This design comes from an exercise in tuning for small area on the open sky130 flow, not from production work.
RTL that was checked went through simulation tests only; none was proved equivalent to the original.
Not every run is shown, and edits may drop behaviour that the tests do not exercise.
Only the layout flow was run in runs 2 to 5 and 7; the RTL was not checked for function there.
Power is estimated from default activity; no workload was simulated.

--- design.v ---
module fir_lowpass #(
    parameter DATA_WIDTH = 16
) (
    input signed [DATA_WIDTH-1:0] i2s_data_in,
    output reg signed [(DATA_WIDTH+16)-1:0] i2s_data_out,
    input clk,
    input resetn
);
  reg signed [15:0] buffer0, buffer1, buffer2, buffer3, buffer4, buffer5, buffer6, buffer7, buffer8, buffer9, buffer10, buffer11, buffer12, buffer13, buffer14, buffer15;
  reg signed [(DATA_WIDTH+16)-1:0] mul0, mul1, mul2, mul3, mul4, mul5, mul6, mul7, mul8, mul9, mul10, mul11, mul12, mul13, mul14, mul15;
  wire signed [15:0] coef0, coef1, coef2, coef3, coef4, coef5, coef6, coef7, coef8, coef9, coef10, coef11, coef12, coef13, coef14, coef15;
  assign coef0  = 16'hF70E;
  assign coef1  = 16'hFF78;
  assign coef2  = 16'h01A8;
  assign coef3  = 16'h052E;
  assign coef4  = 16'h09A2;
  assign coef5  = 16'h0E54;
  assign coef6  = 16'h1277;
  assign coef7  = 16'h1550;
  assign coef8  = 16'h1655;
  assign coef9  = 16'h1550;
  assign coef10 = 16'h1277;
  assign coef11 = 16'h0E54;
  assign coef12 = 16'h09A2;
  assign coef13 = 16'h052E;
  assign coef14 = 16'h01A8;
  assign coef15 = 16'hFF78;
  always @(posedge clk) begin
    if (!resetn) begin
      buffer0  <= 'h00;
      buffer1  <= 'h00;
      buffer2  <= 'h00;
      buffer3  <= 'h00;
      buffer4  <= 'h00;
      buffer5  <= 'h00;
      buffer6  <= 'h00;
      buffer7  <= 'h00;
      buffer8  <= 'h00;
      buffer9  <= 'h00;
      buffer10 <= 'h00;
      buffer11 <= 'h00;
      buffer12 <= 'h00;
      buffer13 <= 'h00;
      buffer14 <= 'h00;
      buffer15 <= 'h00;
    end else begin
      buffer0  <= i2s_data_in;
      buffer1  <= buffer0;
      buffer2  <= buffer1;
      buffer3  <= buffer2;
      buffer4  <= buffer3;
      buffer5  <= buffer4;
      buffer6  <= buffer5;
      buffer7  <= buffer6;
      buffer8  <= buffer7;
      buffer9  <= buffer8;
      buffer10 <= buffer9;
      buffer11 <= buffer10;
      buffer12 <= buffer11;
      buffer13 <= buffer12;
      buffer14 <= buffer13;
      buffer15 <= buffer14;
    end
  end
  always @(posedge clk) begin
    if (!resetn) begin
      mul0  <= 'h00;
      mul1  <= 'h00;
      mul2  <= 'h00;
      mul3  <= 'h00;
      mul4  <= 'h00;
      mul5  <= 'h00;
      mul6  <= 'h00;
      mul7  <= 'h00;
      mul8  <= 'h00;
      mul9  <= 'h00;
      mul10 <= 'h00;
      mul11 <= 'h00;
      mul12 <= 'h00;
      mul13 <= 'h00;
      mul14 <= 'h00;
      mul15 <= 'h00;
    end else begin
      mul0  <= coef0 * buffer0;
      mul1  <= coef1 * buffer1;
      mul2  <= coef2 * buffer2;
      mul3  <= coef3 * buffer3;
      mul4  <= coef4 * buffer4;
      mul5  <= coef5 * buffer5;
      mul6  <= coef6 * buffer6;
      mul7  <= coef7 * buffer7;
      mul8  <= coef8 * buffer8;
      mul9  <= coef9 * buffer9;
      mul10 <= coef10 * buffer10;
      mul11 <= coef11 * buffer11;
      mul12 <= coef12 * buffer12;
      mul13 <= coef13 * buffer13;
      mul14 <= coef14 * buffer14;
      mul15 <= coef15 * buffer15;
    end
  end
  always @(posedge clk) begin
    if (!resetn) begin
      i2s_data_out <= 'h00;
    end else begin
      i2s_data_out <= mul0 + mul1 + mul2 + mul3 + mul4 + mul5 + mul6 + mul7 + mul8 + mul9 + mul10 + mul11 + mul12 + mul13 + mul14 + mul15;
    end
  end
endmodule
--- run.sh ---
#!/bin/bash
# synth_recipe.tcl (not shown) runs the flow's synth.tcl, then flattens the netlist and writes it again
# the make line also repeats each setting of config.mk as NAME=value (left out here)
make -C /OpenROAD-flow-scripts/flow DESIGN_CONFIG=/design/flow/config.mk WORK_HOME=/design/flow/orfs CLKGATE_MAP_FILE= SYNTH_SCRIPT=/design/flow/synth_recipe.tcl finish
--- config.mk ---
export PLATFORM = sky130hd
export DESIGN_NAME = fir_lowpass
export DESIGN_NICKNAME = fir_lowpass
export VERILOG_FILES = /design/flow/design.v
export SDC_FILE = /design/flow/constraint.sdc
export NUM_CORES = 4
export LEC_CHECK = 0
export CAP_MARGIN = 20
export CORE_MARGIN = 2
export CORE_UTILIZATION = 40
export SLEW_MARGIN = 20
--- constraint.sdc ---
create_clock -name core_clock -period 8.0 [get_ports {clk}]
set_input_delay 1.6000 -clock core_clock [delete_from_list [all_inputs] [get_ports {clk}]]
set_output_delay 1.6000 -clock core_clock [all_outputs]
set_load 0.01 [all_outputs]
==> impl_metrics.csv, run 1 <==
group,metric,value,unit
cts,htreeDepth,3,
route,route.detailed.wl_per_inst,18.6,µm
place,place_ws,1660,ps
finish,instances_no_fill,11000,
power,leakagePower,46.7,nW
cts,cts_resized,0,
floorplan,fp-row-count,164,
cts,clkTransAtPathRegs,60,ps
cts,cts_num_sinks,684,
sta,period_share,79.2,%
cts,cts_made_buffers,84,
cts,cts_setup_buffers,0,
synth,syn-cell-area,0.0804,mm²
global_routing,grt_pass1_wl,325000,µm
sta,slew_headroom,39.7,%
floorplan,fp.dieArea,0.205,mm²
finish,fin_area,0.0870,mm²
place,dp_hpwl,174000,µm
global_routing,grt_max_degree,151,
critical_path,cp_cell_sequence,"inv_1 > fa_1 > fa_1 > fa_1 > inv_1 > fa_1 > inv_1 > fa_1 > inv_1 > fa_1 > ha_1 > fa_1 > a21oi_1 > o21bai_1 > a211o_1 > nand2_1 > o21bai_1 > a21oi_1 > o22ai_1 > o41a_1 > xnor2_1 > nor2_1",
finish,area_growth,8.19,%
synth,synth_ff_type,"dfxtp_1",
sta,fin_ws,1660,ps
synth,netlist-cell-type-count,82,
critical_path,cpMostUsedCell,"fa_1",
finish,nFillCells,19400,
synth,yosysWarnings,1,
route,via_count,53200,
sta,worst_pin_slew,903,ps
finish,multi_input_area,0.0580,mm²
finish,fin_nets,11000,
critical_path,slowest_stage,"fa_1",
synth,synth_cells,8258,
outcome,outcome,"timing/DRC/antenna clean",
route,antenna_left,0,
global_routing,antenna_found_initial,11,
sta,setup_tns,0,ps
worst_hold_path,hold_path_class,"flip-flop to flip-flop",
cts,hold_buffers,0,
sta,period_needed,6340,ps
global_routing,grt_pass1_vias,56700,
sta,hold_viol_final,0,
synth,syn_avg_cell_area,9.74,µm²
floorplan,ios,50,
sta,rsz0062_at_grt,"no",
synth,synth_top_area_share,31.2,%
cts,clk_path_buf_depth,3,
synth,synth_seq_cells,684,
[run 1: cell type report]
class,instances,share of cell area [%]
clock inverter,43,0.731
tap,2656,3.82
inverter,2219,9.58
clock buffer,110,2.68
sequential,684,15.7
antenna,2,0.00575
multi-input combinational,5259,66.7
timing repair buffer,64,0.741
[run 1: routing by layer]
metal	vias up	part of all wire [%]	track usage, %
li1	25600	-	-
met5	-	0	0
met2	873	46	33.5
met1	26500	47	28.8
met3	197	4.1	2.55
met4	0	3.2	5.81
[run 1: sequential cells by signal (all words and copies together) (netlist names), 27 cells and up]
name,flops
i2s_data_out,32
mul10,30
mul6,30
mul8,30
mul0,28
mul4,28
mul11,27
mul3,27
mul5,27
[run 1: power by group]
group          internal (mW)  total [mW]  switching [mW]
combinational           1.96        4.83            2.86
clock                   2.46        4.15            1.69
sequential              3.60        3.76           0.161
total                   8.01        12.7            4.72
[run 1: cells in the final DEF, fill, tap and decap left out, types with 11 or more instances in the layout]
master and instances:
a211oi_1 29, a21boi_0 16, a21o_1 132, a21oi_1 246, a31o_2 13, a31oi_1 28, and2_1 209, and3_1 30
buf_4 12, bufinv_16 12, clkbuf_1 13, clkbuf_16 84, clkbuf_8 14, clkdlybuf4s50_1 48, clkinv_2 14, dfxtp_1 684
fa_1 1254, ha_1 1368, inv_1 2216, mux2i_1 30, nand2_1 166, nand2b_1 47, nand3_1 54, nand4_1 20
nor2_1 606, nor2b_1 46, nor3_1 98, nor3b_1 12, o211ai_1 21, o21a_1 35, o21ai_0 172, o21bai_1 45
o31ai_1 12, or2_2 11, or3_1 15, xnor2_1 233, xor2_1 178
[run 1: worst paths after layout]
kind / start / end / slack (ps) / cells after the start
min reg2reg: buffer14[2] / buffer15[2] / 580 / 1
max: buffer15[1] / i2s_data_out[19] / 1660 / 22
max reg2reg: buffer15[1] / i2s_data_out[19] / 1660 / 22
min: buffer14[2] / buffer15[2] / 580 / 1
[run 1: cells by family after synthesis]
family | Yosys count | share of synthesized area, %
flip-flops | 684 | 17.0
adder cells (fa/ha/maj) | 2623 | 52.5
AO/OA/AOI/OAI | 846 | 6.83
XOR/XNOR | 411 | 4.48
buffers and inverters | 2315 | 10.8
multiplexers | 33 | 0.415
AND/OR/NAND/NOR | 1346 | 7.92
[run 1: cells in the mapped netlist (all sizes together), types with 16 or more instances]
library cell,instances
o211ai,21
nand3,54
and2,209
fa,1254
nand2,166
xor2,178
a211oi,31
dfxtp,684
mux2i,30
o21bai,45
xnor2,233
clkbuf,94
a31oi,28
a21boi,16
nand2b,47
a21o,132
o21a,35
nand4,20
o21ai,177
nor2,606
a21oi,247
and3,30
inv,2217
nor3,98
nor2b,46
ha,1368
[run 1: metrics by stage]
stage               utilization (%)  hold slack, ps
floorplan                         -             470
global placement               42.0             560
detailed placement             42.0             567
CTS                            43.5             562
global route                   43.5             590
finish                         43.5             579
[run 1: worst register-to-register path, cell delays in order, from the launching register on]
cell,delay [ps]
dfxtp_1,450
inv_1,150
fa_1,530
fa_1,590
fa_1,530
inv_1,50
fa_1,520
inv_1,50
fa_1,350
inv_1,80
fa_1,420
ha_1,230
fa_1,460
a21oi_1,180
o21bai_1,130
a211o_1,340
nand2_1,140
o21bai_1,80
a21oi_1,250
o22ai_1,130
o41a_1,350
xnor2_1,140
nor2_1,50
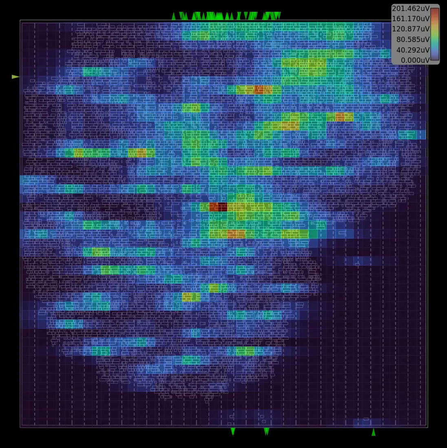
*Static IR drop, run 1*
Net Switching: 4.72 mW
P_int: 8.01 mW
PwrDens: 146 mW/mm²
Final Power: 12.7 mW

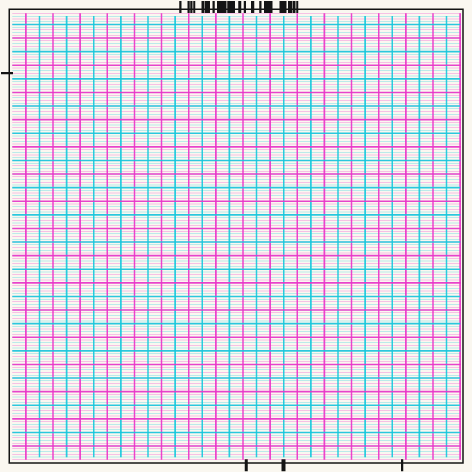
*Floorplan with the power grid, run 1*
(1 px per µm) Pins as bars on the die edge.
| color | net |
|---|---|
| magenta | VSS |
| cyan | VDD |
met4 straps: 33
met5 straps: 32
rows: 164
met1 rails: 165
signal pins: 50
Die W: 452 µm
area of the core: 0.200 mm²

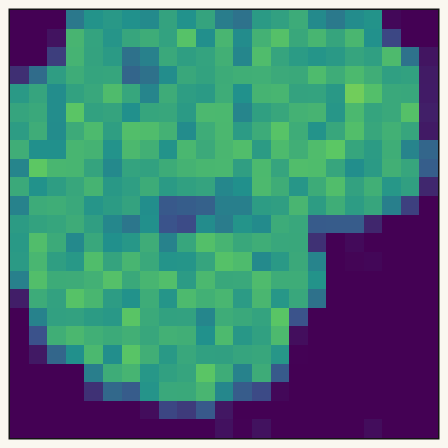
*Placement density heat map, run 1*
23 x 23 tiles, from dark purple (low) to yellow (high), 0 to 100% covered.
tiles over 75% full: 0.20%
fullest tile: 78%
emptiest ninth of the die: bottom right
Starting Density: 40.2%
final design utilization: 43.5%

### Signal wires by layer, run 1

(1 px per µm)
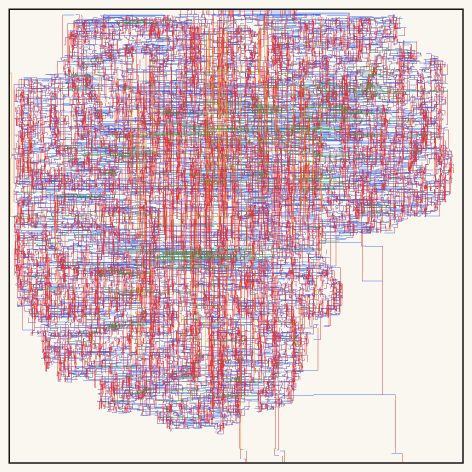

--- run 2: outline of the changes from run 1 ---
design.v: 109 -> 2015 lines; modules unchanged: 0
  fir_lowpass: edited, 109 -> 2004 lines
  fir_fa: new, 4 lines
  fir_inv: new, 3 lines
  fir_ha: new, 4 lines
==> module fir_inv as of run 2 <==
module fir_inv (input a, output y);
  assign y = ~a;
endmodule
==> module fir_ha as of run 2 <==
module fir_ha (input a, input b, output s, output co);
  assign s = a ^ b;
  assign co = a & b;
endmodule
==> module fir_fa as of run 2 <==
module fir_fa (input a, input b, input c, output s, output co);
  assign s = a ^ b ^ c;
  assign co = (a & b) | (c & (a ^ b));
endmodule
--- a/config.mk
+++ b/config.mk
@@ -8,4 +8,7 @@
 export CAP_MARGIN = 20
 export CORE_MARGIN = 2
-export CORE_UTILIZATION = 40
+export CORE_UTILIZATION = 60
+export PLACE_DENSITY = 0.7
 export SLEW_MARGIN = 20
+export SYNTH_HIERARCHICAL = 1
+export SYNTH_MINIMUM_KEEP_SIZE = 0
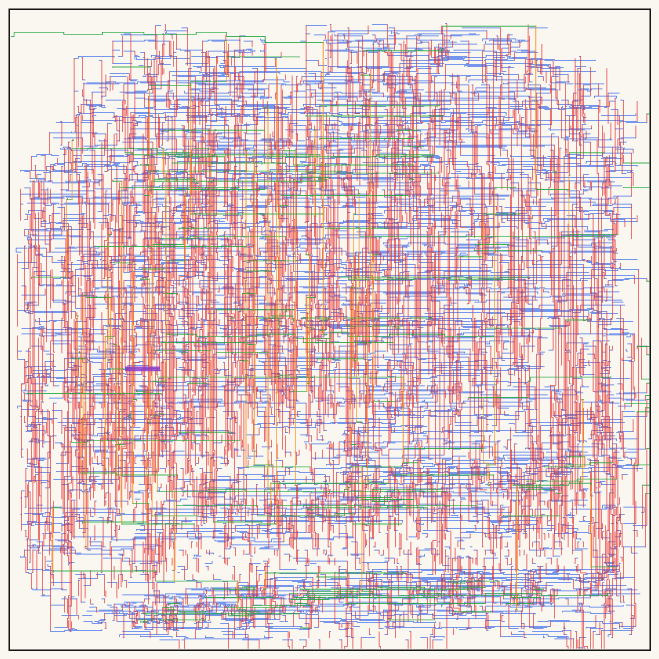
*Signal wires by layer, run 2*
(3 px per µm)
| color | layer | wire length |
|---|---|---|
| orange | met4 | 2,770 µm |
| blue | met1 | 24.3 mm |
| purple | met5 | 10.1 µm |
| red | met2 | 32.3 mm |
| green | met3 | 3,810 µm |
Detailed Route WL: 63,200 µm
GRT Util Overall: 30.8%
via count: 14,200
WL per Instance: 24.5 µm

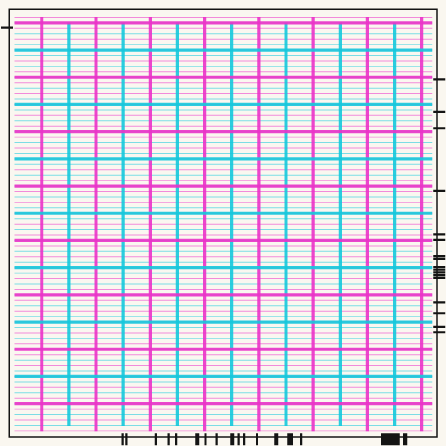
*Floorplan with the power grid, run 2*
(2 px per µm) Pins as bars on the die edge.
maximum VDD drop: 0.000557 V
Die W: 213 µm
Vert. Die Dim: 213 µm

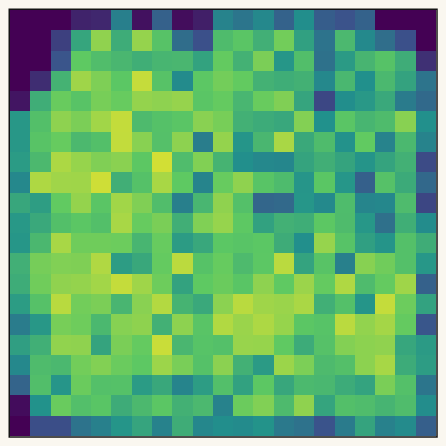
*Placement density heat map, run 2*
(2 px per µm) 21 x 21 tiles, from dark purple (low) to yellow (high), 0 to 100% covered.
area of the core: 0.0432 mm²
final design utilization: 67.7%

==> run 2 against run 1 <==
  * Highest routed layer is now met5
  * Sequential share of layout area rose by 7.1 points
  * Critical path depth fell by 4
  * Still clean
  * Global-route usage rose by 10 points
  * Register-to-register slack got worse by 1400 ps
  * Flip-flop and latch count fell by 350
  * Combinational power rose by 43%
  * Clock power fell by 57%
  * First-iteration DRC count fell by 68%
==> impl_metrics.csv, run 2 <==
group,metric,value,unit
cts,hold_buffers,0,
place,dp_hpwl,54800,µm
worst_hold_path,holdPathEnd,"r9[3]",
cts,clkTransAtPathRegs,60,ps
sta,whs,363,ps
worst_hold_path,hold_path_class,"flip-flop to flip-flop",
power,pwr-share-comb,64.7,%
finish,nFillCells,3186,
finish,area_growth,11.3,%
synth,synth_ff_type,"dfxtp_1",
finish,max_flop_register,"i2s_data_out",
critical_path,rr_startpoint,"r2[0]",
power,leakagePower,11.0,nW
synth,netlist-cell-type-count,60,
synth,netlist_top_cells_count,"fa_1 (806), dfxtp_1 (334), inv_1 (176)",
power,clkPwrFrac,16.8,%
sta,period_needed,7710,ps
global_routing,use_met2,50.6,%
floorplan,initial_utilization,60.8,%
power,p_sw_share,44.4,%
finish,mostFrequentLayoutCell,"fa_1",
power,p_sw,4.76,mW
global_routing,grt_max_degree,82,
synth,yosysMostFrequentCell,"fa_1",
place,gp_congestion,1.01,
sta,period_share,96.4,%
sta,setup_tns,0,ps
global_routing,use_met3,6.38,%
cts,cts_resized,0,
place,dpl.cell_count,2518,
finish,instances_no_fill,2583,
sta,drv_slew,0,
global_routing,grt_pass1_vias,16900,
synth,synth_seq_cells,334,
place,place_area,0.0279,mm²
synth,syn-cell-area,0.0262,mm²
cts,cts_made_buffers,37,
floorplan,ios,50,
worst_hold_path,hold_depth,1,
sta,rsz0062_at_grt,"no",
cts,cts_num_sinks,334,
place,place_ws,252,ps
floorplan,fp.dieArea,0.0454,mm²
synth,seq_area_frac_synth,25.5,%
sta,fmax,0.130,GHz
floorplan,fp-row-count,76,
route,drt_drc_violations_left,0,
finish,layout_common_cells,"fa_1 (806), dfxtp_1 (334), inv_1 (175), nand2_1 (142), nor2_1 (133)",
critical_path,end_kind,"flip-flop",
finish,largest_reg_flops,32,
outcome,outcome,"timing/DRC/antenna clean",
global_routing,antenna_found_initial,2,
cts,cts_setup_buffers,0,
global_routing,grt-busiest-layer,"met2",
sta,worst_pin_slew,969,ps
sta,fin_ws,291,ps
synth,synth_top_area_share,61.5,%
sta,hold_viol_final,0,
cts,htreeDepth,2,
synth,synth_cells,1826,
worst_hold_path,worstHoldStart,"r8[3]",
finish,fin_nets,2823,
finish,diodes,0,
critical_path,reg2regPathDepth,18,
global_routing,use_met1,40.7,%
critical_path,r2r_end,"q15_0",
sta,slew_headroom,35.4,%
finish,multi_input_area,0.0188,mm²
power,cell_internal_pwr,5.95,mW
synth,syn_avg_cell_area,14.4,µm²
finish,fin_area,0.0292,mm²
cts,clk_path_buf_depth,3,
critical_path,reg2reg_slack,290,ps
global_routing,grt_pass1_wl,98700,µm
route,antenna_left,0,
run,max_cap_viol_count,0,
power,total_power,10.7,mW
power,p_per_area,366,mW/mm²
synth,yosysWarnings,7,
power,pwr-share-seq,18.5,%
-- run 2: cell count changes in the layout (fill, tap and decap cells not counted), moves of 92 or more --
cell | before | now
a21o_1 | 132 | 3
xnor2_1 | 233 | 22
fa_1 | 1254 | 806
ha_1 | 1368 | 27
o21ai_0 | 172 | 10
nor2_1 | 606 | 133
xor2_1 | 178 | 7
nor3_1 | 98 | 6
and2_1 | 209 | 2
dfxtp_1 | 684 | 334
inv_1 | 2216 | 175
a21oi_1 | 246 | 13
-- run 2: critical path: stages (launching register included) --
cell	delay [ps]
dfxtp_1	320
ha_1	210
fa_1	380
fa_1	410
fa_1	400
fa_1	390
fa_1	430
fa_1	710
fa_1	490
fa_1	410
fa_1	480
fa_1	410
fa_1	410
inv_1	80
fa_1	430
fa_1	420
fa_1	390
fa_1	390
fa_1	440
-- run 2: kinds of logic after synthesis --
group	Yosys count	synth area share, %
fa+ha+maj	833	62.8
simple gates	346	5.68
flops	334	25.5
buf+inv	213	3.15
compound gates	67	1.84
xor+xnor	29	0.968
mux	3	0.114
other cells	1	0.0143
-- run 2: final cells by class --
| type | instances | share of cell area, % |
|---|---|---|
| clock buffers | 47 | 3.58 |
| clock inverters | 18 | 0.779 |
| inverters | 176 | 2.27 |
| multi-input cells | 1297 | 64.3 |
| flip-flops and latches | 334 | 22.9 |
| well taps | 585 | 2.50 |
| repair buffers | 126 | 3.65 |
-- run 2: power by group through the flow --
| stage | Combinational (mW) | Sequential (mW) | Clock, mW |
|---|---|---|---|
| 5_1_grt | 7.86 | 1.99 | 1.91 |
| 2_1_floorplan | 5.17 | 2.02 | 0 |
| 3_3_place_gp | 6.65 | 2.01 | 0 |
| 4_1_cts | 6.95 | 1.98 | 1.84 |
| 3_5_place_dp | 6.89 | 2.02 | 0 |
| 6_report | 6.93 | 1.98 | 1.80 |
-- run 2: worst max-delay path by stage --
| stage | startpoint | end | slack, ps | cells after the start |
|---|---|---|---|---|
| 6_report | r2[0] | q15_0 | 290 | 18 |
| 5_1_grt | r2[0] | q15_0 | 60 | 18 |
| 4_1_cts | r2[0] | q15_0 | 260 | 18 |
| 3_5_place_dp | r2[0] | q15_0 | 250 | 18 |
| 3_3_place_gp | r2[0] | q15_0 | 380 | 18 |
| 2_1_floorplan | r9[0] | q15_0 | 560 | 18 |
-- run 2: Yosys stat by module, one instance, submodules excluded --
module       area, µm²  flops+latches  times used
fir_fa            20.0              0         806
fir_ha            12.5              0          14
fir_inv           3.75              0           1
fir_lowpass       9930            334           1
-- run 2: metal layers --
| metal | vias to the layer above | routed length [µm] | share of wire, % |
|---|---|---|---|
| li1 | 5794 | - | - |
| met1 | 7818 | 24300 | 38 |
| met4 | 2 | 2770 | 4.4 |
| met5 | - | 10 | 0.016 |
| met2 | 428 | 32300 | 51 |
| met3 | 120 | 3810 | 6.0 |
### Static IR drop, run 2

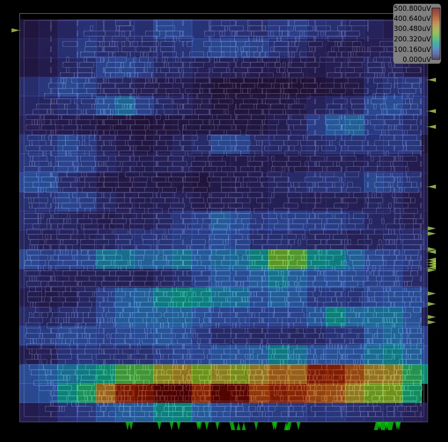

--- run 3 (diff from run 2) ---
--- a/config.mk
+++ b/config.mk
@@ -8,6 +8,7 @@
 export CAP_MARGIN = 20
 export CORE_MARGIN = 2
 export CORE_UTILIZATION = 60
+export CTS_BUF_LIST = sky130_fd_sc_hd__clkbuf_4 sky130_fd_sc_hd__clkbuf_8
 export PLACE_DENSITY = 0.7
 export SLEW_MARGIN = 20
 export SYNTH_HIERARCHICAL = 1
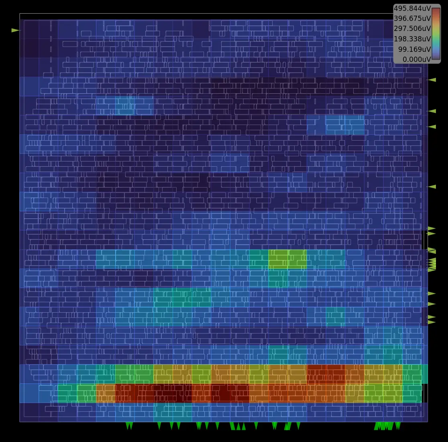
*Static IR drop, run 3*
Net Switching: 4.77 mW
P_int: 5.85 mW
PwrDens: 363 mW/mm²
Final Power: 10.6 mW

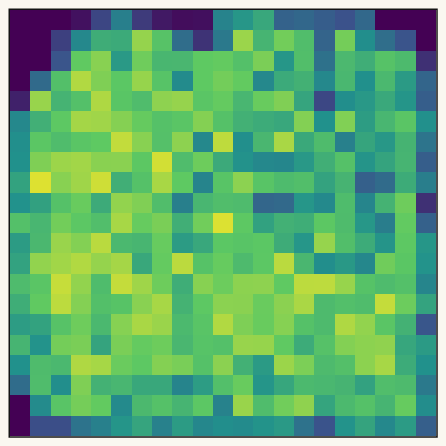
*Placement density heat map, run 3*
(2 px per µm) 21 x 21 tiles, from dark purple (low) to yellow (high), 0 to 100% covered.
nearly empty tiles: 3.2%
tiles over 75% full: 31%
mean over tiles: 63%
densest ninth of the die: left middle
Starting Density: 60.8%
final design utilization: 67.8%

==> run 3 against run 2 <==
  * Fmax hardly changed
  * Design area is 0.12% higher
  * Cell count is 1.5% higher
  * Clock power shrank 4%
  * Sequential share of layout area about the same
  * Setup slack got worse by 1.3 ps
  * Non-clock buffer count unchanged
  * Critical path depth unchanged
  * Flip-flop and latch count unchanged
  * Register-to-register slack about the same
  * Power is 0.77% lower
==> impl_metrics.csv, run 3 <==
group,metric,value,unit
route,drt_iter0_drc,874,
critical_path,rr_startpoint,"r2[0]",
route,wl_met2,32100,µm
cts,cts_tree,"built",
sta,slew_headroom,35.1,%
place,place_ws,252,ps
floorplan,fp.coreArea,0.0432,mm²
global_routing,track_usage,30.7,%
critical_path,crit_type,"flip-flop to flip-flop",
finish,max_flop_register,"i2s_data_out",
critical_path,cp-start-kind,"flip-flop",
run,max_cap_viol_count,0,
sta,fmax,0.130,GHz
power,leakagePower,11.1,nW
synth,synth_top_area_share,61.5,%
finish,diodes,0,
place,dpl.cell_count,2518,
place,dp_hpwl,54800,µm
cts,cts_root_buffer,"clkbuf_8",
finish,drive_gt1_share,9.43,%
route,via_count,14300,
sta,fin_ws,290,ps
route,drt_drc_violations_left,0,
global_routing,grt-ovfl-total,0,
outcome,outcome,"timing/DRC/antenna clean",
critical_path,required,8560,ps
route,top_layer_used,"met4",
synth,synth_seq_cells,334,
floorplan,ios,50,
synth,synth_ff_type,"dfxtp_1",
route,first_pass_iters,5,
floorplan,die_h,213,µm
cts,hold_buffers,0,
cts,clk_latency,690,ps
floorplan,fp-row-count,76,
critical_path,r2r_end,"q15_0",
worst_hold_path,hold_path_class,"flip-flop to flip-flop",
cts,cts_setup_buffers,0,
worst_hold_path,hold_depth,1,
sta,rsz0062_at_grt,"no",
route,antenna_left,0,
critical_path,crit_fanout,4,
global_routing,antenna_found_initial,1,
critical_path,critPathLaunch,"r2[0]",
synth,netlist-cell-type-count,60,
route,viasPerCell,5.45,
global_routing,grt_pass1_wl,98700,µm
finish,area_growth,11.5,%
critical_path,crit_arrival,8270,ps
sta,worst_pin_slew,973,ps
route,met3_length,4030,µm
synth,synthTopCellsByArea,"fa_1 (61%), dfxtp_1 (25%), inv_1 (2.5%)",
critical_path,reg2regPathDepth,18,
cts,clk_path_buf_depth,3,
sta,period_share,96.4,%
synth,synth_edf_count,0,
sta,setup_violations,0,
route,finalWirelength,63100,µm
global_routing,grt_pass1_vias,16900,
synth,syn-cell-area,0.0262,mm²
synth,synth_top_area_cell,"fa_1",
cts,cts_num_sinks,334,
sta,drv_slew,0,
cts,cts_made_buffers,57,
power,max-vdd-ir-drop,0.000547,V
floorplan,die_x,213,µm
sta,hold_viol_final,0,
cts,cts_resized,0,
critical_path,end_kind,"flip-flop",
worst_hold_path,worstHoldStart,"r8[8]",
route,route.detailed.wl_per_inst,24.1,µm
place,gp_congestion,1.01,
worst_hold_path,holdPathEnd,"r9[8]",
synth,syn_avg_cell_area,14.4,µm²
sta,period_needed,7710,ps
synth,synth_cells,1826,
synth,netlist_top_cells_count,"fa_1 (806), dfxtp_1 (334), inv_1 (176)",
place,io_buffer_count,49,
finish,layout_common_cells,"fa_1 (806), dfxtp_1 (334), inv_1 (175), nand2_1 (142), nor2_1 (133)",
synth,yosysWarnings,7,
synth,async_flop_share,0,%
route,wl_met1,24400,µm
sta,clock_skew,44.4,ps
sta,setup_tns,0,ps
global_routing,grt_max_degree,82,
cts,htreeDepth,2,
synth,seq_area_frac_synth,25.5,%
floorplan,fp.dieArea,0.0454,mm²
synth,yosysMostFrequentCell,"fa_1",
cts,clkTransAtPathRegs,70,ps
critical_path,reg2reg_slack,290,ps
finish,largest_reg_flops,32,
finish,fin_nets,2843,
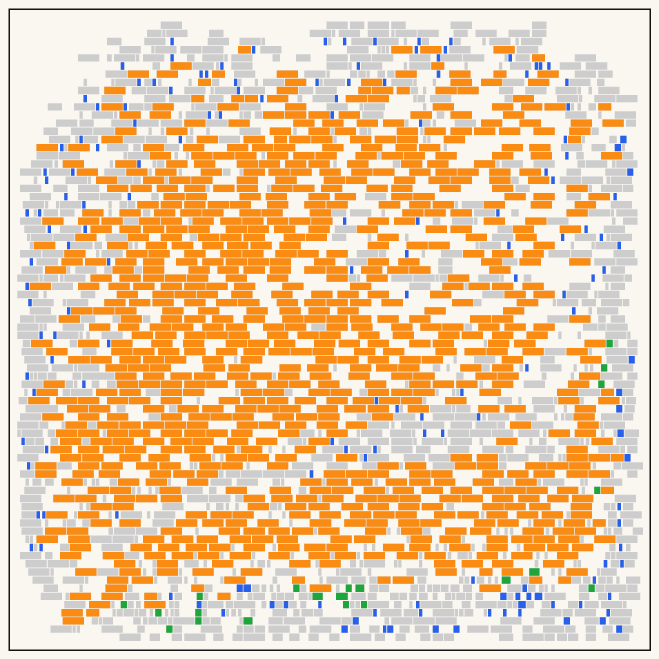
*Selected gate families, run 3*
(3 px per µm)
| color | family | cells | most used |
|---|---|---|---|
| orange | adder and majority cells | 833 | fa_1 |
| blue | NOR gates | 160 | nor2_1 |
| green | AND and OR gates | 21 | and3_1 |
commonest non-fill, non-tap cell in the layout: fa_1
final non-filler cell total: 2,622
multi-input logic portion of the cell area: 64.3%

[run 3: cell types whose count changed in the layout (fill, tap and decap cells not counted), sizes merged]
cell	before	now
inv	178	177
clkbuf	47	89
clkinvlp	2	3
bufinv	5	2
[run 3: worst max path at each step]
| stage | slack (ps) | depth (start not counted) | to |
|---|---|---|---|
| 2_1_floorplan | 560 | 18 | q15_0 |
| 3_3_place_gp | 380 | 18 | q15_0 |
| 3_5_place_dp | 250 | 18 | q15_0 |
| 4_1_cts | 280 | 18 | q15_0 |
| 5_1_grt | 70 | 18 | q15_0 |
| 6_report | 290 | 18 | q15_0 |
[run 3: kinds of logic after synthesis]
logic type	synth area share, %
DFF	25.5
AOI/OAI and AO/OA	1.84
adders and majority gates	62.8
and+or+nand+nor	5.68
muxes	0.114
other	0.0143
xor gates and xnor gates	0.968
buffers and inverters	3.15
[run 3: through the flow]
step	hold slack [ps]	cell area [µm²]
2_1_floorplan	343	26300
3_3_place_gp	345	27900
3_5_place_dp	347	27900
4_1_cts	357	29300
5_1_grt	369	29300
6_report	355	29300
[run 3: modules after synthesis, one instance, submodules excluded]
module | cells | flip-flops and latches | times used | area (µm²)
fir_inv | 1 | 0 | 1 | 3.75
fir_ha | 1 | 0 | 14 | 12.5
fir_fa | 1 | 0 | 806 | 20.0
fir_lowpass | 1005 | 334 | 1 | 9930
[run 3: per-layer routing]
metal / up-vias / global-route usage (%)
met1: 7876 / 40.9
met2: 438 / 50.4
met5: - / 0
li1: 5850 / -
met3: 117 / 6.57
met4: 0 / 11.7
[run 3: worst max-delay path, stage by stage (launching register included)]
cell,delay [ps]
dfxtp_1,320
ha_1,210
fa_1,380
fa_1,410
fa_1,400
fa_1,390
fa_1,430
fa_1,720
fa_1,490
fa_1,410
fa_1,480
fa_1,410
fa_1,410
inv_1,80
fa_1,430
fa_1,420
fa_1,390
fa_1,390
fa_1,450
[run 3: area by class of cell]
type,count,area (µm²)
timing repair buffer,126,1070
multi-input combinational,1297,18800
clock buffer,89,1170
fill,3207,13900
sequential,334,6690
tap,585,732
clock inverter,15,139
inverter,176,663
[run 3: power by group]
part | switching (mW) | total (mW) | internal (mW)
clock network | 0.734 | 1.73 | 0.993
registers | 0.0777 | 1.98 | 1.90
logic | 3.96 | 6.92 | 2.96
### Signal wires by layer, run 3

(3 px per µm)
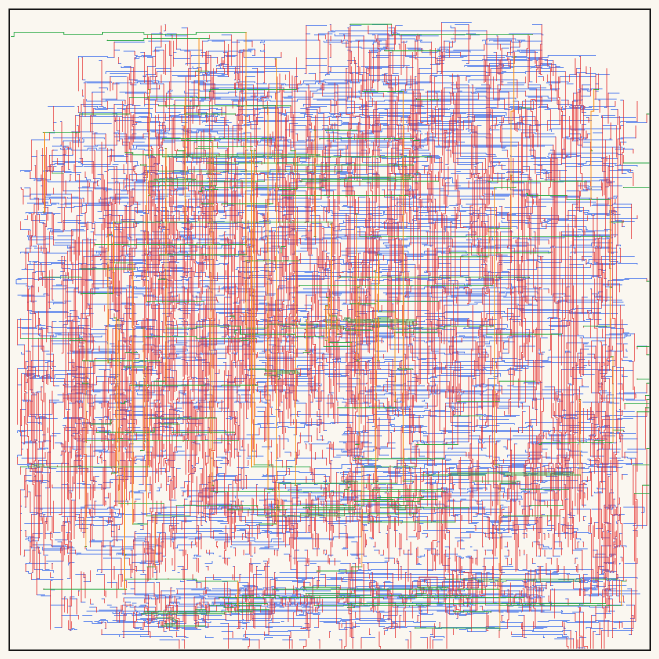

--- run 4 (diff from run 3) ---
--- a/config.mk
+++ b/config.mk
@@ -8,7 +8,8 @@
 export CAP_MARGIN = 20
 export CORE_MARGIN = 2
 export CORE_UTILIZATION = 60
-export CTS_BUF_LIST = sky130_fd_sc_hd__clkbuf_4 sky130_fd_sc_hd__clkbuf_8
+export CTS_CLUSTER_DIAMETER = 80
+export CTS_CLUSTER_SIZE = 30
 export PLACE_DENSITY = 0.7
 export SLEW_MARGIN = 20
 export SYNTH_HIERARCHICAL = 1
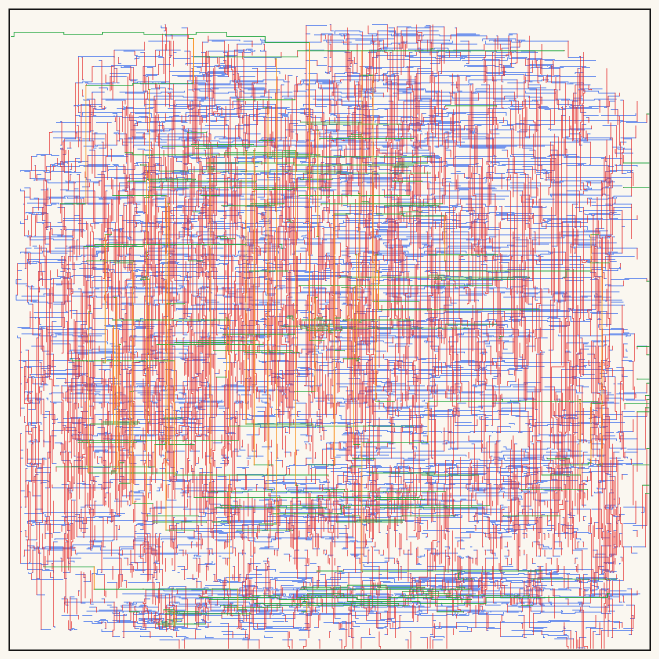
*Signal wires by layer, run 4*
(3 px per µm)
Detailed Route WL: 61,900 µm
via count: 14,000
WL per Instance: 24.2 µm
GRT Util Overall: 30.1%

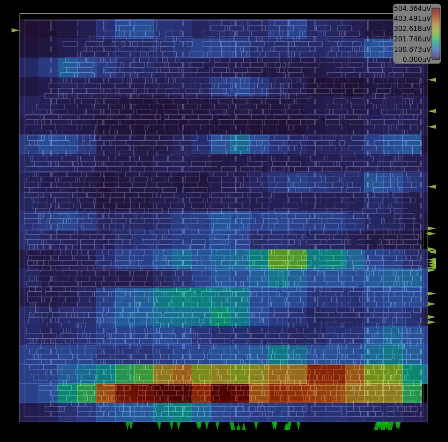
*Static IR drop, run 4*
Final Power: 10.2 mW
Net Switching: 4.75 mW
PwrDens: 355 mW/mm²
P_int: 5.46 mW

==> run 4 against run 3 <==
  * Die area unchanged
  * Register-to-register slack worse by 20 ps
  * Non-clock buffer count unchanged
  * Cell count fell by 2.4%
==> impl_metrics.csv, run 4 <==
group,metric,value,unit
outcome,outcome,"timing/DRC/antenna clean",
sta,slew_headroom,36.5,%
sta,worst_pin_slew,952,ps
synth,synth_seq_cells,334,
power,clkPwrFrac,12.8,%
global_routing,grt_pass1_vias,16600,
floorplan,ios,50,
place,io_buffer_count,49,
sta,setup_tns,0,ps
cts,clkTransAtPathRegs,90,ps
synth,synth_ff_type,"dfxtp_1",
run,max_cap_viol_count,0,
critical_path,slowest_stage,"fa_1",
sta,rsz0062_at_grt,"no",
critical_path,reg2reg_slack,270,ps
power,leakagePower,10.8,nW
worst_hold_path,worstHoldStart,"r8[7]",
sta,period_needed,7730,ps
synth,async_flop_share,0,%
sta,drv_slew,0,
floorplan,initial_utilization,60.8,%
floorplan,fp-row-count,76,
cts,cts_made_buffers,23,
critical_path,cp-start-kind,"flip-flop",
power,pwr-share-seq,19.3,%
synth,netlist-cell-type-count,60,
cts,cts_num_sinks,334,
global_routing,use_met2,50.1,%
finish,fin_nets,2809,
route,antenna_left,0,
global_routing,grt-busiest-layer,"met2",
floorplan,fp.coreArea,0.0432,mm²
cts,clk_path_buf_depth,3,
floorplan,die_x,213,µm
finish,fin_util,66.7,%
sta,clock_skew,20.0,ps
power,pwr-share-comb,67.8,%
critical_path,slowest_delay,690,ps
global_routing,grt_max_degree,82,
cts,cts_setup_buffers,0,
critical_path,crit_arrival,8170,ps
route,drt_iter0_drc,885,
critical_path,crit_type,"flip-flop to flip-flop",
finish,drive_gt1_share,6.49,%
sta,period_share,96.6,%
power,p_sw_share,46.5,%
critical_path,crit_fanout,4,
synth,synthTopCellsByArea,"fa_1 (61%), dfxtp_1 (25%), inv_1 (2.5%)",
finish,layout_common_cells,"fa_1 (806), dfxtp_1 (334), inv_1 (175), nand2_1 (142), nor2_1 (133)",
route,drt_drc_violations_left,0,
critical_path,r2r_end,"q15_0",
route,first_pass_iters,6,
finish,mostFrequentLayoutCell,"fa_1",
critical_path,required,8440,ps
cts,htreeDepth,1,
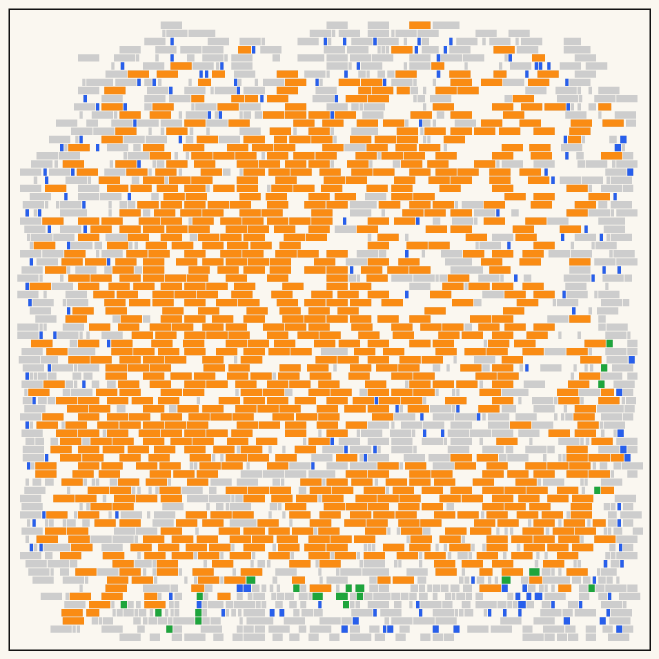
*Selected gate families, run 4*
(3 px per µm)
| color | family | cells | most used |
|---|---|---|---|
| green | AND and OR gates | 21 | and3_1 |
| orange | adder and majority cells | 833 | fa_1 |
| blue | NOR gates | 160 | nor2_1 |
multi-input logic portion of the cell area: 65.3%
final non-filler cell total: 2,558

[run 4: cell counts after synthesis]
Identical to the previous run, type by type.
[run 4: per-module statistics from Yosys (local to each module, per instance)]
module	area, µm²	times used	cells	flip-flops and latches
fir_fa	20.0	806	1	0
fir_ha	12.5	14	1	0
fir_inv	3.75	1	1	0
fir_lowpass	9930	1	1005	334
[run 4: layer usage]
metal,share of wire [%],routed length (µm),up-vias
met3,6.3,3900,105
met5,0,0,-
li1,-,-,5756
met2,51,31800,418
met4,3.9,2440,0
met1,38,23700,7679
[run 4: worst max-delay path by stage]
stage	startpoint	slack (ps)	endpoint
after global placement	r2[0]	380	q15_0
final	r2[0]	270	q15_0
after detailed placement	r2[0]	250	q15_0
after floorplan	r9[0]	560	q15_0
after global routing	r2[0]	60	q15_0
after CTS	r2[0]	250	q15_0
[run 4: critical path: cells and delay by family (launching register included)]
kind,cells,cell delay [ps]
adder cells (fa/ha/maj),17,7200
buffers and inverters,1,80
flip-flops,1,330
[run 4: power groups by stage]
stage	clock, mW	combinational [mW]	sequential, mW
2_1_floorplan	0	5.17	2.02
3_3_place_gp	0	6.65	2.01
3_5_place_dp	0	6.89	2.02
4_1_cts	1.35	6.93	1.98
5_1_grt	1.41	7.86	1.99
6_report	1.31	6.93	1.97
[run 4: layout make-up]
type | instances | area, µm²
clock buffer | 24 | 589
clock inverter | 16 | 253
fill | 3217 | 14400
inverter | 176 | 663
multi-input combinational | 1297 | 18800
sequential | 334 | 6690
tap | 585 | 732
timing repair buffer | 126 | 1070
[run 4: per-stage QoR]
step	hold slack, ps	total power, mW	worst slack [ps]	instances	instance area [µm²]
3_5_place_dp	347	8.91	252	2518	27900
5_1_grt	378	11.3	59.2	2558	28800
6_report	367	10.2	270	2558	28800
3_3_place_gp	345	8.66	375	2518	27900
2_1_floorplan	343	7.19	564	1844	26300
4_1_cts	368	10.3	250	2558	28800
[run 4: cell families (layout without fill, tap and decap cells)]
family | after synthesis | after routing | synth area share, %
fa+ha+maj | 833 | 833 | 62.8
simple gates | 346 | 346 | 5.68
flops | 334 | 334 | 25.5
buf+inv | 213 | 342 | 3.15
compound gates | 67 | 67 | 1.84
xor+xnor | 29 | 29 | 0.968
mux | 3 | 3 | 0.114
other cells | 1 | 19 | 0.0143
### Placement density heat map, run 4

(2 px per µm) 21 x 21 tiles, from dark purple (low) to yellow (high), 0 to 100% covered.
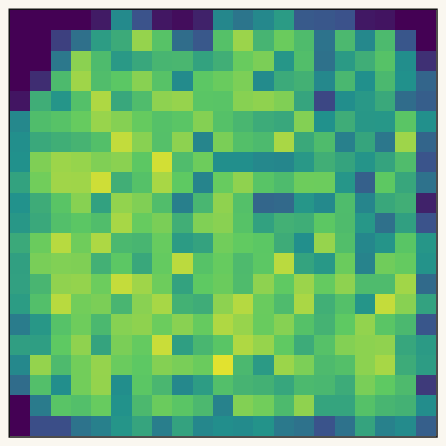

--- run 5 (diff from run 4) ---
--- a/config.mk
+++ b/config.mk
@@ -8,8 +8,7 @@
 export CAP_MARGIN = 20
 export CORE_MARGIN = 2
 export CORE_UTILIZATION = 60
-export CTS_CLUSTER_DIAMETER = 80
-export CTS_CLUSTER_SIZE = 30
+export GPL_TIMING_DRIVEN = 0
 export PLACE_DENSITY = 0.7
 export SLEW_MARGIN = 20
 export SYNTH_HIERARCHICAL = 1
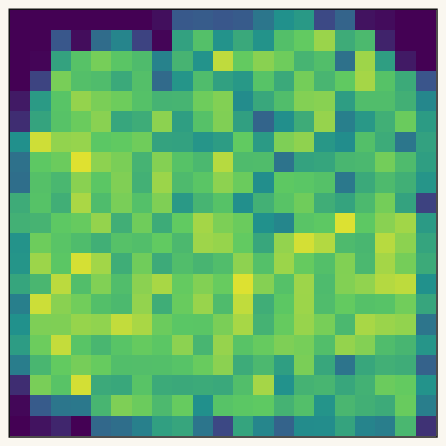
*Placement density heat map, run 5*
(2 px per µm) 21 x 21 tiles, from dark purple (low) to yellow (high), 0 to 100% covered.
final design utilization: 67.3%

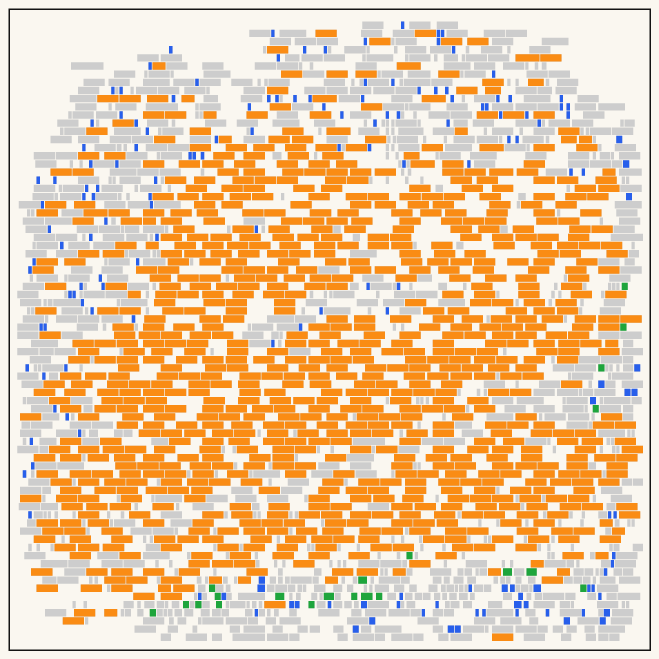
*Selected gate families, run 5*
(3 px per µm)
| color | family | cells | most used |
|---|---|---|---|
| orange | adder and majority cells | 833 | fa_1 |
| green | AND and OR gates | 21 | and3_1 |
| blue | NOR gates | 160 | nor2_1 |

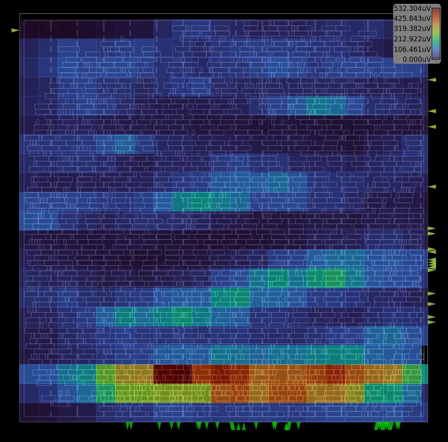
*Static IR drop, run 5*
Final Power: 10.8 mW
Net Switching: 4.81 mW

==> run 5 against run 4 <==
  * Power increased by 6.2%
  * Sequential power about the same
  * Clock power increased by 46%
  * Routed wire length increased by 5.3%
  * Combinational power about the same
  * Via count increased by 3.1%
  * Cell count about the same
  * Fmax decreased by 1.6%
  * Die area unchanged
  * Highest routed layer unchanged
==> impl_metrics.csv, run 5 <==
group,metric,value,unit
critical_path,crit_fanout,5,
sta,period_needed,7860,ps
synth,synth_top_area_share,61.5,%
global_routing,grt_pass1_wl,99900,µm
outcome,outcome,"timing/DRC/antenna clean",
synth,netlist_top_cells_count,"fa_1 (806), dfxtp_1 (334), inv_1 (176)",
route,finalWirelength,65200,µm
synth,synth_top_area_cell,"fa_1",
synth,synth_edf_count,0,
place,dp_hpwl,55800,µm
synth,synthTopCellsByArea,"fa_1 (61%), dfxtp_1 (25%), inv_1 (2.5%)",
sta,fmax,0.127,GHz
finish,fin_area,0.0291,mm²
place,dpl.cell_count,2478,
route,drt_drc_violations_left,0,
worst_hold_path,hold_depth,1,
route,route.detailed.wl_per_inst,25.5,µm
synth,syn_avg_cell_area,14.4,µm²
finish,mostFrequentLayoutCell,"fa_1",
cts,clk_path_buf_depth,3,
finish,largest_reg_flops,32,
sta,drv_slew,0,
place,io_buffer_count,49,
sta,hold_viol_final,0,
cts,cts_num_sinks,334,
floorplan,initial_utilization,60.8,%
synth,seq_area_frac_synth,25.5,%
synth,yosysMostFrequentCell,"fa_1",
critical_path,crit_type,"flip-flop to flip-flop",
global_routing,antenna_found_initial,0,
power,p_per_area,373,mW/mm²
worst_hold_path,hold_path_class,"flip-flop to flip-flop",
floorplan,fp-row-count,76,
critical_path,crit_arrival,8290,ps
synth,syn-cell-area,0.0262,mm²
floorplan,fp.dieArea,0.0454,mm²
route,antenna_left,0,
sta,period_share,98.2,%
sta,clock_skew,17.1,ps
synth,yosysWarnings,7,
cts,clkTransAtPathRegs,60,ps
synth,async_flop_share,0,%
synth,synth_ff_type,"dfxtp_1",
critical_path,cp-start-kind,"flip-flop",
power,max-vdd-ir-drop,0.000561,V
sta,slew_headroom,31.2,%
sta,fin_ws,142,ps
cts,cts_made_buffers,39,
cts,clk_latency,570,ps
sta,setup_violations,0,
critical_path,required,8430,ps
finish,layout_common_cells,"fa_1 (797), dfxtp_1 (329), inv_1 (176), nand2_1 (142), nor2_1 (133)",
run,max_cap_viol_count,0,
global_routing,grt_max_degree,15,
power,leakagePower,10.8,nW
cts,cts_root_buffer,"clkbuf_16",
global_routing,track_usage,31.7,%
global_routing,grt_pass1_vias,16500,
route,first_pass_iters,6,
floorplan,ios,50,
sta,worst_pin_slew,1030,ps
place,gp_congestion,0.985,
synth,synth_seq_cells,334,
finish,drive_gt1_share,5.53,%
global_routing,grt-ovfl-total,0,
synth,netlist-cell-type-count,60,
finish,area_growth,10.7,%
place,place_area,0.0275,mm²
sta,rsz0062_at_grt,"no",
cts,htreeDepth,2,
cts,cts_tree,"built",
finish,fin_nets,2791,
cts,hold_buffers,0,
finish,instances_no_fill,2556,
critical_path,reg2regPathDepth,17,
floorplan,die_x,213,µm
route,drt_iter0_drc,886,
route,via_count,14400,
place,place_ws,-219,ps
finish,max_flop_register,"i2s_data_out",
==> run 5: cell types whose count changed in the layout (fill, tap and decap cells not counted), sizes merged <==
cell,change
bufinv,+5
diode,+1
clkbuf,+60
clkinv,-2
dlygate4sd1,+1
clkdlybuf4s50,+1
buf,-67
clkinvlp,+2
clkdlybuf4s18,+1
inv,-4
==> run 5: layer usage <==
layer | up-vias | global-route usage [%] | wire length (µm)
met3 | 143 | 6.46 | 4430
met1 | 8005 | 41.8 | 24600
met5 | - | 0 | 0
li1 | 5738 | - | -
met4 | 0 | 13.1 | 3000
met2 | 509 | 52.1 | 33200
==> run 5: per-module statistics from Yosys (local to each module, per instance) <==
module	cells	flip-flops and latches	area, µm²
fir_inv	1	0	3.75
fir_fa	1	0	20.0
fir_lowpass	1005	334	9930
fir_ha	1	0	12.5
==> run 5: timing repair <==
item	CTS	global route
pin swaps	0	4
setup endpoints to repair	2	4
setup buffers	0	6
resized for setup	4	15
==> run 5: logic make-up after synthesis <==
| group | after synthesis | share of synthesized area, % |
|---|---|---|
| compound gates | 67 | 1.84 |
| xor+xnor | 29 | 0.968 |
| simple gates | 346 | 5.68 |
| buf+inv | 213 | 3.15 |
| mux | 3 | 0.114 |
| flops | 334 | 25.5 |
| fa+ha+maj | 833 | 62.8 |
| other cells | 1 | 0.0143 |
==> run 5: critical path: stages, from the launching register on <==
cell	delay [ps]
dfxtp_1	330
ha_2	190
fa_1	400
fa_1	390
fa_1	400
fa_1	410
fa_1	410
fa_1	410
fa_1	930
fa_1	550
fa_1	450
fa_1	400
fa_1	450
fa_1	410
fa_1	380
fa_1	390
fa_1	390
fa_1	420
==> run 5: stage by stage <==
step                      hold slack, ps  TNS [ps]
after CTS                            363         0
final                                364         0
after global placement               345      -292
after detailed placement             348      -388
after global routing                 371         0
after floorplan                      343         0
==> run 5: cell type report <==
cell class | count | area, µm²
fill | 3149 | 14100
timing repair buffer | 55 | 536
multi-input combinational | 1297 | 18900
inverter | 176 | 661
buffer | 37 | 166
clock buffer | 54 | 1140
tap | 585 | 732
clock inverter | 17 | 251
antenna | 1 | 2.50
sequential | 334 | 6700
==> run 5: final timing paths <==
path	endpoint	slack, ps	startpoint
worst min-delay path	r9[13]	360	r8[13]
worst max-delay path	q15_0	140	r5[0]
worst max register to register	q15_0	140	r5[0]
worst min register to register	r9[13]	360	r8[13]
==> run 5: power by group <==
group | switching [mW] | leakage, nW | internal (mW)
Sequential | 0.0884 | 2.72 | 1.90
Combinational | 3.97 | 7.43 | 2.97
Clock | 0.745 | 0.679 | 1.17
### Signal wires by layer, run 5

(3 px per µm)
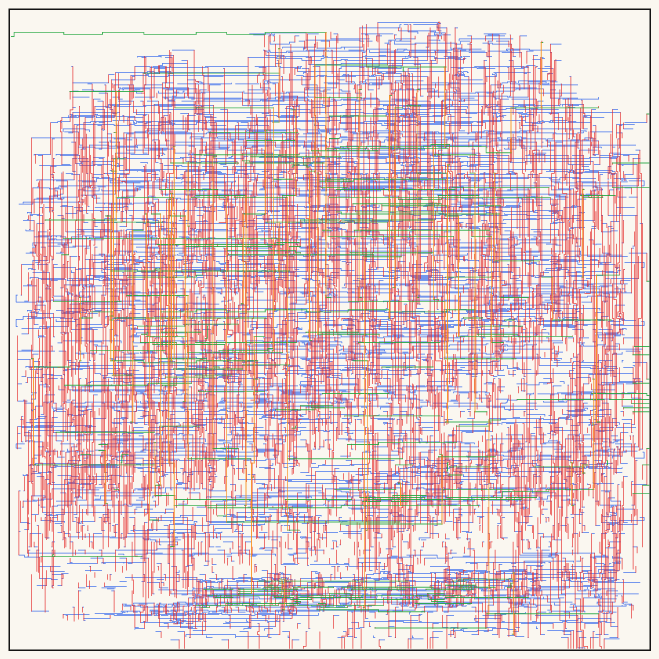

--- run 6 (diff from run 5) ---
--- a/design.v
+++ b/design.v
@@ -1903,47 +1903,40 @@
   wire [31:0] fa_a = {s1831, c1828, s1827, s1791, s1787, s1825, n1774, n1763, s1823, s1821, n1721, s1819, n1683, n1662, s1817, s1815, s1813, c1810, s1809, n1522, n1498, c1806, s1805, s1437, s1420, s1803, s1393, s1801, s1799, s1365, s1797, s1795};
   wire [31:0] fa_b = {1'b0, s1829, 1'b0, 1'b1, c1826, 1'b0, n1775, c1824, 1'b0, 1'b0, c1820, 1'b0, 1'b0, c1818, 1'b0, 1'b0, 1'b0, s1811, 1'b0, 1'b1, c1808, s1807, 1'b0, 1'b0, c1804, 1'b0, c1802, 1'b0, 1'b0, c1798, 1'b0, 1'b0};
   wire [31:0] acc = fa_a + fa_b;
-  wire rstb;
-  fir_inv u_rstb (resetn, rstb);
-  always @(posedge clk) begin
-    if (rstb) begin
-      r0 <= 16'h0000;
-      r2 <= 16'h0000;
-      r4 <= 16'h0000;
-      r6 <= 16'h0000;
-      r8 <= 16'h0000;
-      r10 <= 16'h0000;
-      r12 <= 16'h0000;
-      r14 <= 16'h0000;
-    end else begin
-      r0 <= i2s_data_in;
-      r2 <= ~r1;
-      r4 <= ~r3;
-      r6 <= ~r5;
-      r8 <= ~r7;
-      r10 <= ~r9;
-      r12 <= ~r11;
-      r14 <= ~r13;
-    end
-  end
   always @(posedge clk) begin
     if (!resetn) begin
+      r0 <= 16'h0000;
       r1 <= 16'hffff;
+      r2 <= 16'h0000;
       r3 <= 16'hffff;
+      r4 <= 16'h0000;
       r5 <= 16'hffff;
+      r6 <= 16'h0000;
       r7 <= 16'hffff;
+      r8 <= 16'h0000;
       r9 <= 16'hffff;
+      r10 <= 16'h0000;
       r11 <= 16'hffff;
+      r12 <= 16'h0000;
       r13 <= 16'hffff;
+      r14 <= 16'h0000;
       r15 <= 16'hffff;
     end else begin
+      r0 <= i2s_data_in;
       r1 <= ~r0;
+      r2 <= ~r1;
       r3 <= ~r2;
+      r4 <= ~r3;
       r5 <= ~r4;
+      r6 <= ~r5;
       r7 <= ~r6;
+      r8 <= ~r7;
       r9 <= ~r8;
+      r10 <= ~r9;
       r11 <= ~r10;
+      r12 <= ~r11;
       r13 <= ~r12;
+      r14 <= ~r13;
       r15 <= ~r14;
     end
   end
@@ -2006,9 +1999,6 @@
   assign s = a ^ b ^ c;
   assign co = (a & b) | (c & (a ^ b));
 endmodule
-module fir_inv (input a, output y);
-  assign y = ~a;
-endmodule
 module fir_ha (input a, input b, output s, output co);
   assign s = a ^ b;
   assign co = a & b;
--- a/config.mk
+++ b/config.mk
@@ -7,9 +7,7 @@
 export LEC_CHECK = 0
 export CAP_MARGIN = 20
 export CORE_MARGIN = 2
-export CORE_UTILIZATION = 60
-export GPL_TIMING_DRIVEN = 0
-export PLACE_DENSITY = 0.7
+export CORE_UTILIZATION = 40
 export SLEW_MARGIN = 20
 export SYNTH_HIERARCHICAL = 1
 export SYNTH_MINIMUM_KEEP_SIZE = 0
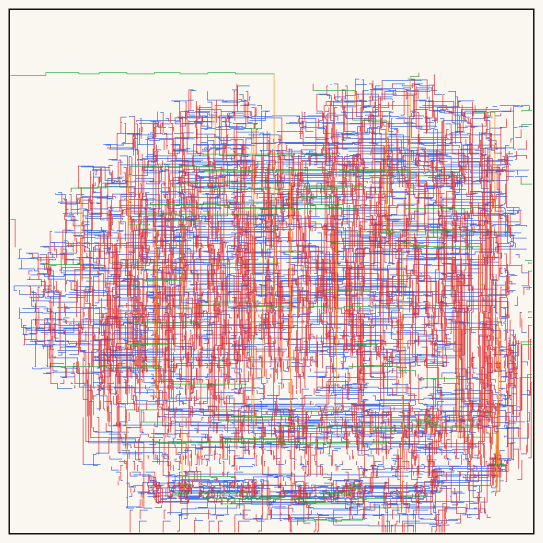
*Signal wires by layer, run 6*
(2 px per µm)
| color | layer | wire length |
|---|---|---|
| red | met2 | 32.8 mm |
| green | met3 | 3,310 µm |
| orange | met4 | 1,570 µm |
| blue | met1 | 27.7 mm |
Detailed Route WL: 65,400 µm
GRT Util Overall: 20.4%
WL per Instance: 22.8 µm
via count: 14,000

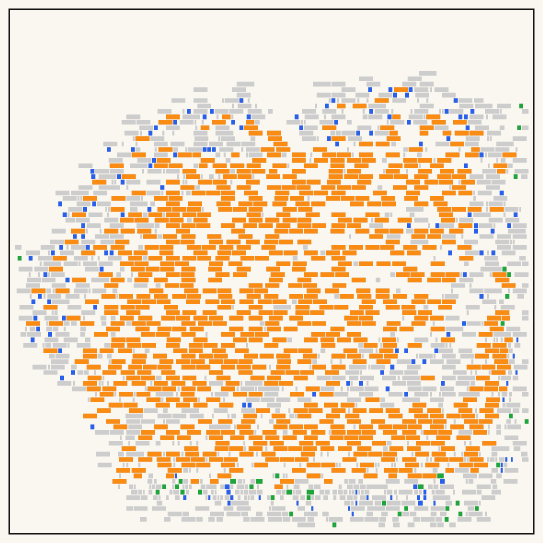
*Selected gate families, run 6*
(2 px per µm)
| color | family | cells | most used |
|---|---|---|---|
| blue | NOR gates | 144 | nor2b_1 |
| green | AND and OR gates | 37 | and2_1 |
| orange | adder and majority cells | 833 | fa_1 |

==> run 6 against run 5 <==
  * Still clean
  * Worst hold slack lost 4.4 ps
  * Routed wire length grew 0.26%
  * Setup slack gained 110 ps
  * First-iteration DRC count grew 4.2%
  * Synthesized area grew 1.0%
  * Largest power group unchanged
==> impl_metrics.csv, run 6 <==
group,metric,value,unit
floorplan,ios,50,
finish,largest_reg_flops,32,
run,max_cap_viol_count,0,
global_routing,use_met1,28.1,%
power,clkPwrFrac,17.6,%
critical_path,slowest_stage,"fa_1",
synth,yosysMostFrequentCell,"fa_1",
outcome,outcome,"timing/DRC/antenna clean",
finish,mostFrequentLayoutCell,"fa_1",
synth,async_flop_share,0,%
critical_path,slowest_delay,700,ps
global_routing,grt_pass1_wl,101000,µm
sta,slew_headroom,34.1,%
global_routing,grt-busiest-layer,"met2",
floorplan,fp.dieArea,0.0684,mm²
synth,netlist_top_cells_count,"fa_1 (806), dfxtp_1 (334), inv_1 (175)",
finish,layout_common_cells,"fa_1 (806), dfxtp_1 (334), inv_1 (175), nand2_1 (142), nor2b_1 (114)",
critical_path,crit_type,"flip-flop to flip-flop",
synth,syn_avg_cell_area,14.5,µm²
finish,fin_area,0.0300,mm²
floorplan,fp-row-count,94,
power,p_sw,4.74,mW
sta,setup_tns,0,ps
route,antenna_left,0,
floorplan,initial_utilization,40.3,%
power,p_sw_share,44.0,%
global_routing,grt_max_degree,149,
synth,synth_seq_cells,334,
synth,synth_ff_type,"dfxtp_1",
cts,cts_setup_buffers,0,
route,viasPerCell,4.87,
place,place_ws,234,ps
cts,cts_tree,"built",
synth,synth_top_area_cell,"fa_1",
sta,period_needed,7750,ps
place,place_area,0.0286,mm²
synth,synth_top_area_share,60.8,%
power,pwr-share-comb,64.1,%
cts,clkTransAtPathRegs,60,ps
cts,cts_num_sinks,334,
finish,max_flop_register,"i2s_data_out",
critical_path,path_delay_family,"adder cells",
synth,synthTopCellsByArea,"fa_1 (61%), dfxtp_1 (25%), nor2b_1 (2.7%)",
floorplan,fp.coreArea,0.0657,mm²
global_routing,antenna_found_initial,0,
synth,seq_area_frac_synth,25.2,%
critical_path,crit_arrival,8180,ps
sta,setup_violations,0,
global_routing,use_met2,34.0,%
sta,period_share,96.9,%
sta,hold_viol_final,0,
sta,fin_ws,251,ps
route,drt_drc_violations_left,0,
critical_path,cp-start-kind,"flip-flop",
power,pwr-share-seq,18.3,%
finish,diodes,0,
critical_path,required,8440,ps
place,io_buffer_count,49,
place,dpl.cell_count,2803,
cts,htreeDepth,2,
synth,syn-cell-area,0.0265,mm²
critical_path,end_kind,"flip-flop",
global_routing,grt-ovfl-total,0,
sta,worst_pin_slew,963,ps
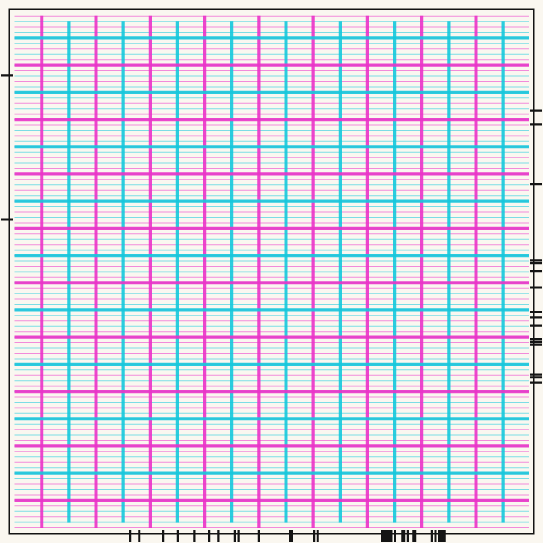
*Floorplan with the power grid, run 6*
(2 px per µm) Pins as bars on the die edge.
Die W: 261 µm
Vert. Die Dim: 261 µm

run 6: changes by cell type after synthesis:
| cell | before | now |
|---|---|---|
| nor2_1 | 133 | 21 |
| nor2b_1 | 18 | 114 |
| and2_1 | 2 | 18 |
| buf_1 | 3 | 2 |
| buf_6 | 0 | 1 |
| clkbuf_1 | 28 | 29 |
| clkbuf_8 | 1 | 0 |
| inv_1 | 176 | 175 |
run 6: cells by family after synthesis:
group | synth area share [%]
other | 0.0141
DFF | 25.2
adders and majority gates | 62.1
muxes | 0.113
buffers and inverters | 3.09
xor gates and xnor gates | 0.958
and+or+nand+nor | 6.68
AOI/OAI and AO/OA | 1.82
run 6: final timing paths:
kind / startpoint / end / slack (ps) / cells past startpoint
min reg2reg: r8[6] / r9[6] / 360 / 1
max: r3[0] / q15_0 / 250 / 18
max reg2reg: r3[0] / q15_0 / 250 / 18
min: r8[6] / r9[6] / 360 / 1
run 6: cell type report:
type                    instances  area [µm²]
fillers                      5879       35700
multi-input cells            1297       19100
flip-flops and latches        334        6690
repair buffers                133        1130
clock buffers                  53        1100
well taps                     864        1080
inverters                     175         657
clock inverters                15         256
run 6: through the flow:
| step | hold slack (ps) | total power [mW] | utilization (%) |
|---|---|---|---|
| finish | 360 | 10.8 | 45.6 |
| global route | 373 | 11.8 | 45.6 |
| CTS | 361 | 10.9 | 45.6 |
| detailed placement | 349 | 8.88 | 43.6 |
| global placement | 346 | 8.76 | 43.6 |
| floorplan | 343 | 7.20 | - |
run 6: power groups by stage:
stage	sequential (mW)	clock, mW	combinational, mW
3_3_place_gp	2.01	0	6.75
4_1_cts	1.98	1.94	6.94
5_1_grt	1.99	2.01	7.76
2_1_floorplan	2.02	0	5.18
3_5_place_dp	2.01	0	6.87
6_report	1.97	1.89	6.90
run 6: Yosys stat by module (local to each module, per instance):
module | times used | flops+latches | cells inside | area (µm²)
fir_fa | 806 | 0 | 1 | 20.0
fir_ha | 14 | 0 | 1 | 12.5
fir_lowpass | 1 | 334 | 1005 | 10200
run 6: routing by layer:
metal,routed length (µm),up-vias,part of all wire [%]
met3,3310,67,5.1
li1,-,5819,-
met1,27700,7747,42
met4,1570,0,2.4
met5,0,-,0
met2,32800,337,50
### Placement density heat map, run 6

(1.5 px per µm) 26 x 26 tiles, from dark purple (low) to yellow (high), 0 to 100% covered.
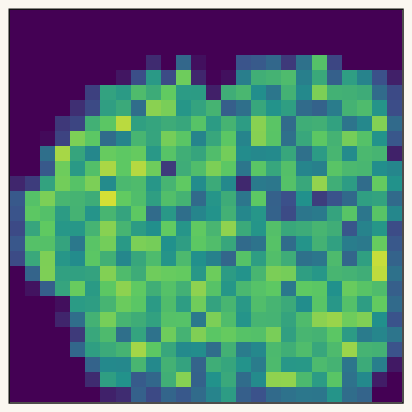

--- run 7 (diff from run 6) ---
--- a/design.v
+++ b/design.v
@@ -1856,87 +1856,94 @@
   fir_fa us1785 (q27_0, r9[15], c1777, s1785, c1786);
   wire s1787, c1788;
   fir_fa us1787 (c1780, s1785, c1783, s1787, c1788);
-  wire s1789, c1790;
-  fir_fa us1789 (1'b1, q28_0, q28_1, s1789, c1790);
+  wire s1789 = 1'b1 ^ q28_0 ^ q28_1;
+  wire c1790 = (1'b1 & q28_0) | (q28_1 & (1'b1 ^ q28_0));
   wire s1791, c1792;
   fir_fa us1791 (s1789, c1786, c1788, s1791, c1792);
-  wire s1793, c1794;
-  fir_fa us1793 (1'b1, q29_0, c1790, s1793, c1794);
-  wire s1795, c1796;
-  fir_fa us1795 (1'b1, n1359, n1341, s1795, c1796);
-  wire s1797, c1798;
-  fir_fa us1797 (1'b1, c1796, s1360, s1797, c1798);
-  wire s1799, c1800;
-  fir_fa us1799 (1'b1, c1366, s1371, s1799, c1800);
-  wire s1801, c1802;
-  fir_fa us1801 (1'b1, s1381, c1800, s1801, c1802);
-  wire s1803, c1804;
-  fir_fa us1803 (1'b1, c1394, s1406, s1803, c1804);
-  wire s1805, c1806;
-  fir_fa us1805 (1'b1, n1456, c1438, s1805, c1806);
-  wire s1807, c1808;
-  fir_fa us1807 (1'b1, n1476, n1475, s1807, c1808);
-  wire s1809, c1810;
-  fir_fa us1809 (1'b1, s1543, n1545, s1809, c1810);
-  wire s1811, c1812;
-  fir_fa us1811 (1'b1, c1544, n1568, s1811, c1812);
+  wire s1793 = 1'b1 ^ q29_0 ^ c1790;
+  wire c1794 = (1'b1 & q29_0) | (c1790 & (1'b1 ^ q29_0));
+  wire s1795 = 1'b1 ^ n1359 ^ n1341;
+  wire c1796 = (1'b1 & n1359) | (n1341 & (1'b1 ^ n1359));
+  wire s1797 = 1'b1 ^ c1796 ^ s1360;
+  wire c1798 = (1'b1 & c1796) | (s1360 & (1'b1 ^ c1796));
+  wire s1799 = 1'b1 ^ c1366 ^ s1371;
+  wire c1800 = (1'b1 & c1366) | (s1371 & (1'b1 ^ c1366));
+  wire s1801 = 1'b1 ^ s1381 ^ c1800;
+  wire c1802 = (1'b1 & s1381) | (c1800 & (1'b1 ^ s1381));
+  wire s1803 = 1'b1 ^ c1394 ^ s1406;
+  wire c1804 = (1'b1 & c1394) | (s1406 & (1'b1 ^ c1394));
+  wire s1805 = 1'b1 ^ n1456 ^ c1438;
+  wire c1806 = (1'b1 & n1456) | (c1438 & (1'b1 ^ n1456));
+  wire s1807 = 1'b1 ^ n1476 ^ n1475;
+  wire c1808 = (1'b1 & n1476) | (n1475 & (1'b1 ^ n1476));
+  wire s1809 = 1'b1 ^ s1543 ^ n1545;
+  wire c1810 = (1'b1 & s1543) | (n1545 & (1'b1 ^ s1543));
+  wire s1811 = 1'b1 ^ c1544 ^ n1568;
+  wire c1812 = (1'b1 & c1544) | (n1568 & (1'b1 ^ c1544));
   wire s1813, c1814;
   fir_fa us1813 (n1593, n1592, c1812, s1813, c1814);
   wire s1815, c1816;
   fir_fa us1815 (n1617, n1618, c1814, s1815, c1816);
   wire s1817, c1818;
   fir_fa us1817 (n1639, n1640, c1816, s1817, c1818);
-  wire s1819, c1820;
-  fir_fa us1819 (1'b1, n1702, n1701, s1819, c1820);
-  wire s1821, c1822;
-  fir_fa us1821 (1'b1, s1733, n1735, s1821, c1822);
-  wire s1823, c1824;
-  fir_fa us1823 (1'b1, s1749, c1822, s1823, c1824);
-  wire s1825, c1826;
-  fir_fa us1825 (1'b1, s1782, n1784, s1825, c1826);
-  wire s1827, c1828;
-  fir_fa us1827 (1'b1, s1793, c1792, s1827, c1828);
-  wire s1829, c1830;
-  fir_fa us1829 (1'b1, q30_0, c1794, s1829, c1830);
-  wire s1831, c1832;
-  fir_fa us1831 (1'b1, 1'b1, c1830, s1831, c1832);
+  wire s1819 = 1'b1 ^ n1702 ^ n1701;
+  wire c1820 = (1'b1 & n1702) | (n1701 & (1'b1 ^ n1702));
+  wire s1821 = 1'b1 ^ s1733 ^ n1735;
+  wire c1822 = (1'b1 & s1733) | (n1735 & (1'b1 ^ s1733));
+  wire s1823 = 1'b1 ^ s1749 ^ c1822;
+  wire c1824 = (1'b1 & s1749) | (c1822 & (1'b1 ^ s1749));
+  wire s1825 = 1'b1 ^ s1782 ^ n1784;
+  wire c1826 = (1'b1 & s1782) | (n1784 & (1'b1 ^ s1782));
+  wire s1827 = 1'b1 ^ s1793 ^ c1792;
+  wire c1828 = (1'b1 & s1793) | (c1792 & (1'b1 ^ s1793));
+  wire s1829 = 1'b1 ^ q30_0 ^ c1794;
+  wire c1830 = (1'b1 & q30_0) | (c1794 & (1'b1 ^ q30_0));
+  wire s1831 = 1'b1 ^ 1'b1 ^ c1830;
+  wire c1832 = (1'b1 & 1'b1) | (c1830 & (1'b1 ^ 1'b1));
   wire [31:0] fa_a = {s1831, c1828, s1827, s1791, s1787, s1825, n1774, n1763, s1823, s1821, n1721, s1819, n1683, n1662, s1817, s1815, s1813, c1810, s1809, n1522, n1498, c1806, s1805, s1437, s1420, s1803, s1393, s1801, s1799, s1365, s1797, s1795};
   wire [31:0] fa_b = {1'b0, s1829, 1'b0, 1'b1, c1826, 1'b0, n1775, c1824, 1'b0, 1'b0, c1820, 1'b0, 1'b0, c1818, 1'b0, 1'b0, 1'b0, s1811, 1'b0, 1'b1, c1808, s1807, 1'b0, 1'b0, c1804, 1'b0, c1802, 1'b0, 1'b0, c1798, 1'b0, 1'b0};
   wire [31:0] acc = fa_a + fa_b;
+  wire rstb;
+  fir_inv u_rstb (resetn, rstb);
   always @(posedge clk) begin
-    if (!resetn) begin
+    if (rstb) begin
       r0 <= 16'h0000;
-      r1 <= 16'hffff;
       r2 <= 16'h0000;
-      r3 <= 16'hffff;
       r4 <= 16'h0000;
-      r5 <= 16'hffff;
       r6 <= 16'h0000;
-      r7 <= 16'hffff;
       r8 <= 16'h0000;
-      r9 <= 16'hffff;
       r10 <= 16'h0000;
-      r11 <= 16'hffff;
       r12 <= 16'h0000;
-      r13 <= 16'hffff;
       r14 <= 16'h0000;
-      r15 <= 16'hffff;
     end else begin
       r0 <= i2s_data_in;
-      r1 <= ~r0;
       r2 <= ~r1;
-      r3 <= ~r2;
       r4 <= ~r3;
-      r5 <= ~r4;
       r6 <= ~r5;
-      r7 <= ~r6;
       r8 <= ~r7;
-      r9 <= ~r8;
       r10 <= ~r9;
-      r11 <= ~r10;
       r12 <= ~r11;
-      r13 <= ~r12;
       r14 <= ~r13;
+    end
+  end
+  always @(posedge clk) begin
+    if (!resetn) begin
+      r1 <= 16'hffff;
+      r3 <= 16'hffff;
+      r5 <= 16'hffff;
+      r7 <= 16'hffff;
+      r9 <= 16'hffff;
+      r11 <= 16'hffff;
+      r13 <= 16'hffff;
+      r15 <= 16'hffff;
+    end else begin
+      r1 <= ~r0;
+      r3 <= ~r2;
+      r5 <= ~r4;
+      r7 <= ~r6;
+      r9 <= ~r8;
+      r11 <= ~r10;
+      r13 <= ~r12;
       r15 <= ~r14;
     end
   end
@@ -1999,6 +2006,9 @@
   assign s = a ^ b ^ c;
   assign co = (a & b) | (c & (a ^ b));
 endmodule
+module fir_inv (input a, output y);
+  assign y = ~a;
+endmodule
 module fir_ha (input a, input b, output s, output co);
   assign s = a ^ b;
   assign co = a & b;
--- a/config.mk
+++ b/config.mk
@@ -7,7 +7,11 @@
 export LEC_CHECK = 0
 export CAP_MARGIN = 20
 export CORE_MARGIN = 2
-export CORE_UTILIZATION = 40
+export CORE_UTILIZATION = 60
+export CTS_CLUSTER_DIAMETER = 80
+export CTS_CLUSTER_SIZE = 30
+export GPL_TIMING_DRIVEN = 0
+export PLACE_DENSITY = 0.7
 export SLEW_MARGIN = 20
 export SYNTH_HIERARCHICAL = 1
 export SYNTH_MINIMUM_KEEP_SIZE = 0
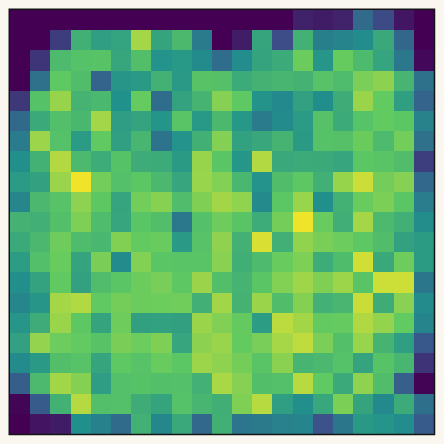
*Placement density heat map, run 7*
(2 px per µm) 21 x 21 tiles, from dark purple (low) to yellow (high), 0 to 100% covered.
nearly empty tiles: 5.4%
fullest tile: 98%
mean over tiles: 61%
tiles over 75% full: 29%
final design utilization: 65.4%
area of the core: 0.0429 mm²
Starting Density: 60.4%

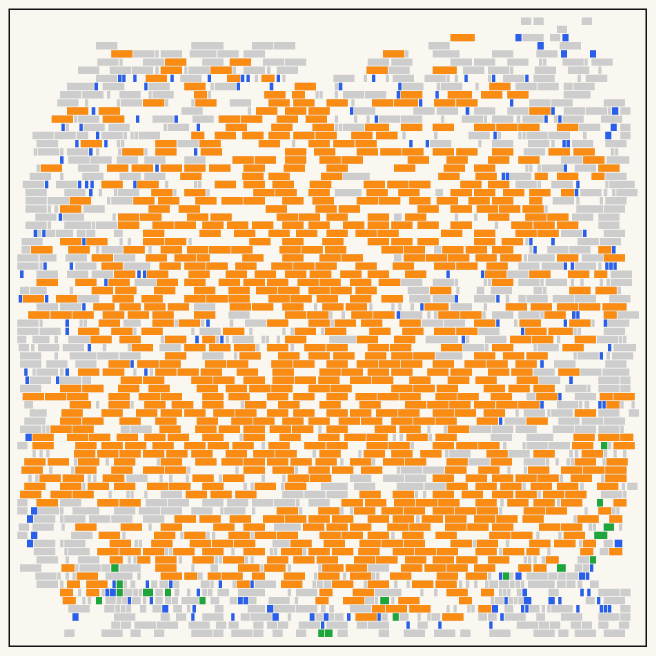
*Selected gate families, run 7*
(3 px per µm)
final non-filler cell total: 2,492
multi-input logic portion of the cell area: 65.7%

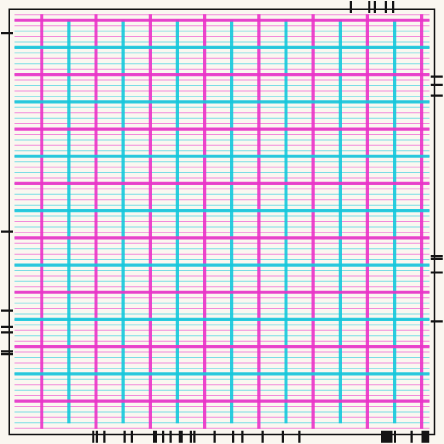
*Floorplan with the power grid, run 7*
(2 px per µm) Pins as bars on the die edge.
maximum VDD drop: 0.000554 V
Die W: 212 µm

==> run 7 against run 6 <==
  * Still clean on timing, DRC and antenna
  * Clock skew rose by 32 ps
  * Cell count fell by 13%
  * Setup slack got worse by 110 ps
  * Non-clock buffer count fell by 44
  * Via count fell by 0.86%
  * Critical endpoint unchanged
  * Core utilization rose by 20 points
  * Worst hold slack got worse by 11 ps
==> impl_metrics.csv, run 7 <==
group,metric,value,unit
outcome,outcome,"timing/DRC/antenna clean",
floorplan,ios,50,
global_routing,grt_pass1_vias,16000,
critical_path,required,8420,ps
critical_path,rr_startpoint,"r12[0]",
route,wl_met2,31500,µm
place,dp_hpwl,54300,µm
worst_hold_path,hold_depth,1,
route,top_layer_used,"met4",
critical_path,path_delay_family,"adder cells",
finish,drive_gt1_share,3.78,%
route,via_count,13900,
sta,worst_pin_slew,1000,ps
critical_path,cpMostUsedCell,"fa_1",
finish,mostFrequentLayoutCell,"fa_1",
finish,largest_reg_flops,32,
global_routing,antenna_found_initial,1,
worst_hold_path,hold_path_class,"flip-flop to flip-flop",
critical_path,r2r_end,"q15_0",
route,drt_drc_violations_left,0,
synth,synth_seq_cells,334,
route,viasPerCell,5.56,
power,clkPwrFrac,13.0,%
cts,cts_root_buffer,"clkbuf_16",
synth,netlist_top_cells_count,"fa_1 (788), dfxtp_1 (334), inv_1 (198)",
run,max_cap_viol_count,0,
route,route.detailed.wl_per_inst,25.0,µm
sta,fmax,0.127,GHz
power,pwr-share-comb,66.9,%
synth,synthTopCellsByArea,"fa_1 (61%), dfxtp_1 (26%), inv_1 (2.9%)",
power,p_sw_share,45.0,%
route,antenna_left,0,
power,cell_internal_pwr,5.43,mW
worst_hold_path,worstHoldStart,"r8[9]",
synth,yosysWarnings,7,
critical_path,slowest_delay,610,ps
place,place_area,0.0272,mm²
cts,cts_tree,"built",
power,p_per_area,352,mW/mm²
sta,setup_violations,0,
cts,clk_path_buf_depth,3,
sta,whs,348,ps
critical_path,reg2reg_slack,140,ps
route,wl_met1,23200,µm
cts,clkTransAtPathRegs,110,ps
cts,clk_latency,590,ps
synth,async_flop_share,0,%
critical_path,reg2regPathDepth,17,
worst_hold_path,holdPathEnd,"r9[9]",
synth,synth_top_area_share,60.9,%
finish,diodes,0,
critical_path,slowest_stage,"ha_1",
critical_path,crit_arrival,8280,ps
sta,drv_slew,0,
cts,cts_num_sinks,334,
route,finalWirelength,62200,µm
place,io_buffer_count,49,
[run 7: changes by cell type in the layout (fill, tap and decap cells not counted), moves of 16 or more]
cell | previous run | this run
nor2b_1 | 114 | 22
clkbuf_16 | 39 | 23
buf_4 | 83 | 6
fa_1 | 806 | 780
clkbuf_1 | 7 | 32
conb_1 | 19 | 0
ha_1 | 27 | 44
and2_1 | 18 | 1
nor2_1 | 21 | 147
inv_1 | 175 | 198
[run 7: metal layers]
layer  global-route usage (%)  vias up
li1                         -     5577
met1                     39.8     7666
met2                     50.5      457
met3                     5.22      150
met4                     15.4        0
met5                        0        -
[run 7: worst max path at each step]
stage	from	endpoint	slack [ps]	cells past startpoint
detailed placement	r9[0]	q15_0	-90	18
global placement	r9[0]	q15_0	-60	18
global route	r14[0]	q15_0	-70	18
floorplan	r9[0]	q15_0	550	18
finish	r12[0]	q15_0	140	17
CTS	r14[0]	q15_0	3	18
[run 7: logic make-up after synthesis]
logic type               share of synthesized area, %
adder cells (fa/ha/maj)                          63.0
buffers and inverters                            3.36
XOR/XNOR                                         1.08
AO/OA/AOI/OAI                                    1.19
multiplexers                                   0.0386
AND/OR/NAND/NOR                                  5.54
flip-flops                                       25.8
[run 7: final cells by class]
class | count | area [µm²]
Inverter | 198 | 743
Sequential cell | 334 | 6690
Buffer | 34 | 128
Fill cell | 3194 | 14800
Multi-Input combinational cell | 1248 | 18400
Timing Repair Buffer | 55 | 536
Tap cell | 585 | 732
Clock inverter | 15 | 218
Clock buffer | 23 | 576
[run 7: worst register-to-register path, stage by stage, from the launching register on]
cell and delay (ps):
dfxtp_1 330, ha_1 610, fa_1 540, fa_1 390, fa_1 410, fa_1 460, fa_1 410, fa_1 530
fa_1 430, fa_1 490, fa_1 570, fa_1 390, inv_1 80, fa_1 440, fa_1 410, fa_1 380
fa_1 390, fa_1 430
[run 7: power by group through the flow]
stage,Sequential [mW],Clock [mW],Combinational (mW)
after floorplan,2.02,0,5.07
after global routing,2.00,1.37,7.52
after detailed placement,2.02,0,6.62
after global placement,2.02,0,6.43
final,1.98,1.28,6.60
after CTS,1.98,1.31,6.67
[run 7: stage by stage]
| step | utilization, % | cells | TNS [ps] | total power [mW] | worst slack (ps) |
|---|---|---|---|---|---|
| finish | 65.4 | 2492 | 0 | 9.87 | 144 |
| global route | 65.4 | 2492 | -68.7 | 10.9 | -68.7 |
| CTS | 65.2 | 2486 | 0 | 9.97 | 2.82 |
| detailed placement | 63.4 | 2448 | -117 | 8.64 | -90.9 |
| global placement | 63.3 | 2448 | -62.8 | 8.45 | -62.8 |
| floorplan | - | 1814 | 0 | 7.09 | 548 |
[run 7: modules after synthesis, one instance, submodules excluded]
module	cells inside	flip-flops and latches	copies in the design
fir_fa	1	0	788
fir_ha	1	0	14
fir_inv	1	0	1
fir_lowpass	1011	334	1
[run 7: repair_timing]
| action | in CTS | in global routing |
|---|---|---|
| cloned | 0 | 0 |
| setup endpoints to repair | 2 | 4 |
| endpoints found under the hold margin | 0 | 0 |
| gates resized for setup | 5 | 8 |
| setup buffers | 0 | 6 |
| pin swaps | 0 | 3 |
| hold buffers | 0 | 0 |
### Signal wires by layer, run 7

(3 px per µm)
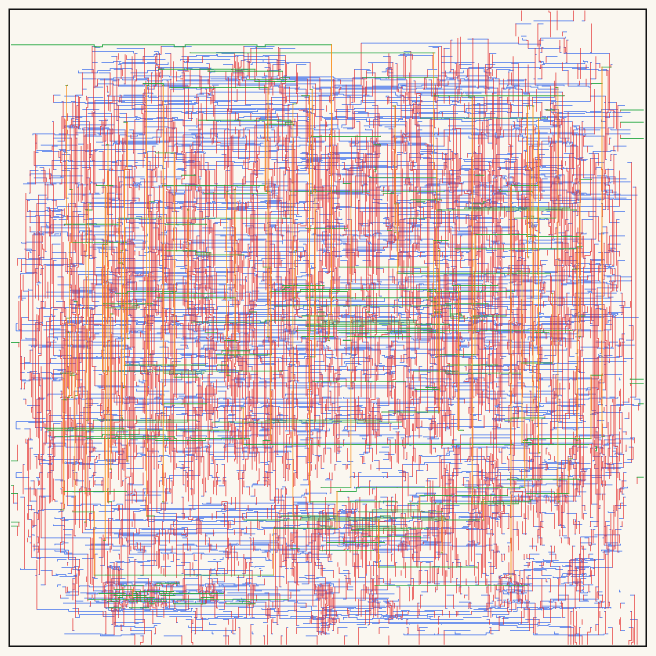

==> run 8: too many edits to list; what changed since run 7 <==
design.v: 2015 -> 1926 lines; modules unchanged: 3
  fir_lowpass: edited, 2004 -> 1915 lines
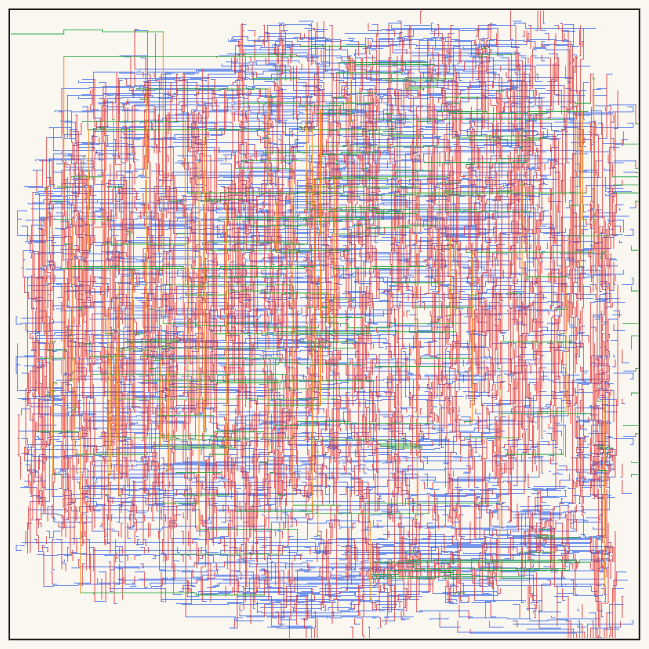
*Signal wires by layer, run 8*
(3 px per µm)
via count: 14,000
Detailed Route WL: 67,100 µm
GRT Util Overall: 32.8%
WL per Instance: 27.9 µm

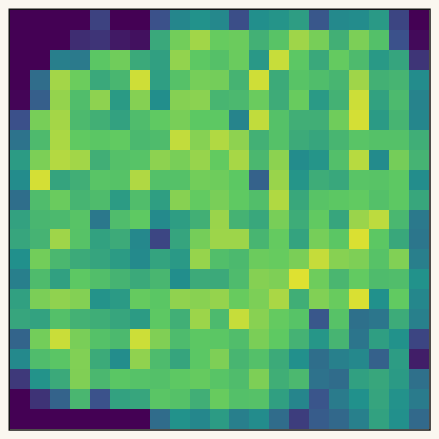
*Placement density heat map, run 8*
(2 px per µm) 21 x 21 tiles, from dark purple (low) to yellow (high), 0 to 100% covered.
nearly empty tiles: 5.0%
mean over tiles: 61%
fullest tile: 95%

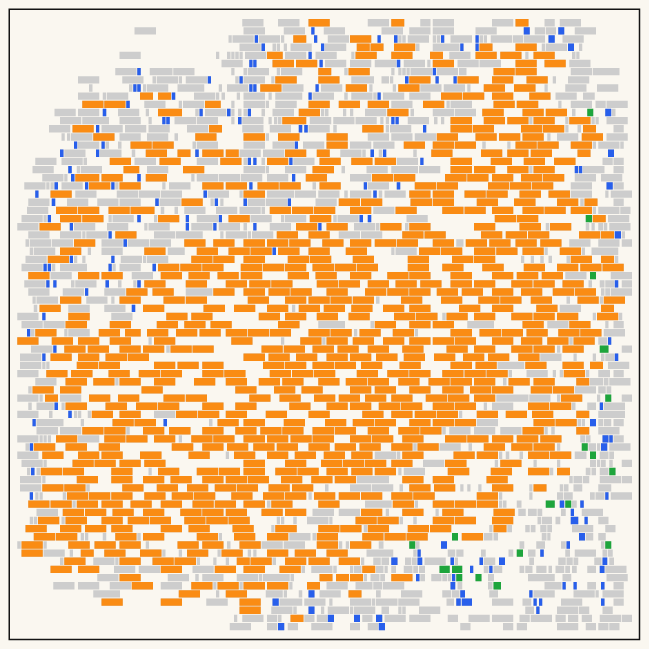
*Selected gate families, run 8*
(3 px per µm)
| color | family | cells | most used |
|---|---|---|---|
| blue | NOR gates | 172 | nor2_1 |
| green | AND and OR gates | 19 | or3_1 |
| orange | adder and majority cells | 805 | fa_1 |
multi-input logic portion of the cell area: 65.7%
final non-filler cell total: 2,402

==> run 8 against run 7 <==
  * Via count up 0.93%
  * Sequential share of layout area rose by 0.54 points
  * Register-to-register slack improved by 80 ps
  * Flip-flop and latch count fell by 1
  * Sequential power barely moved
  * Global-route usage grew 2.2 points
  * Power shrank 7.5%
  * Synthesized area fell by 2.1%
  * Still clean
  * Combinational power is about 10% lower
  * Clock skew shrank 26 ps
  * Worst hold slack improved by 20 ps
==> impl_metrics.csv, run 8 <==
group,metric,value,unit
finish,max_flop_register,"i2s_data_out",
cts,clkTransAtPathRegs,110,ps
global_routing,antenna_found_initial,2,
route,antenna_left,0,
power,max-vdd-ir-drop,0.000541,V
sta,setup_violations,0,
cts,clk_latency,570,ps
route,drt_iter0_drc,1129,
sta,drv_slew,0,
cts,htreeDepth,1,
power,leakagePower,10.5,nW
synth,yosysWarnings,7,
synth,synth_cells,1779,
sta,period_share,97.2,%
sta,setup_tns,0,ps
critical_path,slowest_delay,650,ps
critical_path,reg2reg_slack,220,ps
synth,synth_seq_cells,333,
synth,synth_top_area_cell,"fa_1",
floorplan,initial_utilization,60.6,%
finish,fin_nets,2676,
sta,hold_viol_final,0,
cts,cts_num_sinks,333,
critical_path,rr_startpoint,"r4[5]",
critical_path,path_delay_family,"adder cells",
worst_hold_path,hold_depth,1,
finish,seq_area,0.00667,mm²
place,gp_congestion,0.952,
synth,async_flop_share,0,%
route,drt_drc_violations_left,0,
route,first_pass_iters,5,
floorplan,die_x,210,µm
worst_hold_path,holdPathEnd,"r1[12]",
finish,mostFrequentLayoutCell,"fa_1",
critical_path,critPathLaunch,"r4[5]",
floorplan,ios,50,
synth,netlist_top_cells_count,"fa_1 (763), dfxtp_1 (333), inv_1 (168)",
place,place_area,0.0265,mm²
synth,synth_ff_type,"dfxtp_1",
finish,multi_input_area,0.0179,mm²
cts,cts_root_buffer,"clkbuf_16",
global_routing,grt-busiest-layer,"met2",
global_routing,use_met2,54.9,%
synth,seq_area_frac_synth,26.3,%
sta,slew_headroom,41.6,%
synth,syn_avg_cell_area,14.3,µm²
finish,largest_reg_flops,32,
global_routing,grt_pass1_wl,101000,µm
place,dp_hpwl,56700,µm
critical_path,crit_buf_inv,1,
synth,yosysMostFrequentCell,"fa_1",
finish,layout_common_cells,"fa_1 (759), dfxtp_1 (330), inv_1 (167), nor2_1 (140), nand2_1 (139)",
synth,synthTopCellsByArea,"fa_1 (60%), dfxtp_1 (26%), inv_1 (2.5%)",
finish,fin_area,0.0273,mm²
global_routing,grt_pass1_vias,16100,
sta,clock_skew,27.7,ps
power,p_per_area,334,mW/mm²
sta,worst_pin_slew,876,ps
place,dpl.cell_count,2367,
floorplan,die_h,210,µm
sta,period_needed,7780,ps
global_routing,grt_max_degree,31,
synth,synth_top_area_share,60.2,%
power,total_power,9.13,mW
critical_path,crit_arrival,8230,ps
critical_path,cpMostUsedCell,"fa_1",
critical_path,end_kind,"flip-flop",
place,place_ws,-5.80,ps
sta,rsz0062_at_grt,"no",
floorplan,fp.dieArea,0.0439,mm²
critical_path,crit_fanout,4,
finish,diodes,0,
finish,nFillCells,3108,
cts,hold_buffers,0,
critical_path,cp_cell_sequence,"fa_1 > ha_1 > fa_1 > fa_1 > fa_1 > fa_1 > fa_1 > fa_1 > fa_1 > fa_1 > fa_1 > fa_1 > fa_1 > inv_1 > fa_1 > fa_1 > fa_1",
global_routing,grt-ovfl-total,0,
finish,drive_gt1_share,3.54,%
sta,fin_ws,221,ps
worst_hold_path,hold_path_class,"flip-flop to flip-flop",
critical_path,slowest_stage,"fa_1",
route,viasPerCell,5.82,
critical_path,crit_type,"flip-flop to flip-flop",
sta,whs,369,ps
critical_path,r2r_end,"q22_0",
global_routing,use_met1,43.6,%
global_routing,use_met3,5.33,%
synth,synth_edf_count,0,
critical_path,cp-start-kind,"flip-flop",
place,io_buffer_count,49,
cts,clk_path_buf_depth,3,
floorplan,fp.coreArea,0.0419,mm²
run,max_cap_viol_count,0,
critical_path,required,8450,ps
cts,cts_tree,"built",
synth,netlist-cell-type-count,57,
finish,fin_util,65.3,%
critical_path,reg2regPathDepth,17,
cts,cts_made_buffers,21,
synth,syn-cell-area,0.0254,mm²
outcome,outcome,"timing/DRC/antenna clean",
finish,area_growth,7.74,%
sta,fmax,0.129,GHz
floorplan,fp-row-count,75,
worst_hold_path,worstHoldStart,"r0[12]",
## run 8: final cells by class
| class | count | share of cell area (%) |
|---|---|---|
| inverter | 169 | 2.34 |
| tap | 539 | 2.47 |
| clock buffer | 21 | 1.92 |
| sequential | 333 | 24.4 |
| clock inverter | 12 | 0.838 |
| buffer | 35 | 0.504 |
| timing repair buffer | 51 | 1.85 |
| multi-input combinational | 1242 | 65.7 |
## run 8: worst max path at each step
stage,endpoint,cells past startpoint
after floorplan,q22_0,16
after global placement,q22_0,16
after detailed placement,q22_0,16
after CTS,q22_0,16
after global routing,q22_0,16
final,q22_0,17
## run 8: per-layer routing
metal,share of wire (%),wire length (µm)
met5,0,0
met4,5.1,3410
met1,38,25700
met2,50,33700
met3,6.4,4320
## run 8: report_power, final
| part | internal (mW) | leakage [nW] | switching (mW) | total [mW] |
|---|---|---|---|---|
| Clock | 0.544 | 0.360 | 0.704 | 1.25 |
| Combinational | 2.48 | 7.45 | 3.46 | 5.94 |
| Sequential | 1.87 | 2.71 | 0.0781 | 1.95 |
| Total | 4.89 | 10.5 | 4.24 | 9.13 |
## run 8: cell families (layout without fill, tap and decap cells)
| kind of cell | after synthesis | after routing | share of synthesized area [%] |
|---|---|---|---|
| AO/OA/AOI/OAI | 75 | 75 | 1.93 |
| XOR/XNOR | 14 | 14 | 0.483 |
| adder cells (fa/ha/maj) | 805 | 805 | 62.3 |
| buffers and inverters | 204 | 288 | 3.04 |
| flip-flops | 333 | 333 | 26.3 |
| multiplexers | 1 | 1 | 0.0444 |
| AND/OR/NAND/NOR | 347 | 347 | 5.92 |
## run 8: Yosys stat by module, one instance, submodules excluded
module | copies in the design | cells inside | area, µm²
fir_fa | 762 | 1 | 20.0
fir_lowpass | 1 | 997 | 9870
fir_ha | 19 | 1 | 12.5
fir_inv | 1 | 1 | 3.75
## run 8: what timing repair did
| item | CTS | global route |
|---|---|---|
| gates resized for setup | 1 | 11 |
| setup buffers | 0 | 2 |
| pin swaps | 0 | 0 |
| endpoints found under the setup margin | 1 | 2 |
### Floorplan with the power grid, run 8

(2 px per µm) Pins as bars on the die edge.
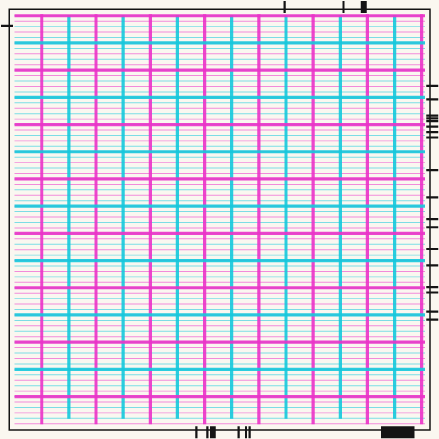

--- run 9 (diff from run 8) ---
--- a/config.mk
+++ b/config.mk
@@ -7,11 +7,11 @@
 export LEC_CHECK = 0
 export CAP_MARGIN = 20
 export CORE_MARGIN = 2
-export CORE_UTILIZATION = 60
+export CORE_UTILIZATION = 70
 export CTS_CLUSTER_DIAMETER = 80
 export CTS_CLUSTER_SIZE = 30
 export GPL_TIMING_DRIVEN = 0
-export PLACE_DENSITY = 0.7
+export PLACE_DENSITY = 0.8
 export SLEW_MARGIN = 20
 export SYNTH_HIERARCHICAL = 1
 export SYNTH_MINIMUM_KEEP_SIZE = 0
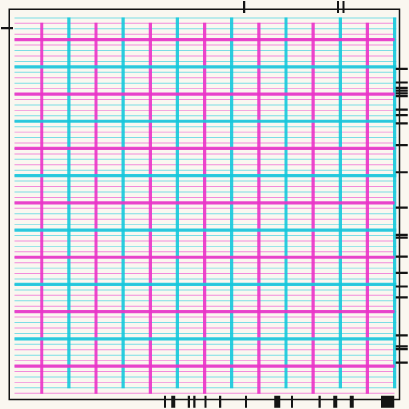
*Floorplan with the power grid, run 9*
(2 px per µm) Pins as bars on the die edge.
| color | net |
|---|---|
| magenta | VSS |
| cyan | VDD |
met5 straps: 13
met1 rails: 70
met4 straps: 14
signal pins: 50
rows: 69

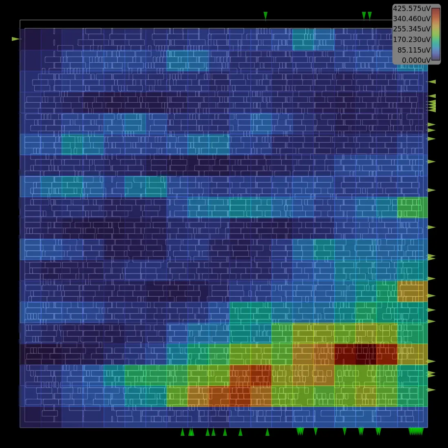
*Static IR drop, run 9*
Final Power: 9.11 mW
PwrDens: 335 mW/mm²
Net Switching: 4.21 mW
P_int: 4.90 mW

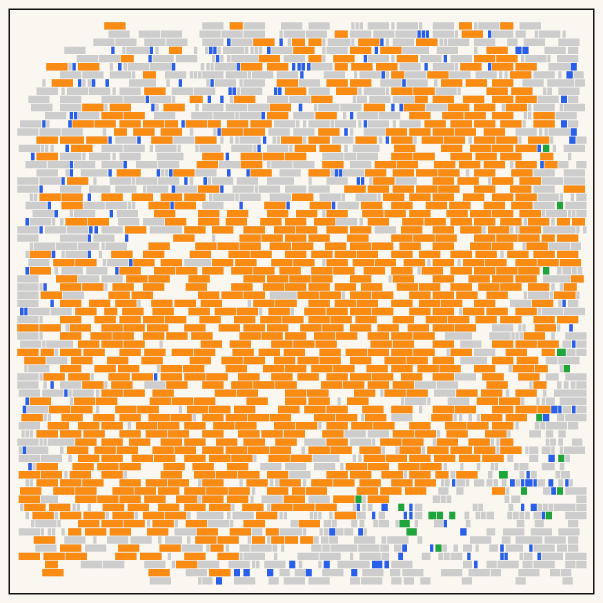
*Selected gate families, run 9*
(3 px per µm)
multi-input logic portion of the cell area: 65.9%
final non-filler cell total: 2,323

==> run 9 against run 8 <==
  * Still clean
  * Worst hold slack got worse by 2.7 ps
  * Combinational power barely moved
  * Design area fell by 0.41%
  * Register-to-register slack got worse by 50 ps
  * Synthesized area did not move
  * Critical path depth fell by 1
  * Cell count fell by 3.3%
==> impl_metrics.csv, run 9 <==
group,metric,value,unit
outcome,outcome,"timing/DRC/antenna clean",
place,io_buffer_count,49,
synth,yosysWarnings,7,
critical_path,cp_cell_sequence,"ha_1 > fa_1 > fa_1 > fa_1 > fa_1 > fa_1 > fa_1 > fa_1 > fa_1 > fa_1 > fa_1 > fa_1 > fa_1 > fa_1 > fa_1 > fa_1",
route,finalWirelength,68300,µm
synth,synth_seq_cells,333,
synth,synth_top_area_share,60.2,%
floorplan,die_h,194,µm
cts,clkTransAtPathRegs,110,ps
sta,rsz0062_at_grt,"no",
critical_path,required,8440,ps
worst_hold_path,hold_path_class,"flip-flop to flip-flop",
cts,cts_num_sinks,333,
critical_path,slowest_stage,"fa_1",
sta,hold_viol_final,0,
sta,fmax,0.128,GHz
route,via_count,14300,
critical_path,crit_type,"flip-flop to flip-flop",
finish,max_flop_register,"i2s_data_out",
global_routing,grt-ovfl-total,0,
synth,synth_ff_type,"dfxtp_1",
synth,async_flop_share,0,%
floorplan,initial_utilization,71.1,%
finish,drive_gt1_share,3.06,%
floorplan,die_x,194,µm
synth,seq_area_frac_synth,26.3,%
finish,fin_util,76.3,%
power,p_sw_share,46.2,%
critical_path,slowest_delay,960,ps
route,first_pass_iters,24,
power,max-vdd-ir-drop,0.000504,V
power,pwr-share-comb,64.9,%
global_routing,grt_max_degree,31,
global_routing,grt_pass1_vias,16700,
finish,nFillCells,2176,
finish,largest_reg_flops,32,
floorplan,ios,50,
synth,syn_avg_cell_area,14.3,µm²
global_routing,track_usage,39.2,%
finish,diodes,0,
global_routing,grt_pass1_wl,103000,µm
sta,period_share,97.8,%
cts,hold_buffers,0,
synth,syn-cell-area,0.0254,mm²
power,clkPwrFrac,13.8,%
power,leakagePower,10.5,nW
route,drt_iter0_drc,1131,
finish,layout_common_cells,"fa_1 (761), dfxtp_1 (330), inv_1 (168), nor2_1 (140), nand2_1 (139)",
floorplan,fp-row-count,69,
cts,clk_path_buf_depth,3,
critical_path,cp.depth,16,
power,pwr-share-seq,21.4,%
place,gp_congestion,0.990,
critical_path,cp-start-kind,"flip-flop",
floorplan,fp.dieArea,0.0378,mm²
finish,seq_area,0.00667,mm²
route,viasPerCell,6.17,
synth,synth_top_area_cell,"fa_1",
==> run 9: cell counts after synthesis <==
No cell type changed its count.
==> run 9: Yosys stat by module (local to each module, per instance) <==
module       area (µm²)  flip-flops and latches  cells
fir_lowpass        9870                     333    997
fir_fa             20.0                       0      1
fir_ha             12.5                       0      1
fir_inv            3.75                       0      1
==> run 9: through the flow <==
step                setup WS [ps]  instance area, µm²  total power [mW]  hold slack, ps
floorplan                     743               25400              6.31             343
global placement             56.1               26400              7.66             346
detailed placement           8.30               26400              7.80             347
CTS                          2.48               27200              9.10             357
global route                 12.6               27200              9.89             380
finish                        176               27200              9.11             366
==> run 9: metal layers <==
metal / global-route usage [%] / up-vias / share of wire (%)
li1: - / 5510 / -
met1: 48.7 / 7876 / 34
met2: 65.1 / 712 / 50
met3: 9.80 / 236 / 9.4
met4: 19.8 / 0 / 6.7
met5: 0 / - / 0
==> run 9: timing repair <==
item | 4_1_cts | 5_1_grt
buffers inserted | 0 | 0
endpoints found under the setup margin | 0 | 2
gates resized for setup | 0 | 5
==> run 9: path summary, 6_finish.rpt <==
path           from      to  slack [ps]
max           r5[0]   q22_0         180
min          r0[12]  r1[12]         370
max reg2reg   r5[0]   q22_0         180
min reg2reg  r0[12]  r1[12]         370
==> run 9: layout make-up <==
type	instances	share of cell area (%)
Sequential cell	333	24.5
Inverter	169	2.33
Timing Repair Buffer	49	1.80
Buffer	35	0.506
Clock buffer	22	1.94
Clock inverter	12	0.901
Tap cell	461	2.12
Multi-Input combinational cell	1242	65.9
==> run 9: power by group through the flow <==
stage | clock (mW) | sequential (mW) | combinational [mW]
floorplan | 0 | 1.98 | 4.33
global placement | 0 | 1.98 | 5.68
detailed placement | 0 | 1.99 | 5.82
CTS | 1.26 | 1.95 | 5.88
global route | 1.32 | 1.96 | 6.61
finish | 1.25 | 1.95 | 5.91
==> run 9: cells by family after synthesis <==
logic type | synth area share (%)
AOI/OAI and AO/OA | 1.93
xor gates and xnor gates | 0.483
adders and majority gates | 62.3
buffers and inverters | 3.04
DFF | 26.3
muxes | 0.0444
and+or+nand+nor | 5.92
### Placement density heat map, run 9

(2 px per µm) 19 x 19 tiles, from dark purple (low) to yellow (high), 0 to 100% covered.
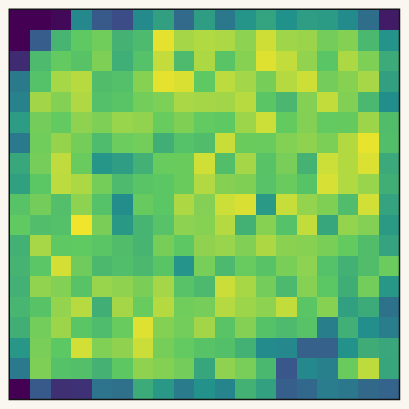

## Run 10: large edit since run 9, in outline
design.v: 1926 -> 1925 lines; modules unchanged: 3
  fir_lowpass: edited, 1915 -> 1911 lines
  fir_and: new, 3 lines
==> module fir_and as of run 10 <==
module fir_and (input a, input b, output y);
  assign y = a & b;
endmodule
==> flow/run.sh (new file) <==
#!/bin/bash
set -euo pipefail
export CTS_ARGS="-sink_clustering_enable -repair_clock_nets -sink_clustering_size 30 -sink_clustering_max_diameter 80 -dont_use_dummy_load"
bash standard.sh finish > standard.log 2>&1
==> standard.sh (new file) <==
#!/bin/bash
# synth_recipe.tcl (not shown) runs the flow's synth.tcl, then flattens the netlist and writes it again
# the make line also repeats each setting of config.mk as NAME=value (left out here)
make -C /OpenROAD-flow-scripts/flow DESIGN_CONFIG=/design/flow/config.mk WORK_HOME=/design/flow/orfs CLKGATE_MAP_FILE= SYNTH_SCRIPT=/design/flow/synth_recipe.tcl "${@:-finish}"
--- a/config.mk
+++ b/config.mk
@@ -8,9 +8,9 @@
 export CAP_MARGIN = 20
 export CORE_MARGIN = 2
-export CORE_UTILIZATION = 70
+export CORE_UTILIZATION = 60
 export CTS_CLUSTER_DIAMETER = 80
 export CTS_CLUSTER_SIZE = 30
 export GPL_TIMING_DRIVEN = 0
-export PLACE_DENSITY = 0.8
+export PLACE_DENSITY = 0.7
 export SLEW_MARGIN = 20
 export SYNTH_HIERARCHICAL = 1
removed: run.sh
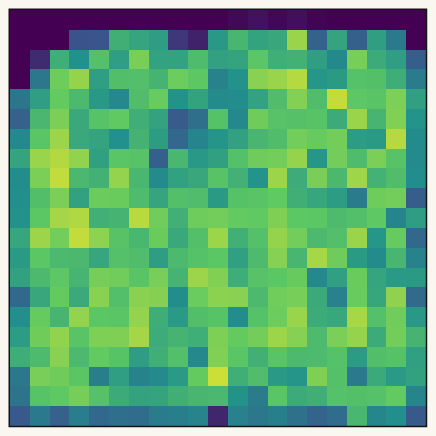
*Placement density heat map, run 10*
(2 px per µm) 21 x 21 tiles, from dark purple (low) to yellow (high), 0 to 100% covered.
fullest tile: 92%
tiles over 75% full: 26%
nearly empty tiles: 5.4%
mean over tiles: 60%
final design utilization: 65.2%
area of the core: 0.0409 mm²
Starting Density: 61.0%

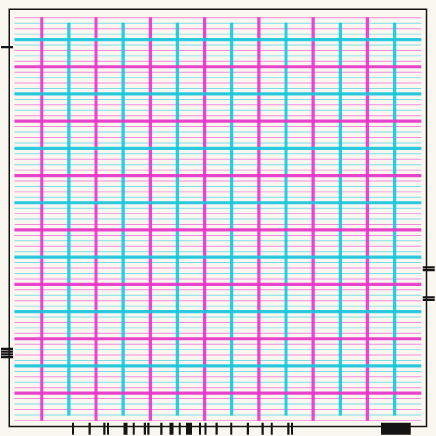
*Floorplan with the power grid, run 10*
(2 px per µm) Pins as bars on the die edge.
| color | net |
|---|---|
| magenta | VSS |
| cyan | VDD |
met5 straps: 14
met1 rails: 75
signal pins: 50

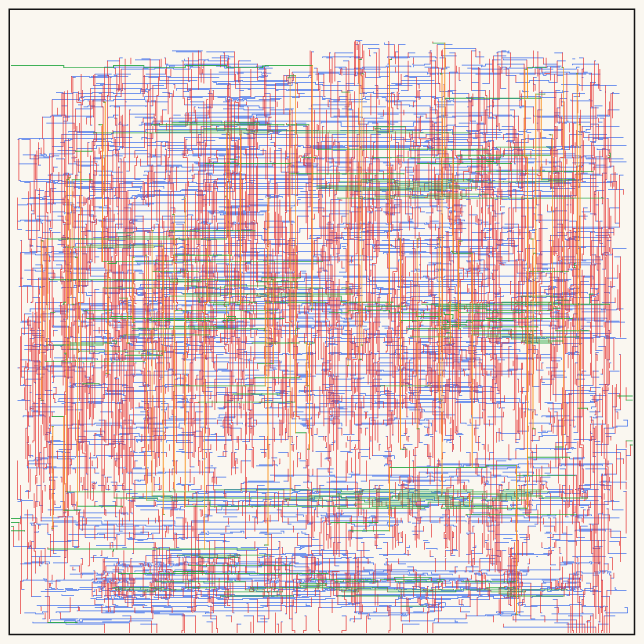
*Signal wires by layer, run 10*
(3 px per µm)
| color | layer | wire length |
|---|---|---|
| blue | met1 | 22.5 mm |
| red | met2 | 29.6 mm |
| orange | met4 | 3,560 µm |
| green | met3 | 4,460 µm |
via count: 12,800
Detailed Route WL: 60,100 µm
GRT Util Overall: 30.2%

==> run 10 against run 9 <==
  * Combinational power increased by 17%
  * Flip-flop and latch count up 1
  * Register-to-register slack improved by 60 ps
  * Power rose by 8.5%
  * Clock-buffer cell count down 1
  * Die area increased by 14%
  * Clock skew is 40 ps higher
  * Synthesized area is 1.6% lower
  * Cell count decreased by 2.5%
==> impl_metrics.csv, run 10 <==
group,metric,value,unit
worst_hold_path,hold_path_class,"flip-flop to flip-flop",
route,antenna_left,0,
cts,clk_latency,560,ps
synth,netlist-cell-type-count,56,
run,max_cap_viol_count,0,
floorplan,die_h,208,µm
place,io_buffer_count,49,
synth,syn-cell-area,0.0249,mm²
floorplan,die_x,208,µm
finish,nFillCells,3045,
power,p_sw_share,47.4,%
floorplan,fp.dieArea,0.0432,mm²
finish,fin_area,0.0267,mm²
synth,synthTopCellsByArea,"fa_1 (61%), dfxtp_1 (27%), inv_1 (2.6%)",
finish,largest_reg_flops,32,
critical_path,end_kind,"flip-flop",
critical_path,slowest_stage,"fa_2",
synth,synth_ff_type,"dfxtp_1",
critical_path,rr_startpoint,"r9[0]",
route,first_pass_iters,5,
finish,layout_common_cells,"fa_1 (757), dfxtp_1 (334), inv_1 (170), nand2_1 (91), nor2_1 (82)",
place,gp_congestion,0.973,
power,p_sw,4.69,mW
synth,seq_area_frac_synth,26.8,%
synth,async_flop_share,0,%
critical_path,endpoint,"q22_0",
synth,syn_avg_cell_area,15.0,µm²
critical_path,cpMostUsedCell,"fa_1",
sta,drv_slew,0,
synth,yosysWarnings,7,
cts,clk_path_buf_depth,3,
critical_path,cp_cell_sequence,"ha_1 > fa_1 > fa_1 > fa_2 > fa_1 > fa_1 > fa_1 > fa_1 > fa_1 > fa_1 > fa_1 > inv_1 > fa_1 > fa_1 > inv_1 > fa_1 > fa_1 > fa_1",
cts,cts_num_sinks,334,
route,viasPerCell,5.66,
finish,mostFrequentLayoutCell,"fa_1",
power,leakagePower,10.9,nW
power,cell_internal_pwr,5.20,mW
critical_path,crit_fanout,5,
route,route.detailed.wl_per_inst,26.6,µm
synth,synth_cells,1658,
critical_path,critPathLaunch,"r9[0]",
place,dp_hpwl,53400,µm
floorplan,ios,50,
cts,htreeDepth,1,
outcome,outcome,"timing/DRC/antenna clean",
sta,whs,326,ps
cts,cts_root_buffer,"clkbuf_16",
critical_path,reg2reg_slack,240,ps
route,drt_iter0_drc,903,
power,pwr-share-comb,70.0,%
power,total_power,9.89,mW
critical_path,reg2regPathDepth,18,
power,clkPwrFrac,10.2,%
critical_path,cp-start-kind,"flip-flop",
global_routing,grt_pass1_wl,92500,µm
critical_path,path_delay_family,"adder cells",
critical_path,cp.depth,18,
critical_path,crit_type,"flip-flop to flip-flop",
finish,max_flop_register,"i2s_data_out",
synth,yosysMostFrequentCell,"fa_1",
sta,slew_headroom,42.1,%
place,place_area,0.0261,mm²
finish,drive_gt1_share,2.48,%
cts,cts_tree,"built",
power,p_per_area,371,mW/mm²
route,drt_drc_violations_left,0,
global_routing,grt_max_degree,31,
critical_path,slowest_delay,740,ps
run 10: logic make-up (layout without fill, tap and decap cells):
kind of cell	Yosys count	in the layout	synth area share, %
flops	334	334	26.8
buf+inv	197	271	3.00
compound gates	67	67	1.88
fa+ha+maj	808	808	63.5
xor+xnor	9	9	0.316
mux	4	4	0.161
simple gates	239	239	4.32
run 10: layout make-up:
cell class	instances	share of cell area (%)
plain buffers	27	0.413
clock buffers	21	1.97
repair buffers	53	1.95
multi-input cells	1127	65.7
flip-flops and latches	334	25.1
well taps	532	2.50
inverters	170	2.39
run 10: metrics by stage:
stage | TNS (ps) | setup slack (ps)
2_1_floorplan | 0 | 773
3_3_place_gp | 0 | 93.9
3_5_place_dp | 0 | 66.6
4_1_cts | 0 | 33.8
5_1_grt | -5.32 | -5.32
6_report | 0 | 241
run 10: power by group through the flow:
| stage | clock network (mW) | registers [mW] | logic (mW) |
|---|---|---|---|
| detailed placement | 0 | 2.00 | 6.87 |
| global route | 1.08 | 1.97 | 7.85 |
| CTS | 1.04 | 1.96 | 6.91 |
| finish | 1.01 | 1.95 | 6.92 |
| global placement | 0 | 1.99 | 6.71 |
| floorplan | 0 | 1.98 | 5.22 |
run 10: modules after synthesis, one instance, submodules excluded:
module	times used	area [µm²]	cells
fir_fa	764	20.0	1
fir_lowpass	1	9400	873
fir_and	1	6.26	1
fir_ha	19	12.5	1
fir_inv	1	3.75	1
run 10: worst min path at each step:
stage | startpoint | end | slack (ps) | cells past startpoint
2_1_floorplan | r0[0] | r1[0] | 310 | 0
3_3_place_gp | r0[9] | r1[9] | 310 | 0
3_5_place_dp | r0[7] | r1[7] | 310 | 0
4_1_cts | r13[8] | r14[8] | 320 | 0
5_1_grt | r13[8] | r14[8] | 310 | 0
6_report | r0[9] | r1[9] | 330 | 0
run 10: what timing repair did:
action                     CTS  global route
setup endpoints to repair    0             2
hold buffers                 0             0
setup buffers                0             4
gates resized for setup      0             7
hold endpoints to repair     0             0
run 10: metal layers:
layer  global-route usage [%]  vias to the layer above  share of wire (%)
li1                         -                     5172                  -
met1                     39.7                     7039                 37
met2                     48.4                      479                 49
met3                     7.74                      125                7.4
met4                     13.1                        0                5.9
met5                    0.445                        -                  0
### Static IR drop, run 10

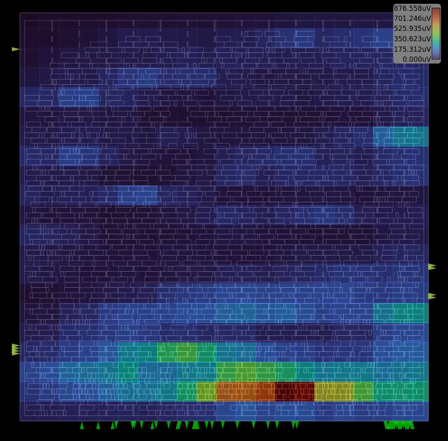

--- run 11 (diff from run 10) ---
==> flow/run.sh (replaced) <==
#!/bin/bash
set -euo pipefail
export CTS_ARGS="-sink_clustering_enable -repair_clock_nets -sink_clustering_size 24 -sink_clustering_max_diameter 60 -dont_use_dummy_load"
bash standard.sh finish > standard.log 2>&1
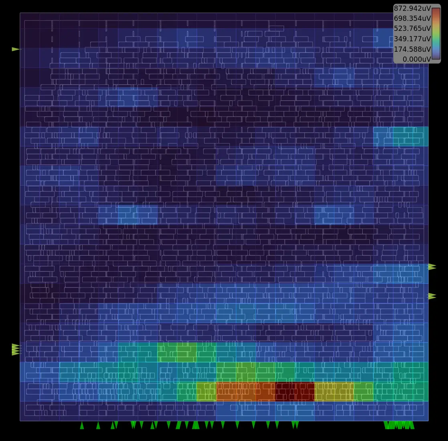
*Static IR drop, run 11*
Final Power: 10.1 mW
PwrDens: 375 mW/mm²

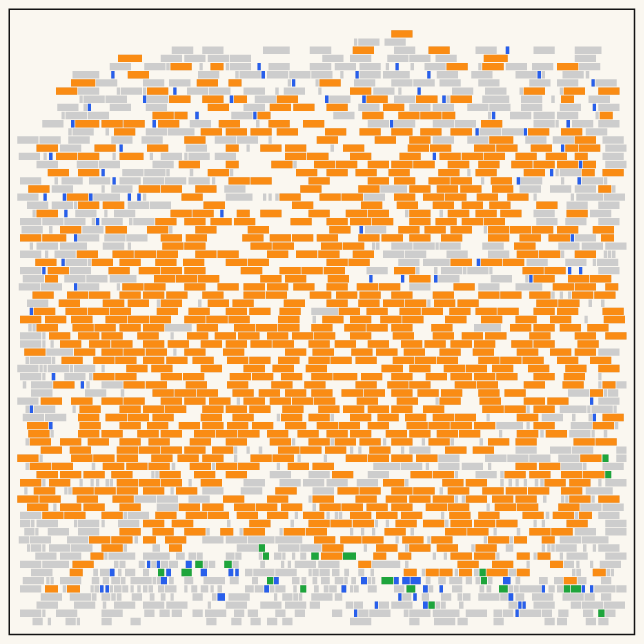
*Selected gate families, run 11*
(3 px per µm)
| color | family | cells | most used |
|---|---|---|---|
| blue | NOR gates | 100 | nor2_1 |
| orange | adder and majority cells | 808 | fa_1 |
| green | AND and OR gates | 21 | and2_1 |
multi-input logic portion of the cell area: 65.3%
final non-filler cell total: 2,268

==> run 11 against run 10 <==
  * Still clean on timing, DRC and antenna
  * Die area did not move
  * Design area rose by 0.65%
  * Sequential power barely moved
  * Flip-flop and latch count did not move
  * Worst hold slack got worse by 5.7 ps
  * Via count rose by 0.28%
  * Sequential share of layout area fell by 0.16 points
  * Critical path depth did not move
  * Non-clock buffer count fell by 4
  * Fmax rose by 0.24%
  * Combinational power barely moved
  * Global-route usage rose by 0.17 points
==> impl_metrics.csv, run 11 <==
group,metric,value,unit
outcome,outcome,"timing/DRC/antenna clean",
finish,max_flop_register,"i2s_data_out",
floorplan,fp-row-count,74,
route,first_pass_iters,5,
sta,clock_skew,59.3,ps
critical_path,required,8450,ps
critical_path,crit_arrival,8190,ps
floorplan,fp.dieArea,0.0432,mm²
finish,fin_area,0.0268,mm²
floorplan,die_x,208,µm
sta,hold_viol_final,0,
finish,drive_gt1_share,2.76,%
place,gp_congestion,0.973,
global_routing,grt_pass1_wl,92900,µm
route,route.detailed.wl_per_inst,26.6,µm
synth,yosysWarnings,7,
cts,clk_latency,600,ps
cts,htreeDepth,1,
route,viasPerCell,5.67,
sta,period_needed,7740,ps
sta,slew_headroom,41.1,%
critical_path,slowest_delay,760,ps
power,pwr-share-comb,68.6,%
synth,synth_seq_cells,334,
critical_path,critPathLaunch,"r9[8]",
synth,synth_cells,1658,
synth,synth_top_area_share,61.3,%
floorplan,fp.coreArea,0.0409,mm²
power,pwr-share-seq,19.4,%
route,finalWirelength,60400,µm
route,via_count,12900,
floorplan,ios,50,
synth,synth_top_area_cell,"fa_1",
critical_path,cpMostUsedCell,"fa_1",
run,max_cap_viol_count,0,
finish,fin_nets,2564,
route,drt_iter0_drc,871,
critical_path,crit_type,"flip-flop to flip-flop",
worst_hold_path,hold_path_class,"flip-flop to flip-flop",
global_routing,track_usage,30.4,%
route,antenna_left,0,
sta,setup_tns,0,ps
finish,mostFrequentLayoutCell,"fa_1",
global_routing,antenna_found_initial,0,
synth,netlist_top_cells_count,"fa_1 (764), dfxtp_1 (334), inv_1 (170)",
sta,setup_violations,0,
synth,seq_area_frac_synth,26.8,%
sta,drv_slew,0,
sta,whs,321,ps
synth,yosysMostFrequentCell,"fa_1",
power,p_sw_share,46.8,%
global_routing,grt_pass1_vias,15200,
power,cell_internal_pwr,5.36,mW
cts,cts_tree,"built",
synth,synth_edf_count,0,
cts,clkTransAtPathRegs,70,ps
power,p_sw,4.72,mW
cts,clk_path_buf_depth,3,
critical_path,slowest_stage,"fa_1",
floorplan,die_h,208,µm
finish,diodes,0,
cts,cts_root_buffer,"clkbuf_16",
synth,syn-cell-area,0.0249,mm²
finish,largest_reg_flops,32,
critical_path,crit_fanout,5,
critical_path,cp_cell_sequence,"ha_1 > fa_1 > fa_2 > fa_2 > fa_1 > fa_2 > fa_1 > fa_1 > fa_1 > fa_1 > fa_1 > inv_1 > fa_1 > fa_1 > inv_1 > fa_1 > fa_1 > fa_1",
finish,layout_common_cells,"fa_1 (756), dfxtp_1 (334), inv_1 (170), nand2_1 (91), nor2_1 (82)",
sta,worst_pin_slew,883,ps
global_routing,grt_max_degree,25,
critical_path,rr_startpoint,"r9[8]",
worst_hold_path,worstHoldStart,"r2[8]",
finish,area_growth,7.62,%
synth,async_flop_share,0,%
sta,period_share,96.8,%
sta,rsz0062_at_grt,"no",
synth,synth_ff_type,"dfxtp_1",
critical_path,end_kind,"flip-flop",
power,max-vdd-ir-drop,0.000669,V
synth,netlist-cell-type-count,56,
floorplan,initial_utilization,61.0,%
cts,cts_made_buffers,29,
place,place_area,0.0261,mm²
sta,fmax,0.129,GHz
global_routing,grt-ovfl-total,0,
cts,cts_num_sinks,334,
place,dp_hpwl,53400,µm
place,io_buffer_count,49,
power,clkPwrFrac,12.0,%
cts,hold_buffers,0,
synth,syn_avg_cell_area,15.0,µm²
power,leakagePower,11.0,nW
critical_path,cp-start-kind,"flip-flop",
route,drt_drc_violations_left,0,
synth,synthTopCellsByArea,"fa_1 (61%), dfxtp_1 (27%), inv_1 (2.6%)",
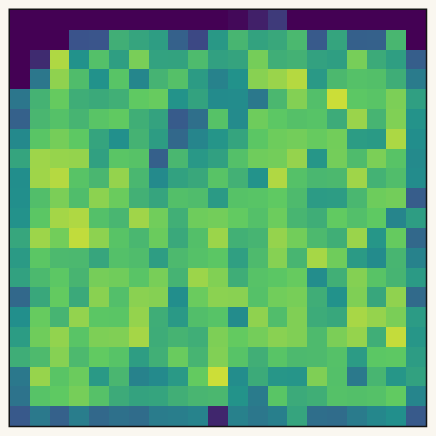
*Placement density heat map, run 11*
(2 px per µm) 21 x 21 tiles, from dark purple (low) to yellow (high), 0 to 100% covered.
final design utilization: 65.6%

## run 11: critical path, delay by kind of cell (launching register included)
kind / cells / cell delay, ps
fa+ha+maj: 16 / 6960
buf+inv: 2 / 100
flops: 1 / 540
## run 11: power by group through the flow
stage | combinational, mW | sequential (mW) | clock [mW]
floorplan | 5.22 | 1.98 | 0
global placement | 6.71 | 1.99 | 0
detailed placement | 6.87 | 2.00 | 0
CTS | 6.91 | 1.96 | 1.24
global route | 7.85 | 1.97 | 1.29
finish | 6.91 | 1.95 | 1.21
## run 11: path summary, 6_finish.rpt
kind	endpoint	slack, ps	cells past startpoint
worst min-delay path	r3[8]	320	0
worst max register to register	q22_0	260	18
worst max-delay path	q22_0	260	18
worst min register to register	r3[8]	320	0
## run 11: what timing repair did
action	4_1_cts	5_1_grt
setup buffers	0	0
setup endpoints to repair	0	2
gates resized for setup	0	8
hold endpoints to repair	0	0
## run 11: logic make-up (layout without fill, tap and decap cells)
family | after synthesis | in the layout | share of synthesized area (%)
fa+ha+maj | 808 | 808 | 63.5
buf+inv | 197 | 275 | 3.00
mux | 4 | 4 | 0.161
compound gates | 67 | 67 | 1.88
flops | 334 | 334 | 26.8
simple gates | 239 | 239 | 4.32
xor+xnor | 9 | 9 | 0.316
## run 11: final cells by class
cell class,count,area (µm²)
inverter,170,638
sequential,334,6690
tap,532,666
buffer,27,110
timing repair buffer,49,490
multi-input combinational,1127,17500
clock buffer,29,726
fill,3014,14100
## run 11: stage by stage
step	utilization, %	instances	setup slack, ps
6_report	65.6	2268	260
4_1_cts	65.6	2268	25.5
3_3_place_gp	63.8	2239	93.9
5_1_grt	65.6	2268	0.854
2_1_floorplan	-	1658	773
3_5_place_dp	63.8	2239	66.6
## run 11: per-module statistics from Yosys, one instance, submodules excluded
module       area, µm²  cells inside  flops+latches  times used
fir_inv           3.75             1              0           1
fir_lowpass       9400           873            334           1
fir_ha            12.5             1              0          19
fir_fa            20.0             1              0         764
fir_and           6.26             1              0           1
## run 11: layer usage
layer	share of wire, %	track usage (%)	vias to the layer above
met5	0.060	1.11	-
li1	-	-	5194
met4	6.3	14.0	2
met1	37	39.7	7001
met3	7.9	7.86	139
met2	49	48.3	515
### Signal wires by layer, run 11

(3 px per µm)
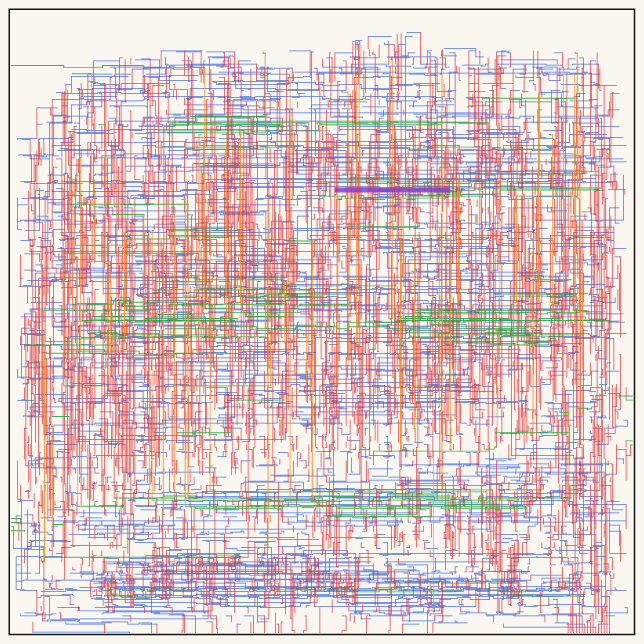

--- run 12 (diff from run 11) ---
==> flow/run.sh (replaced) <==
#!/bin/bash
set -euo pipefail
export CTS_ARGS="-sink_clustering_enable -repair_clock_nets -sink_clustering_size 16 -sink_clustering_max_diameter 50 -dont_use_dummy_load -buf_list sky130_fd_sc_hd__clkbuf_8"
bash standard.sh finish > standard.log 2>&1
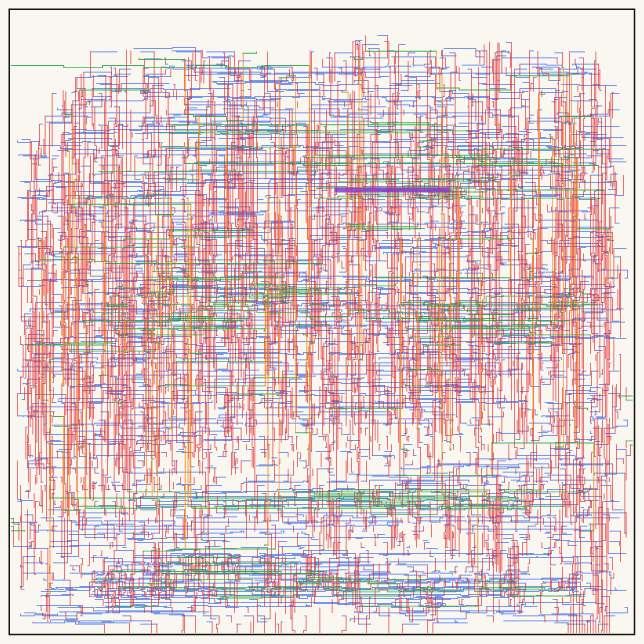
*Signal wires by layer, run 12*
(3 px per µm)
| color | layer | wire length |
|---|---|---|
| green | met3 | 5,070 µm |
| orange | met4 | 3,390 µm |
| red | met2 | 30.0 mm |
| purple | met5 | 36.8 µm |
| blue | met1 | 22.0 mm |

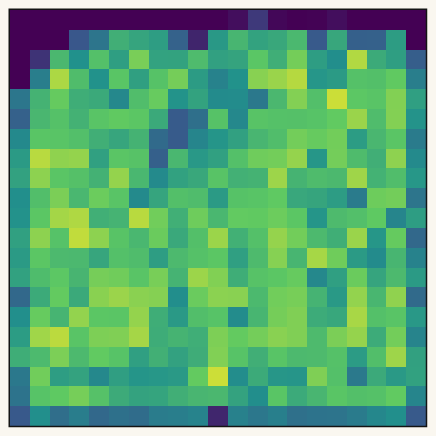
*Placement density heat map, run 12*
(2 px per µm) 21 x 21 tiles, from dark purple (low) to yellow (high), 0 to 100% covered.
final design utilization: 65.1%

==> run 12 against run 11 <==
  * Worst hold slack gained 1.8 ps
  * Setup slack lost 43 ps
  * Power shrank 2.6%
  * Synthesized area is the same
  * Routed wire length grew 0.23%
  * Fmax shrank 0.55%
  * Critical path depth shrank 1
  * Global-route usage grew 0.16 points
  * Clock skew grew 42 ps
  * Non-clock buffer count grew 3
  * Sequential share of layout area grew 0.19 points
  * First-iteration DRC count grew 5.1%
==> impl_metrics.csv, run 12 <==
group,metric,value,unit
outcome,outcome,"timing/DRC/antenna clean",
power,pwr-share-comb,70.4,%
critical_path,crit_type,"flip-flop to flip-flop",
finish,layout_common_cells,"fa_1 (753), dfxtp_1 (332), inv_1 (170), nand2_1 (91), nor2_1 (82)",
route,via_count,12900,
place,dp_hpwl,53400,µm
critical_path,end_kind,"flip-flop",
floorplan,die_h,208,µm
place,io_buffer_count,49,
floorplan,ios,50,
synth,syn-cell-area,0.0249,mm²
power,cell_internal_pwr,5.13,mW
synth,netlist_top_cells_count,"fa_1 (764), dfxtp_1 (334), inv_1 (170)",
sta,setup_tns,0,ps
critical_path,crit_fanout,5,
sta,period_share,97.3,%
floorplan,die_x,208,µm
finish,drive_gt1_share,3.61,%
critical_path,required,8450,ps
cts,clk_latency,620,ps
sta,period_needed,7780,ps
floorplan,fp-row-count,74,
route,antenna_left,0,
sta,clock_skew,101,ps
synth,synth_top_area_cell,"fa_1",
route,drt_iter0_drc,915,
place,gp_congestion,0.973,
route,drt_drc_violations_left,0,
finish,area_growth,6.83,%
sta,drv_slew,0,
power,leakagePower,10.9,nW
floorplan,fp.coreArea,0.0409,mm²
global_routing,grt-ovfl-total,0,
critical_path,crit_arrival,8230,ps
power,pwr-share-seq,19.9,%
synth,synth_ff_type,"dfxtp_1",
global_routing,grt_pass1_vias,15200,
sta,worst_pin_slew,878,ps
worst_hold_path,hold_path_class,"flip-flop to flip-flop",
sta,setup_violations,0,
sta,hold_viol_final,0,
cts,cts_tree,"built",
route,first_pass_iters,5,
finish,mostFrequentLayoutCell,"fa_1",
global_routing,grt_pass1_wl,92800,µm
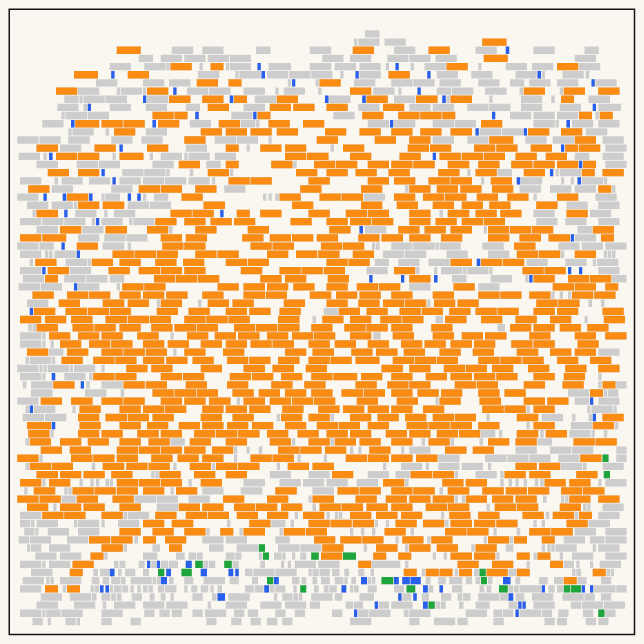
*Selected gate families, run 12*
(3 px per µm)
| color | family | cells | most used |
|---|---|---|---|
| green | AND and OR gates | 21 | and2_1 |
| blue | NOR gates | 100 | nor2_1 |
| orange | adder and majority cells | 808 | fa_1 |

[run 12: kinds of logic (layout without fill, tap and decap cells)]
logic type | Yosys count | count (layout) | synth area share, %
fa+ha+maj | 808 | 808 | 63.5
flops | 334 | 334 | 26.8
buf+inv | 197 | 285 | 3.00
simple gates | 239 | 239 | 4.32
xor+xnor | 9 | 9 | 0.316
mux | 4 | 4 | 0.161
compound gates | 67 | 67 | 1.88
[run 12: stage by stage]
step,worst slack [ps],cells,util [%]
floorplan,773,1658,-
global placement,93.9,2239,63.8
detailed placement,66.6,2239,63.8
CTS,29.3,2275,65.0
global route,13.5,2278,65.1
finish,217,2278,65.1
[run 12: repair_timing]
action | 4_1_cts | 5_1_grt
gates cloned | 0 | 0
resized for setup | 1 | 12
setup buffers | 0 | 3
setup endpoints to repair | 1 | 2
pin swaps | 0 | 1
hold buffers | 0 | 0
[run 12: critical path, cell delays in order, from the launching register on]
cell and delay (ps):
dfxtp_1 320, ha_1 210, fa_1 390, fa_1 410, fa_1 400, fa_1 400
fa_1 410, fa_1 420, fa_1 940, fa_1 560, fa_1 430, fa_1 430
fa_1 520, fa_1 520, inv_1 50, fa_1 400, fa_1 380, fa_1 430
[run 12: layout make-up]
class                           instances  area (µm²)  share of cell area, %
Multi-Input combinational cell       1127       17500                   65.8
Sequential cell                       334        6690                   25.1
Tap cell                              532         666                   2.50
Inverter                              170         638                   2.39
Timing Repair Buffer                   52         513                   1.92
Clock buffer                           36         495                   1.86
Buffer                                 27         110                  0.413
[run 12: Yosys stat by module (local to each module, per instance)]
module | area, µm² | cells | times used
fir_inv | 3.75 | 1 | 1
fir_ha | 12.5 | 1 | 19
fir_fa | 20.0 | 1 | 764
fir_lowpass | 9400 | 873 | 1
fir_and | 6.26 | 1 | 1
[run 12: layer usage]
metal / up-vias / routed length, µm / GRT usage (%)
met2: 539 / 30000 / 48.5
met1: 7058 / 22000 / 39.4
met3: 127 / 5070 / 8.47
met5: - / 36 / 1.11
met4: 2 / 3390 / 14.4
li1: 5206 / - / -
[run 12: path summary, 6_finish.rpt]
path / start / end / slack, ps / cells after the start
hold reg to reg: r2[7] / r3[7] / 320 / 0
setup / recovery: r6[8] / q22_0 / 220 / 17
setup reg to reg: r6[8] / q22_0 / 220 / 17
hold / removal: r2[7] / r3[7] / 320 / 0
[run 12: power by group through the flow]
| stage | Clock, mW | Sequential, mW | Combinational, mW |
|---|---|---|---|
| floorplan | 0 | 1.98 | 5.22 |
| global route | 1.04 | 1.97 | 7.84 |
| finish | 0.949 | 1.95 | 6.91 |
| global placement | 0 | 1.99 | 6.71 |
| CTS | 0.985 | 1.96 | 6.90 |
| detailed placement | 0 | 2.00 | 6.87 |

[separate check: timing with driven ports]
No port has a modelled driver above. Below, the same layouts with a new extraction and two added sets of constraints.
Step 1: set_driving_cell puts a clkbuf_16 on clk and a buf_2 on each other input, an assumption about the parent block.
Step 2, shift: input delay + t, output delay - t, t = (earliest + latest rising clock arrival at the registers) / 2. This alone moves slack from input paths to output paths.
Slacks: no drivers / after step 1 / after step 2; pairs: no drivers / after step 1.
| run | t (ns) | slack for setup (ns) |
|---|---|---|
| run 1 | 0.775 | 1.665 / 1.665 / 1.665 |
| run 2 | 0.609 | 0.291 / 0.291 / 0.291 |
| run 3 | 0.722 | 0.290 / 0.290 / 0.290 |
| run 4 | 0.615 | 0.270 / 0.270 / 0.270 |
| run 5 | 0.611 | 0.142 / 0.142 / 0.142 |
| run 6 | 0.612 | 0.251 / 0.251 / 0.251 |
| run 7 | 0.618 | 0.144 / 0.144 / 0.144 |
| run 8 | 0.613 | 0.221 / 0.221 / 0.221 |
| run 9 | 0.613 | 0.176 / 0.176 / 0.176 |
| run 10 | 0.582 | 0.241 / 0.241 / 0.241 |
| run 11 | 0.621 | 0.260 / 0.260 / 0.260 |
| run 12 | 0.624 | 0.217 / 0.217 / 0.217 |
After both steps every run listed still meets setup and hold.
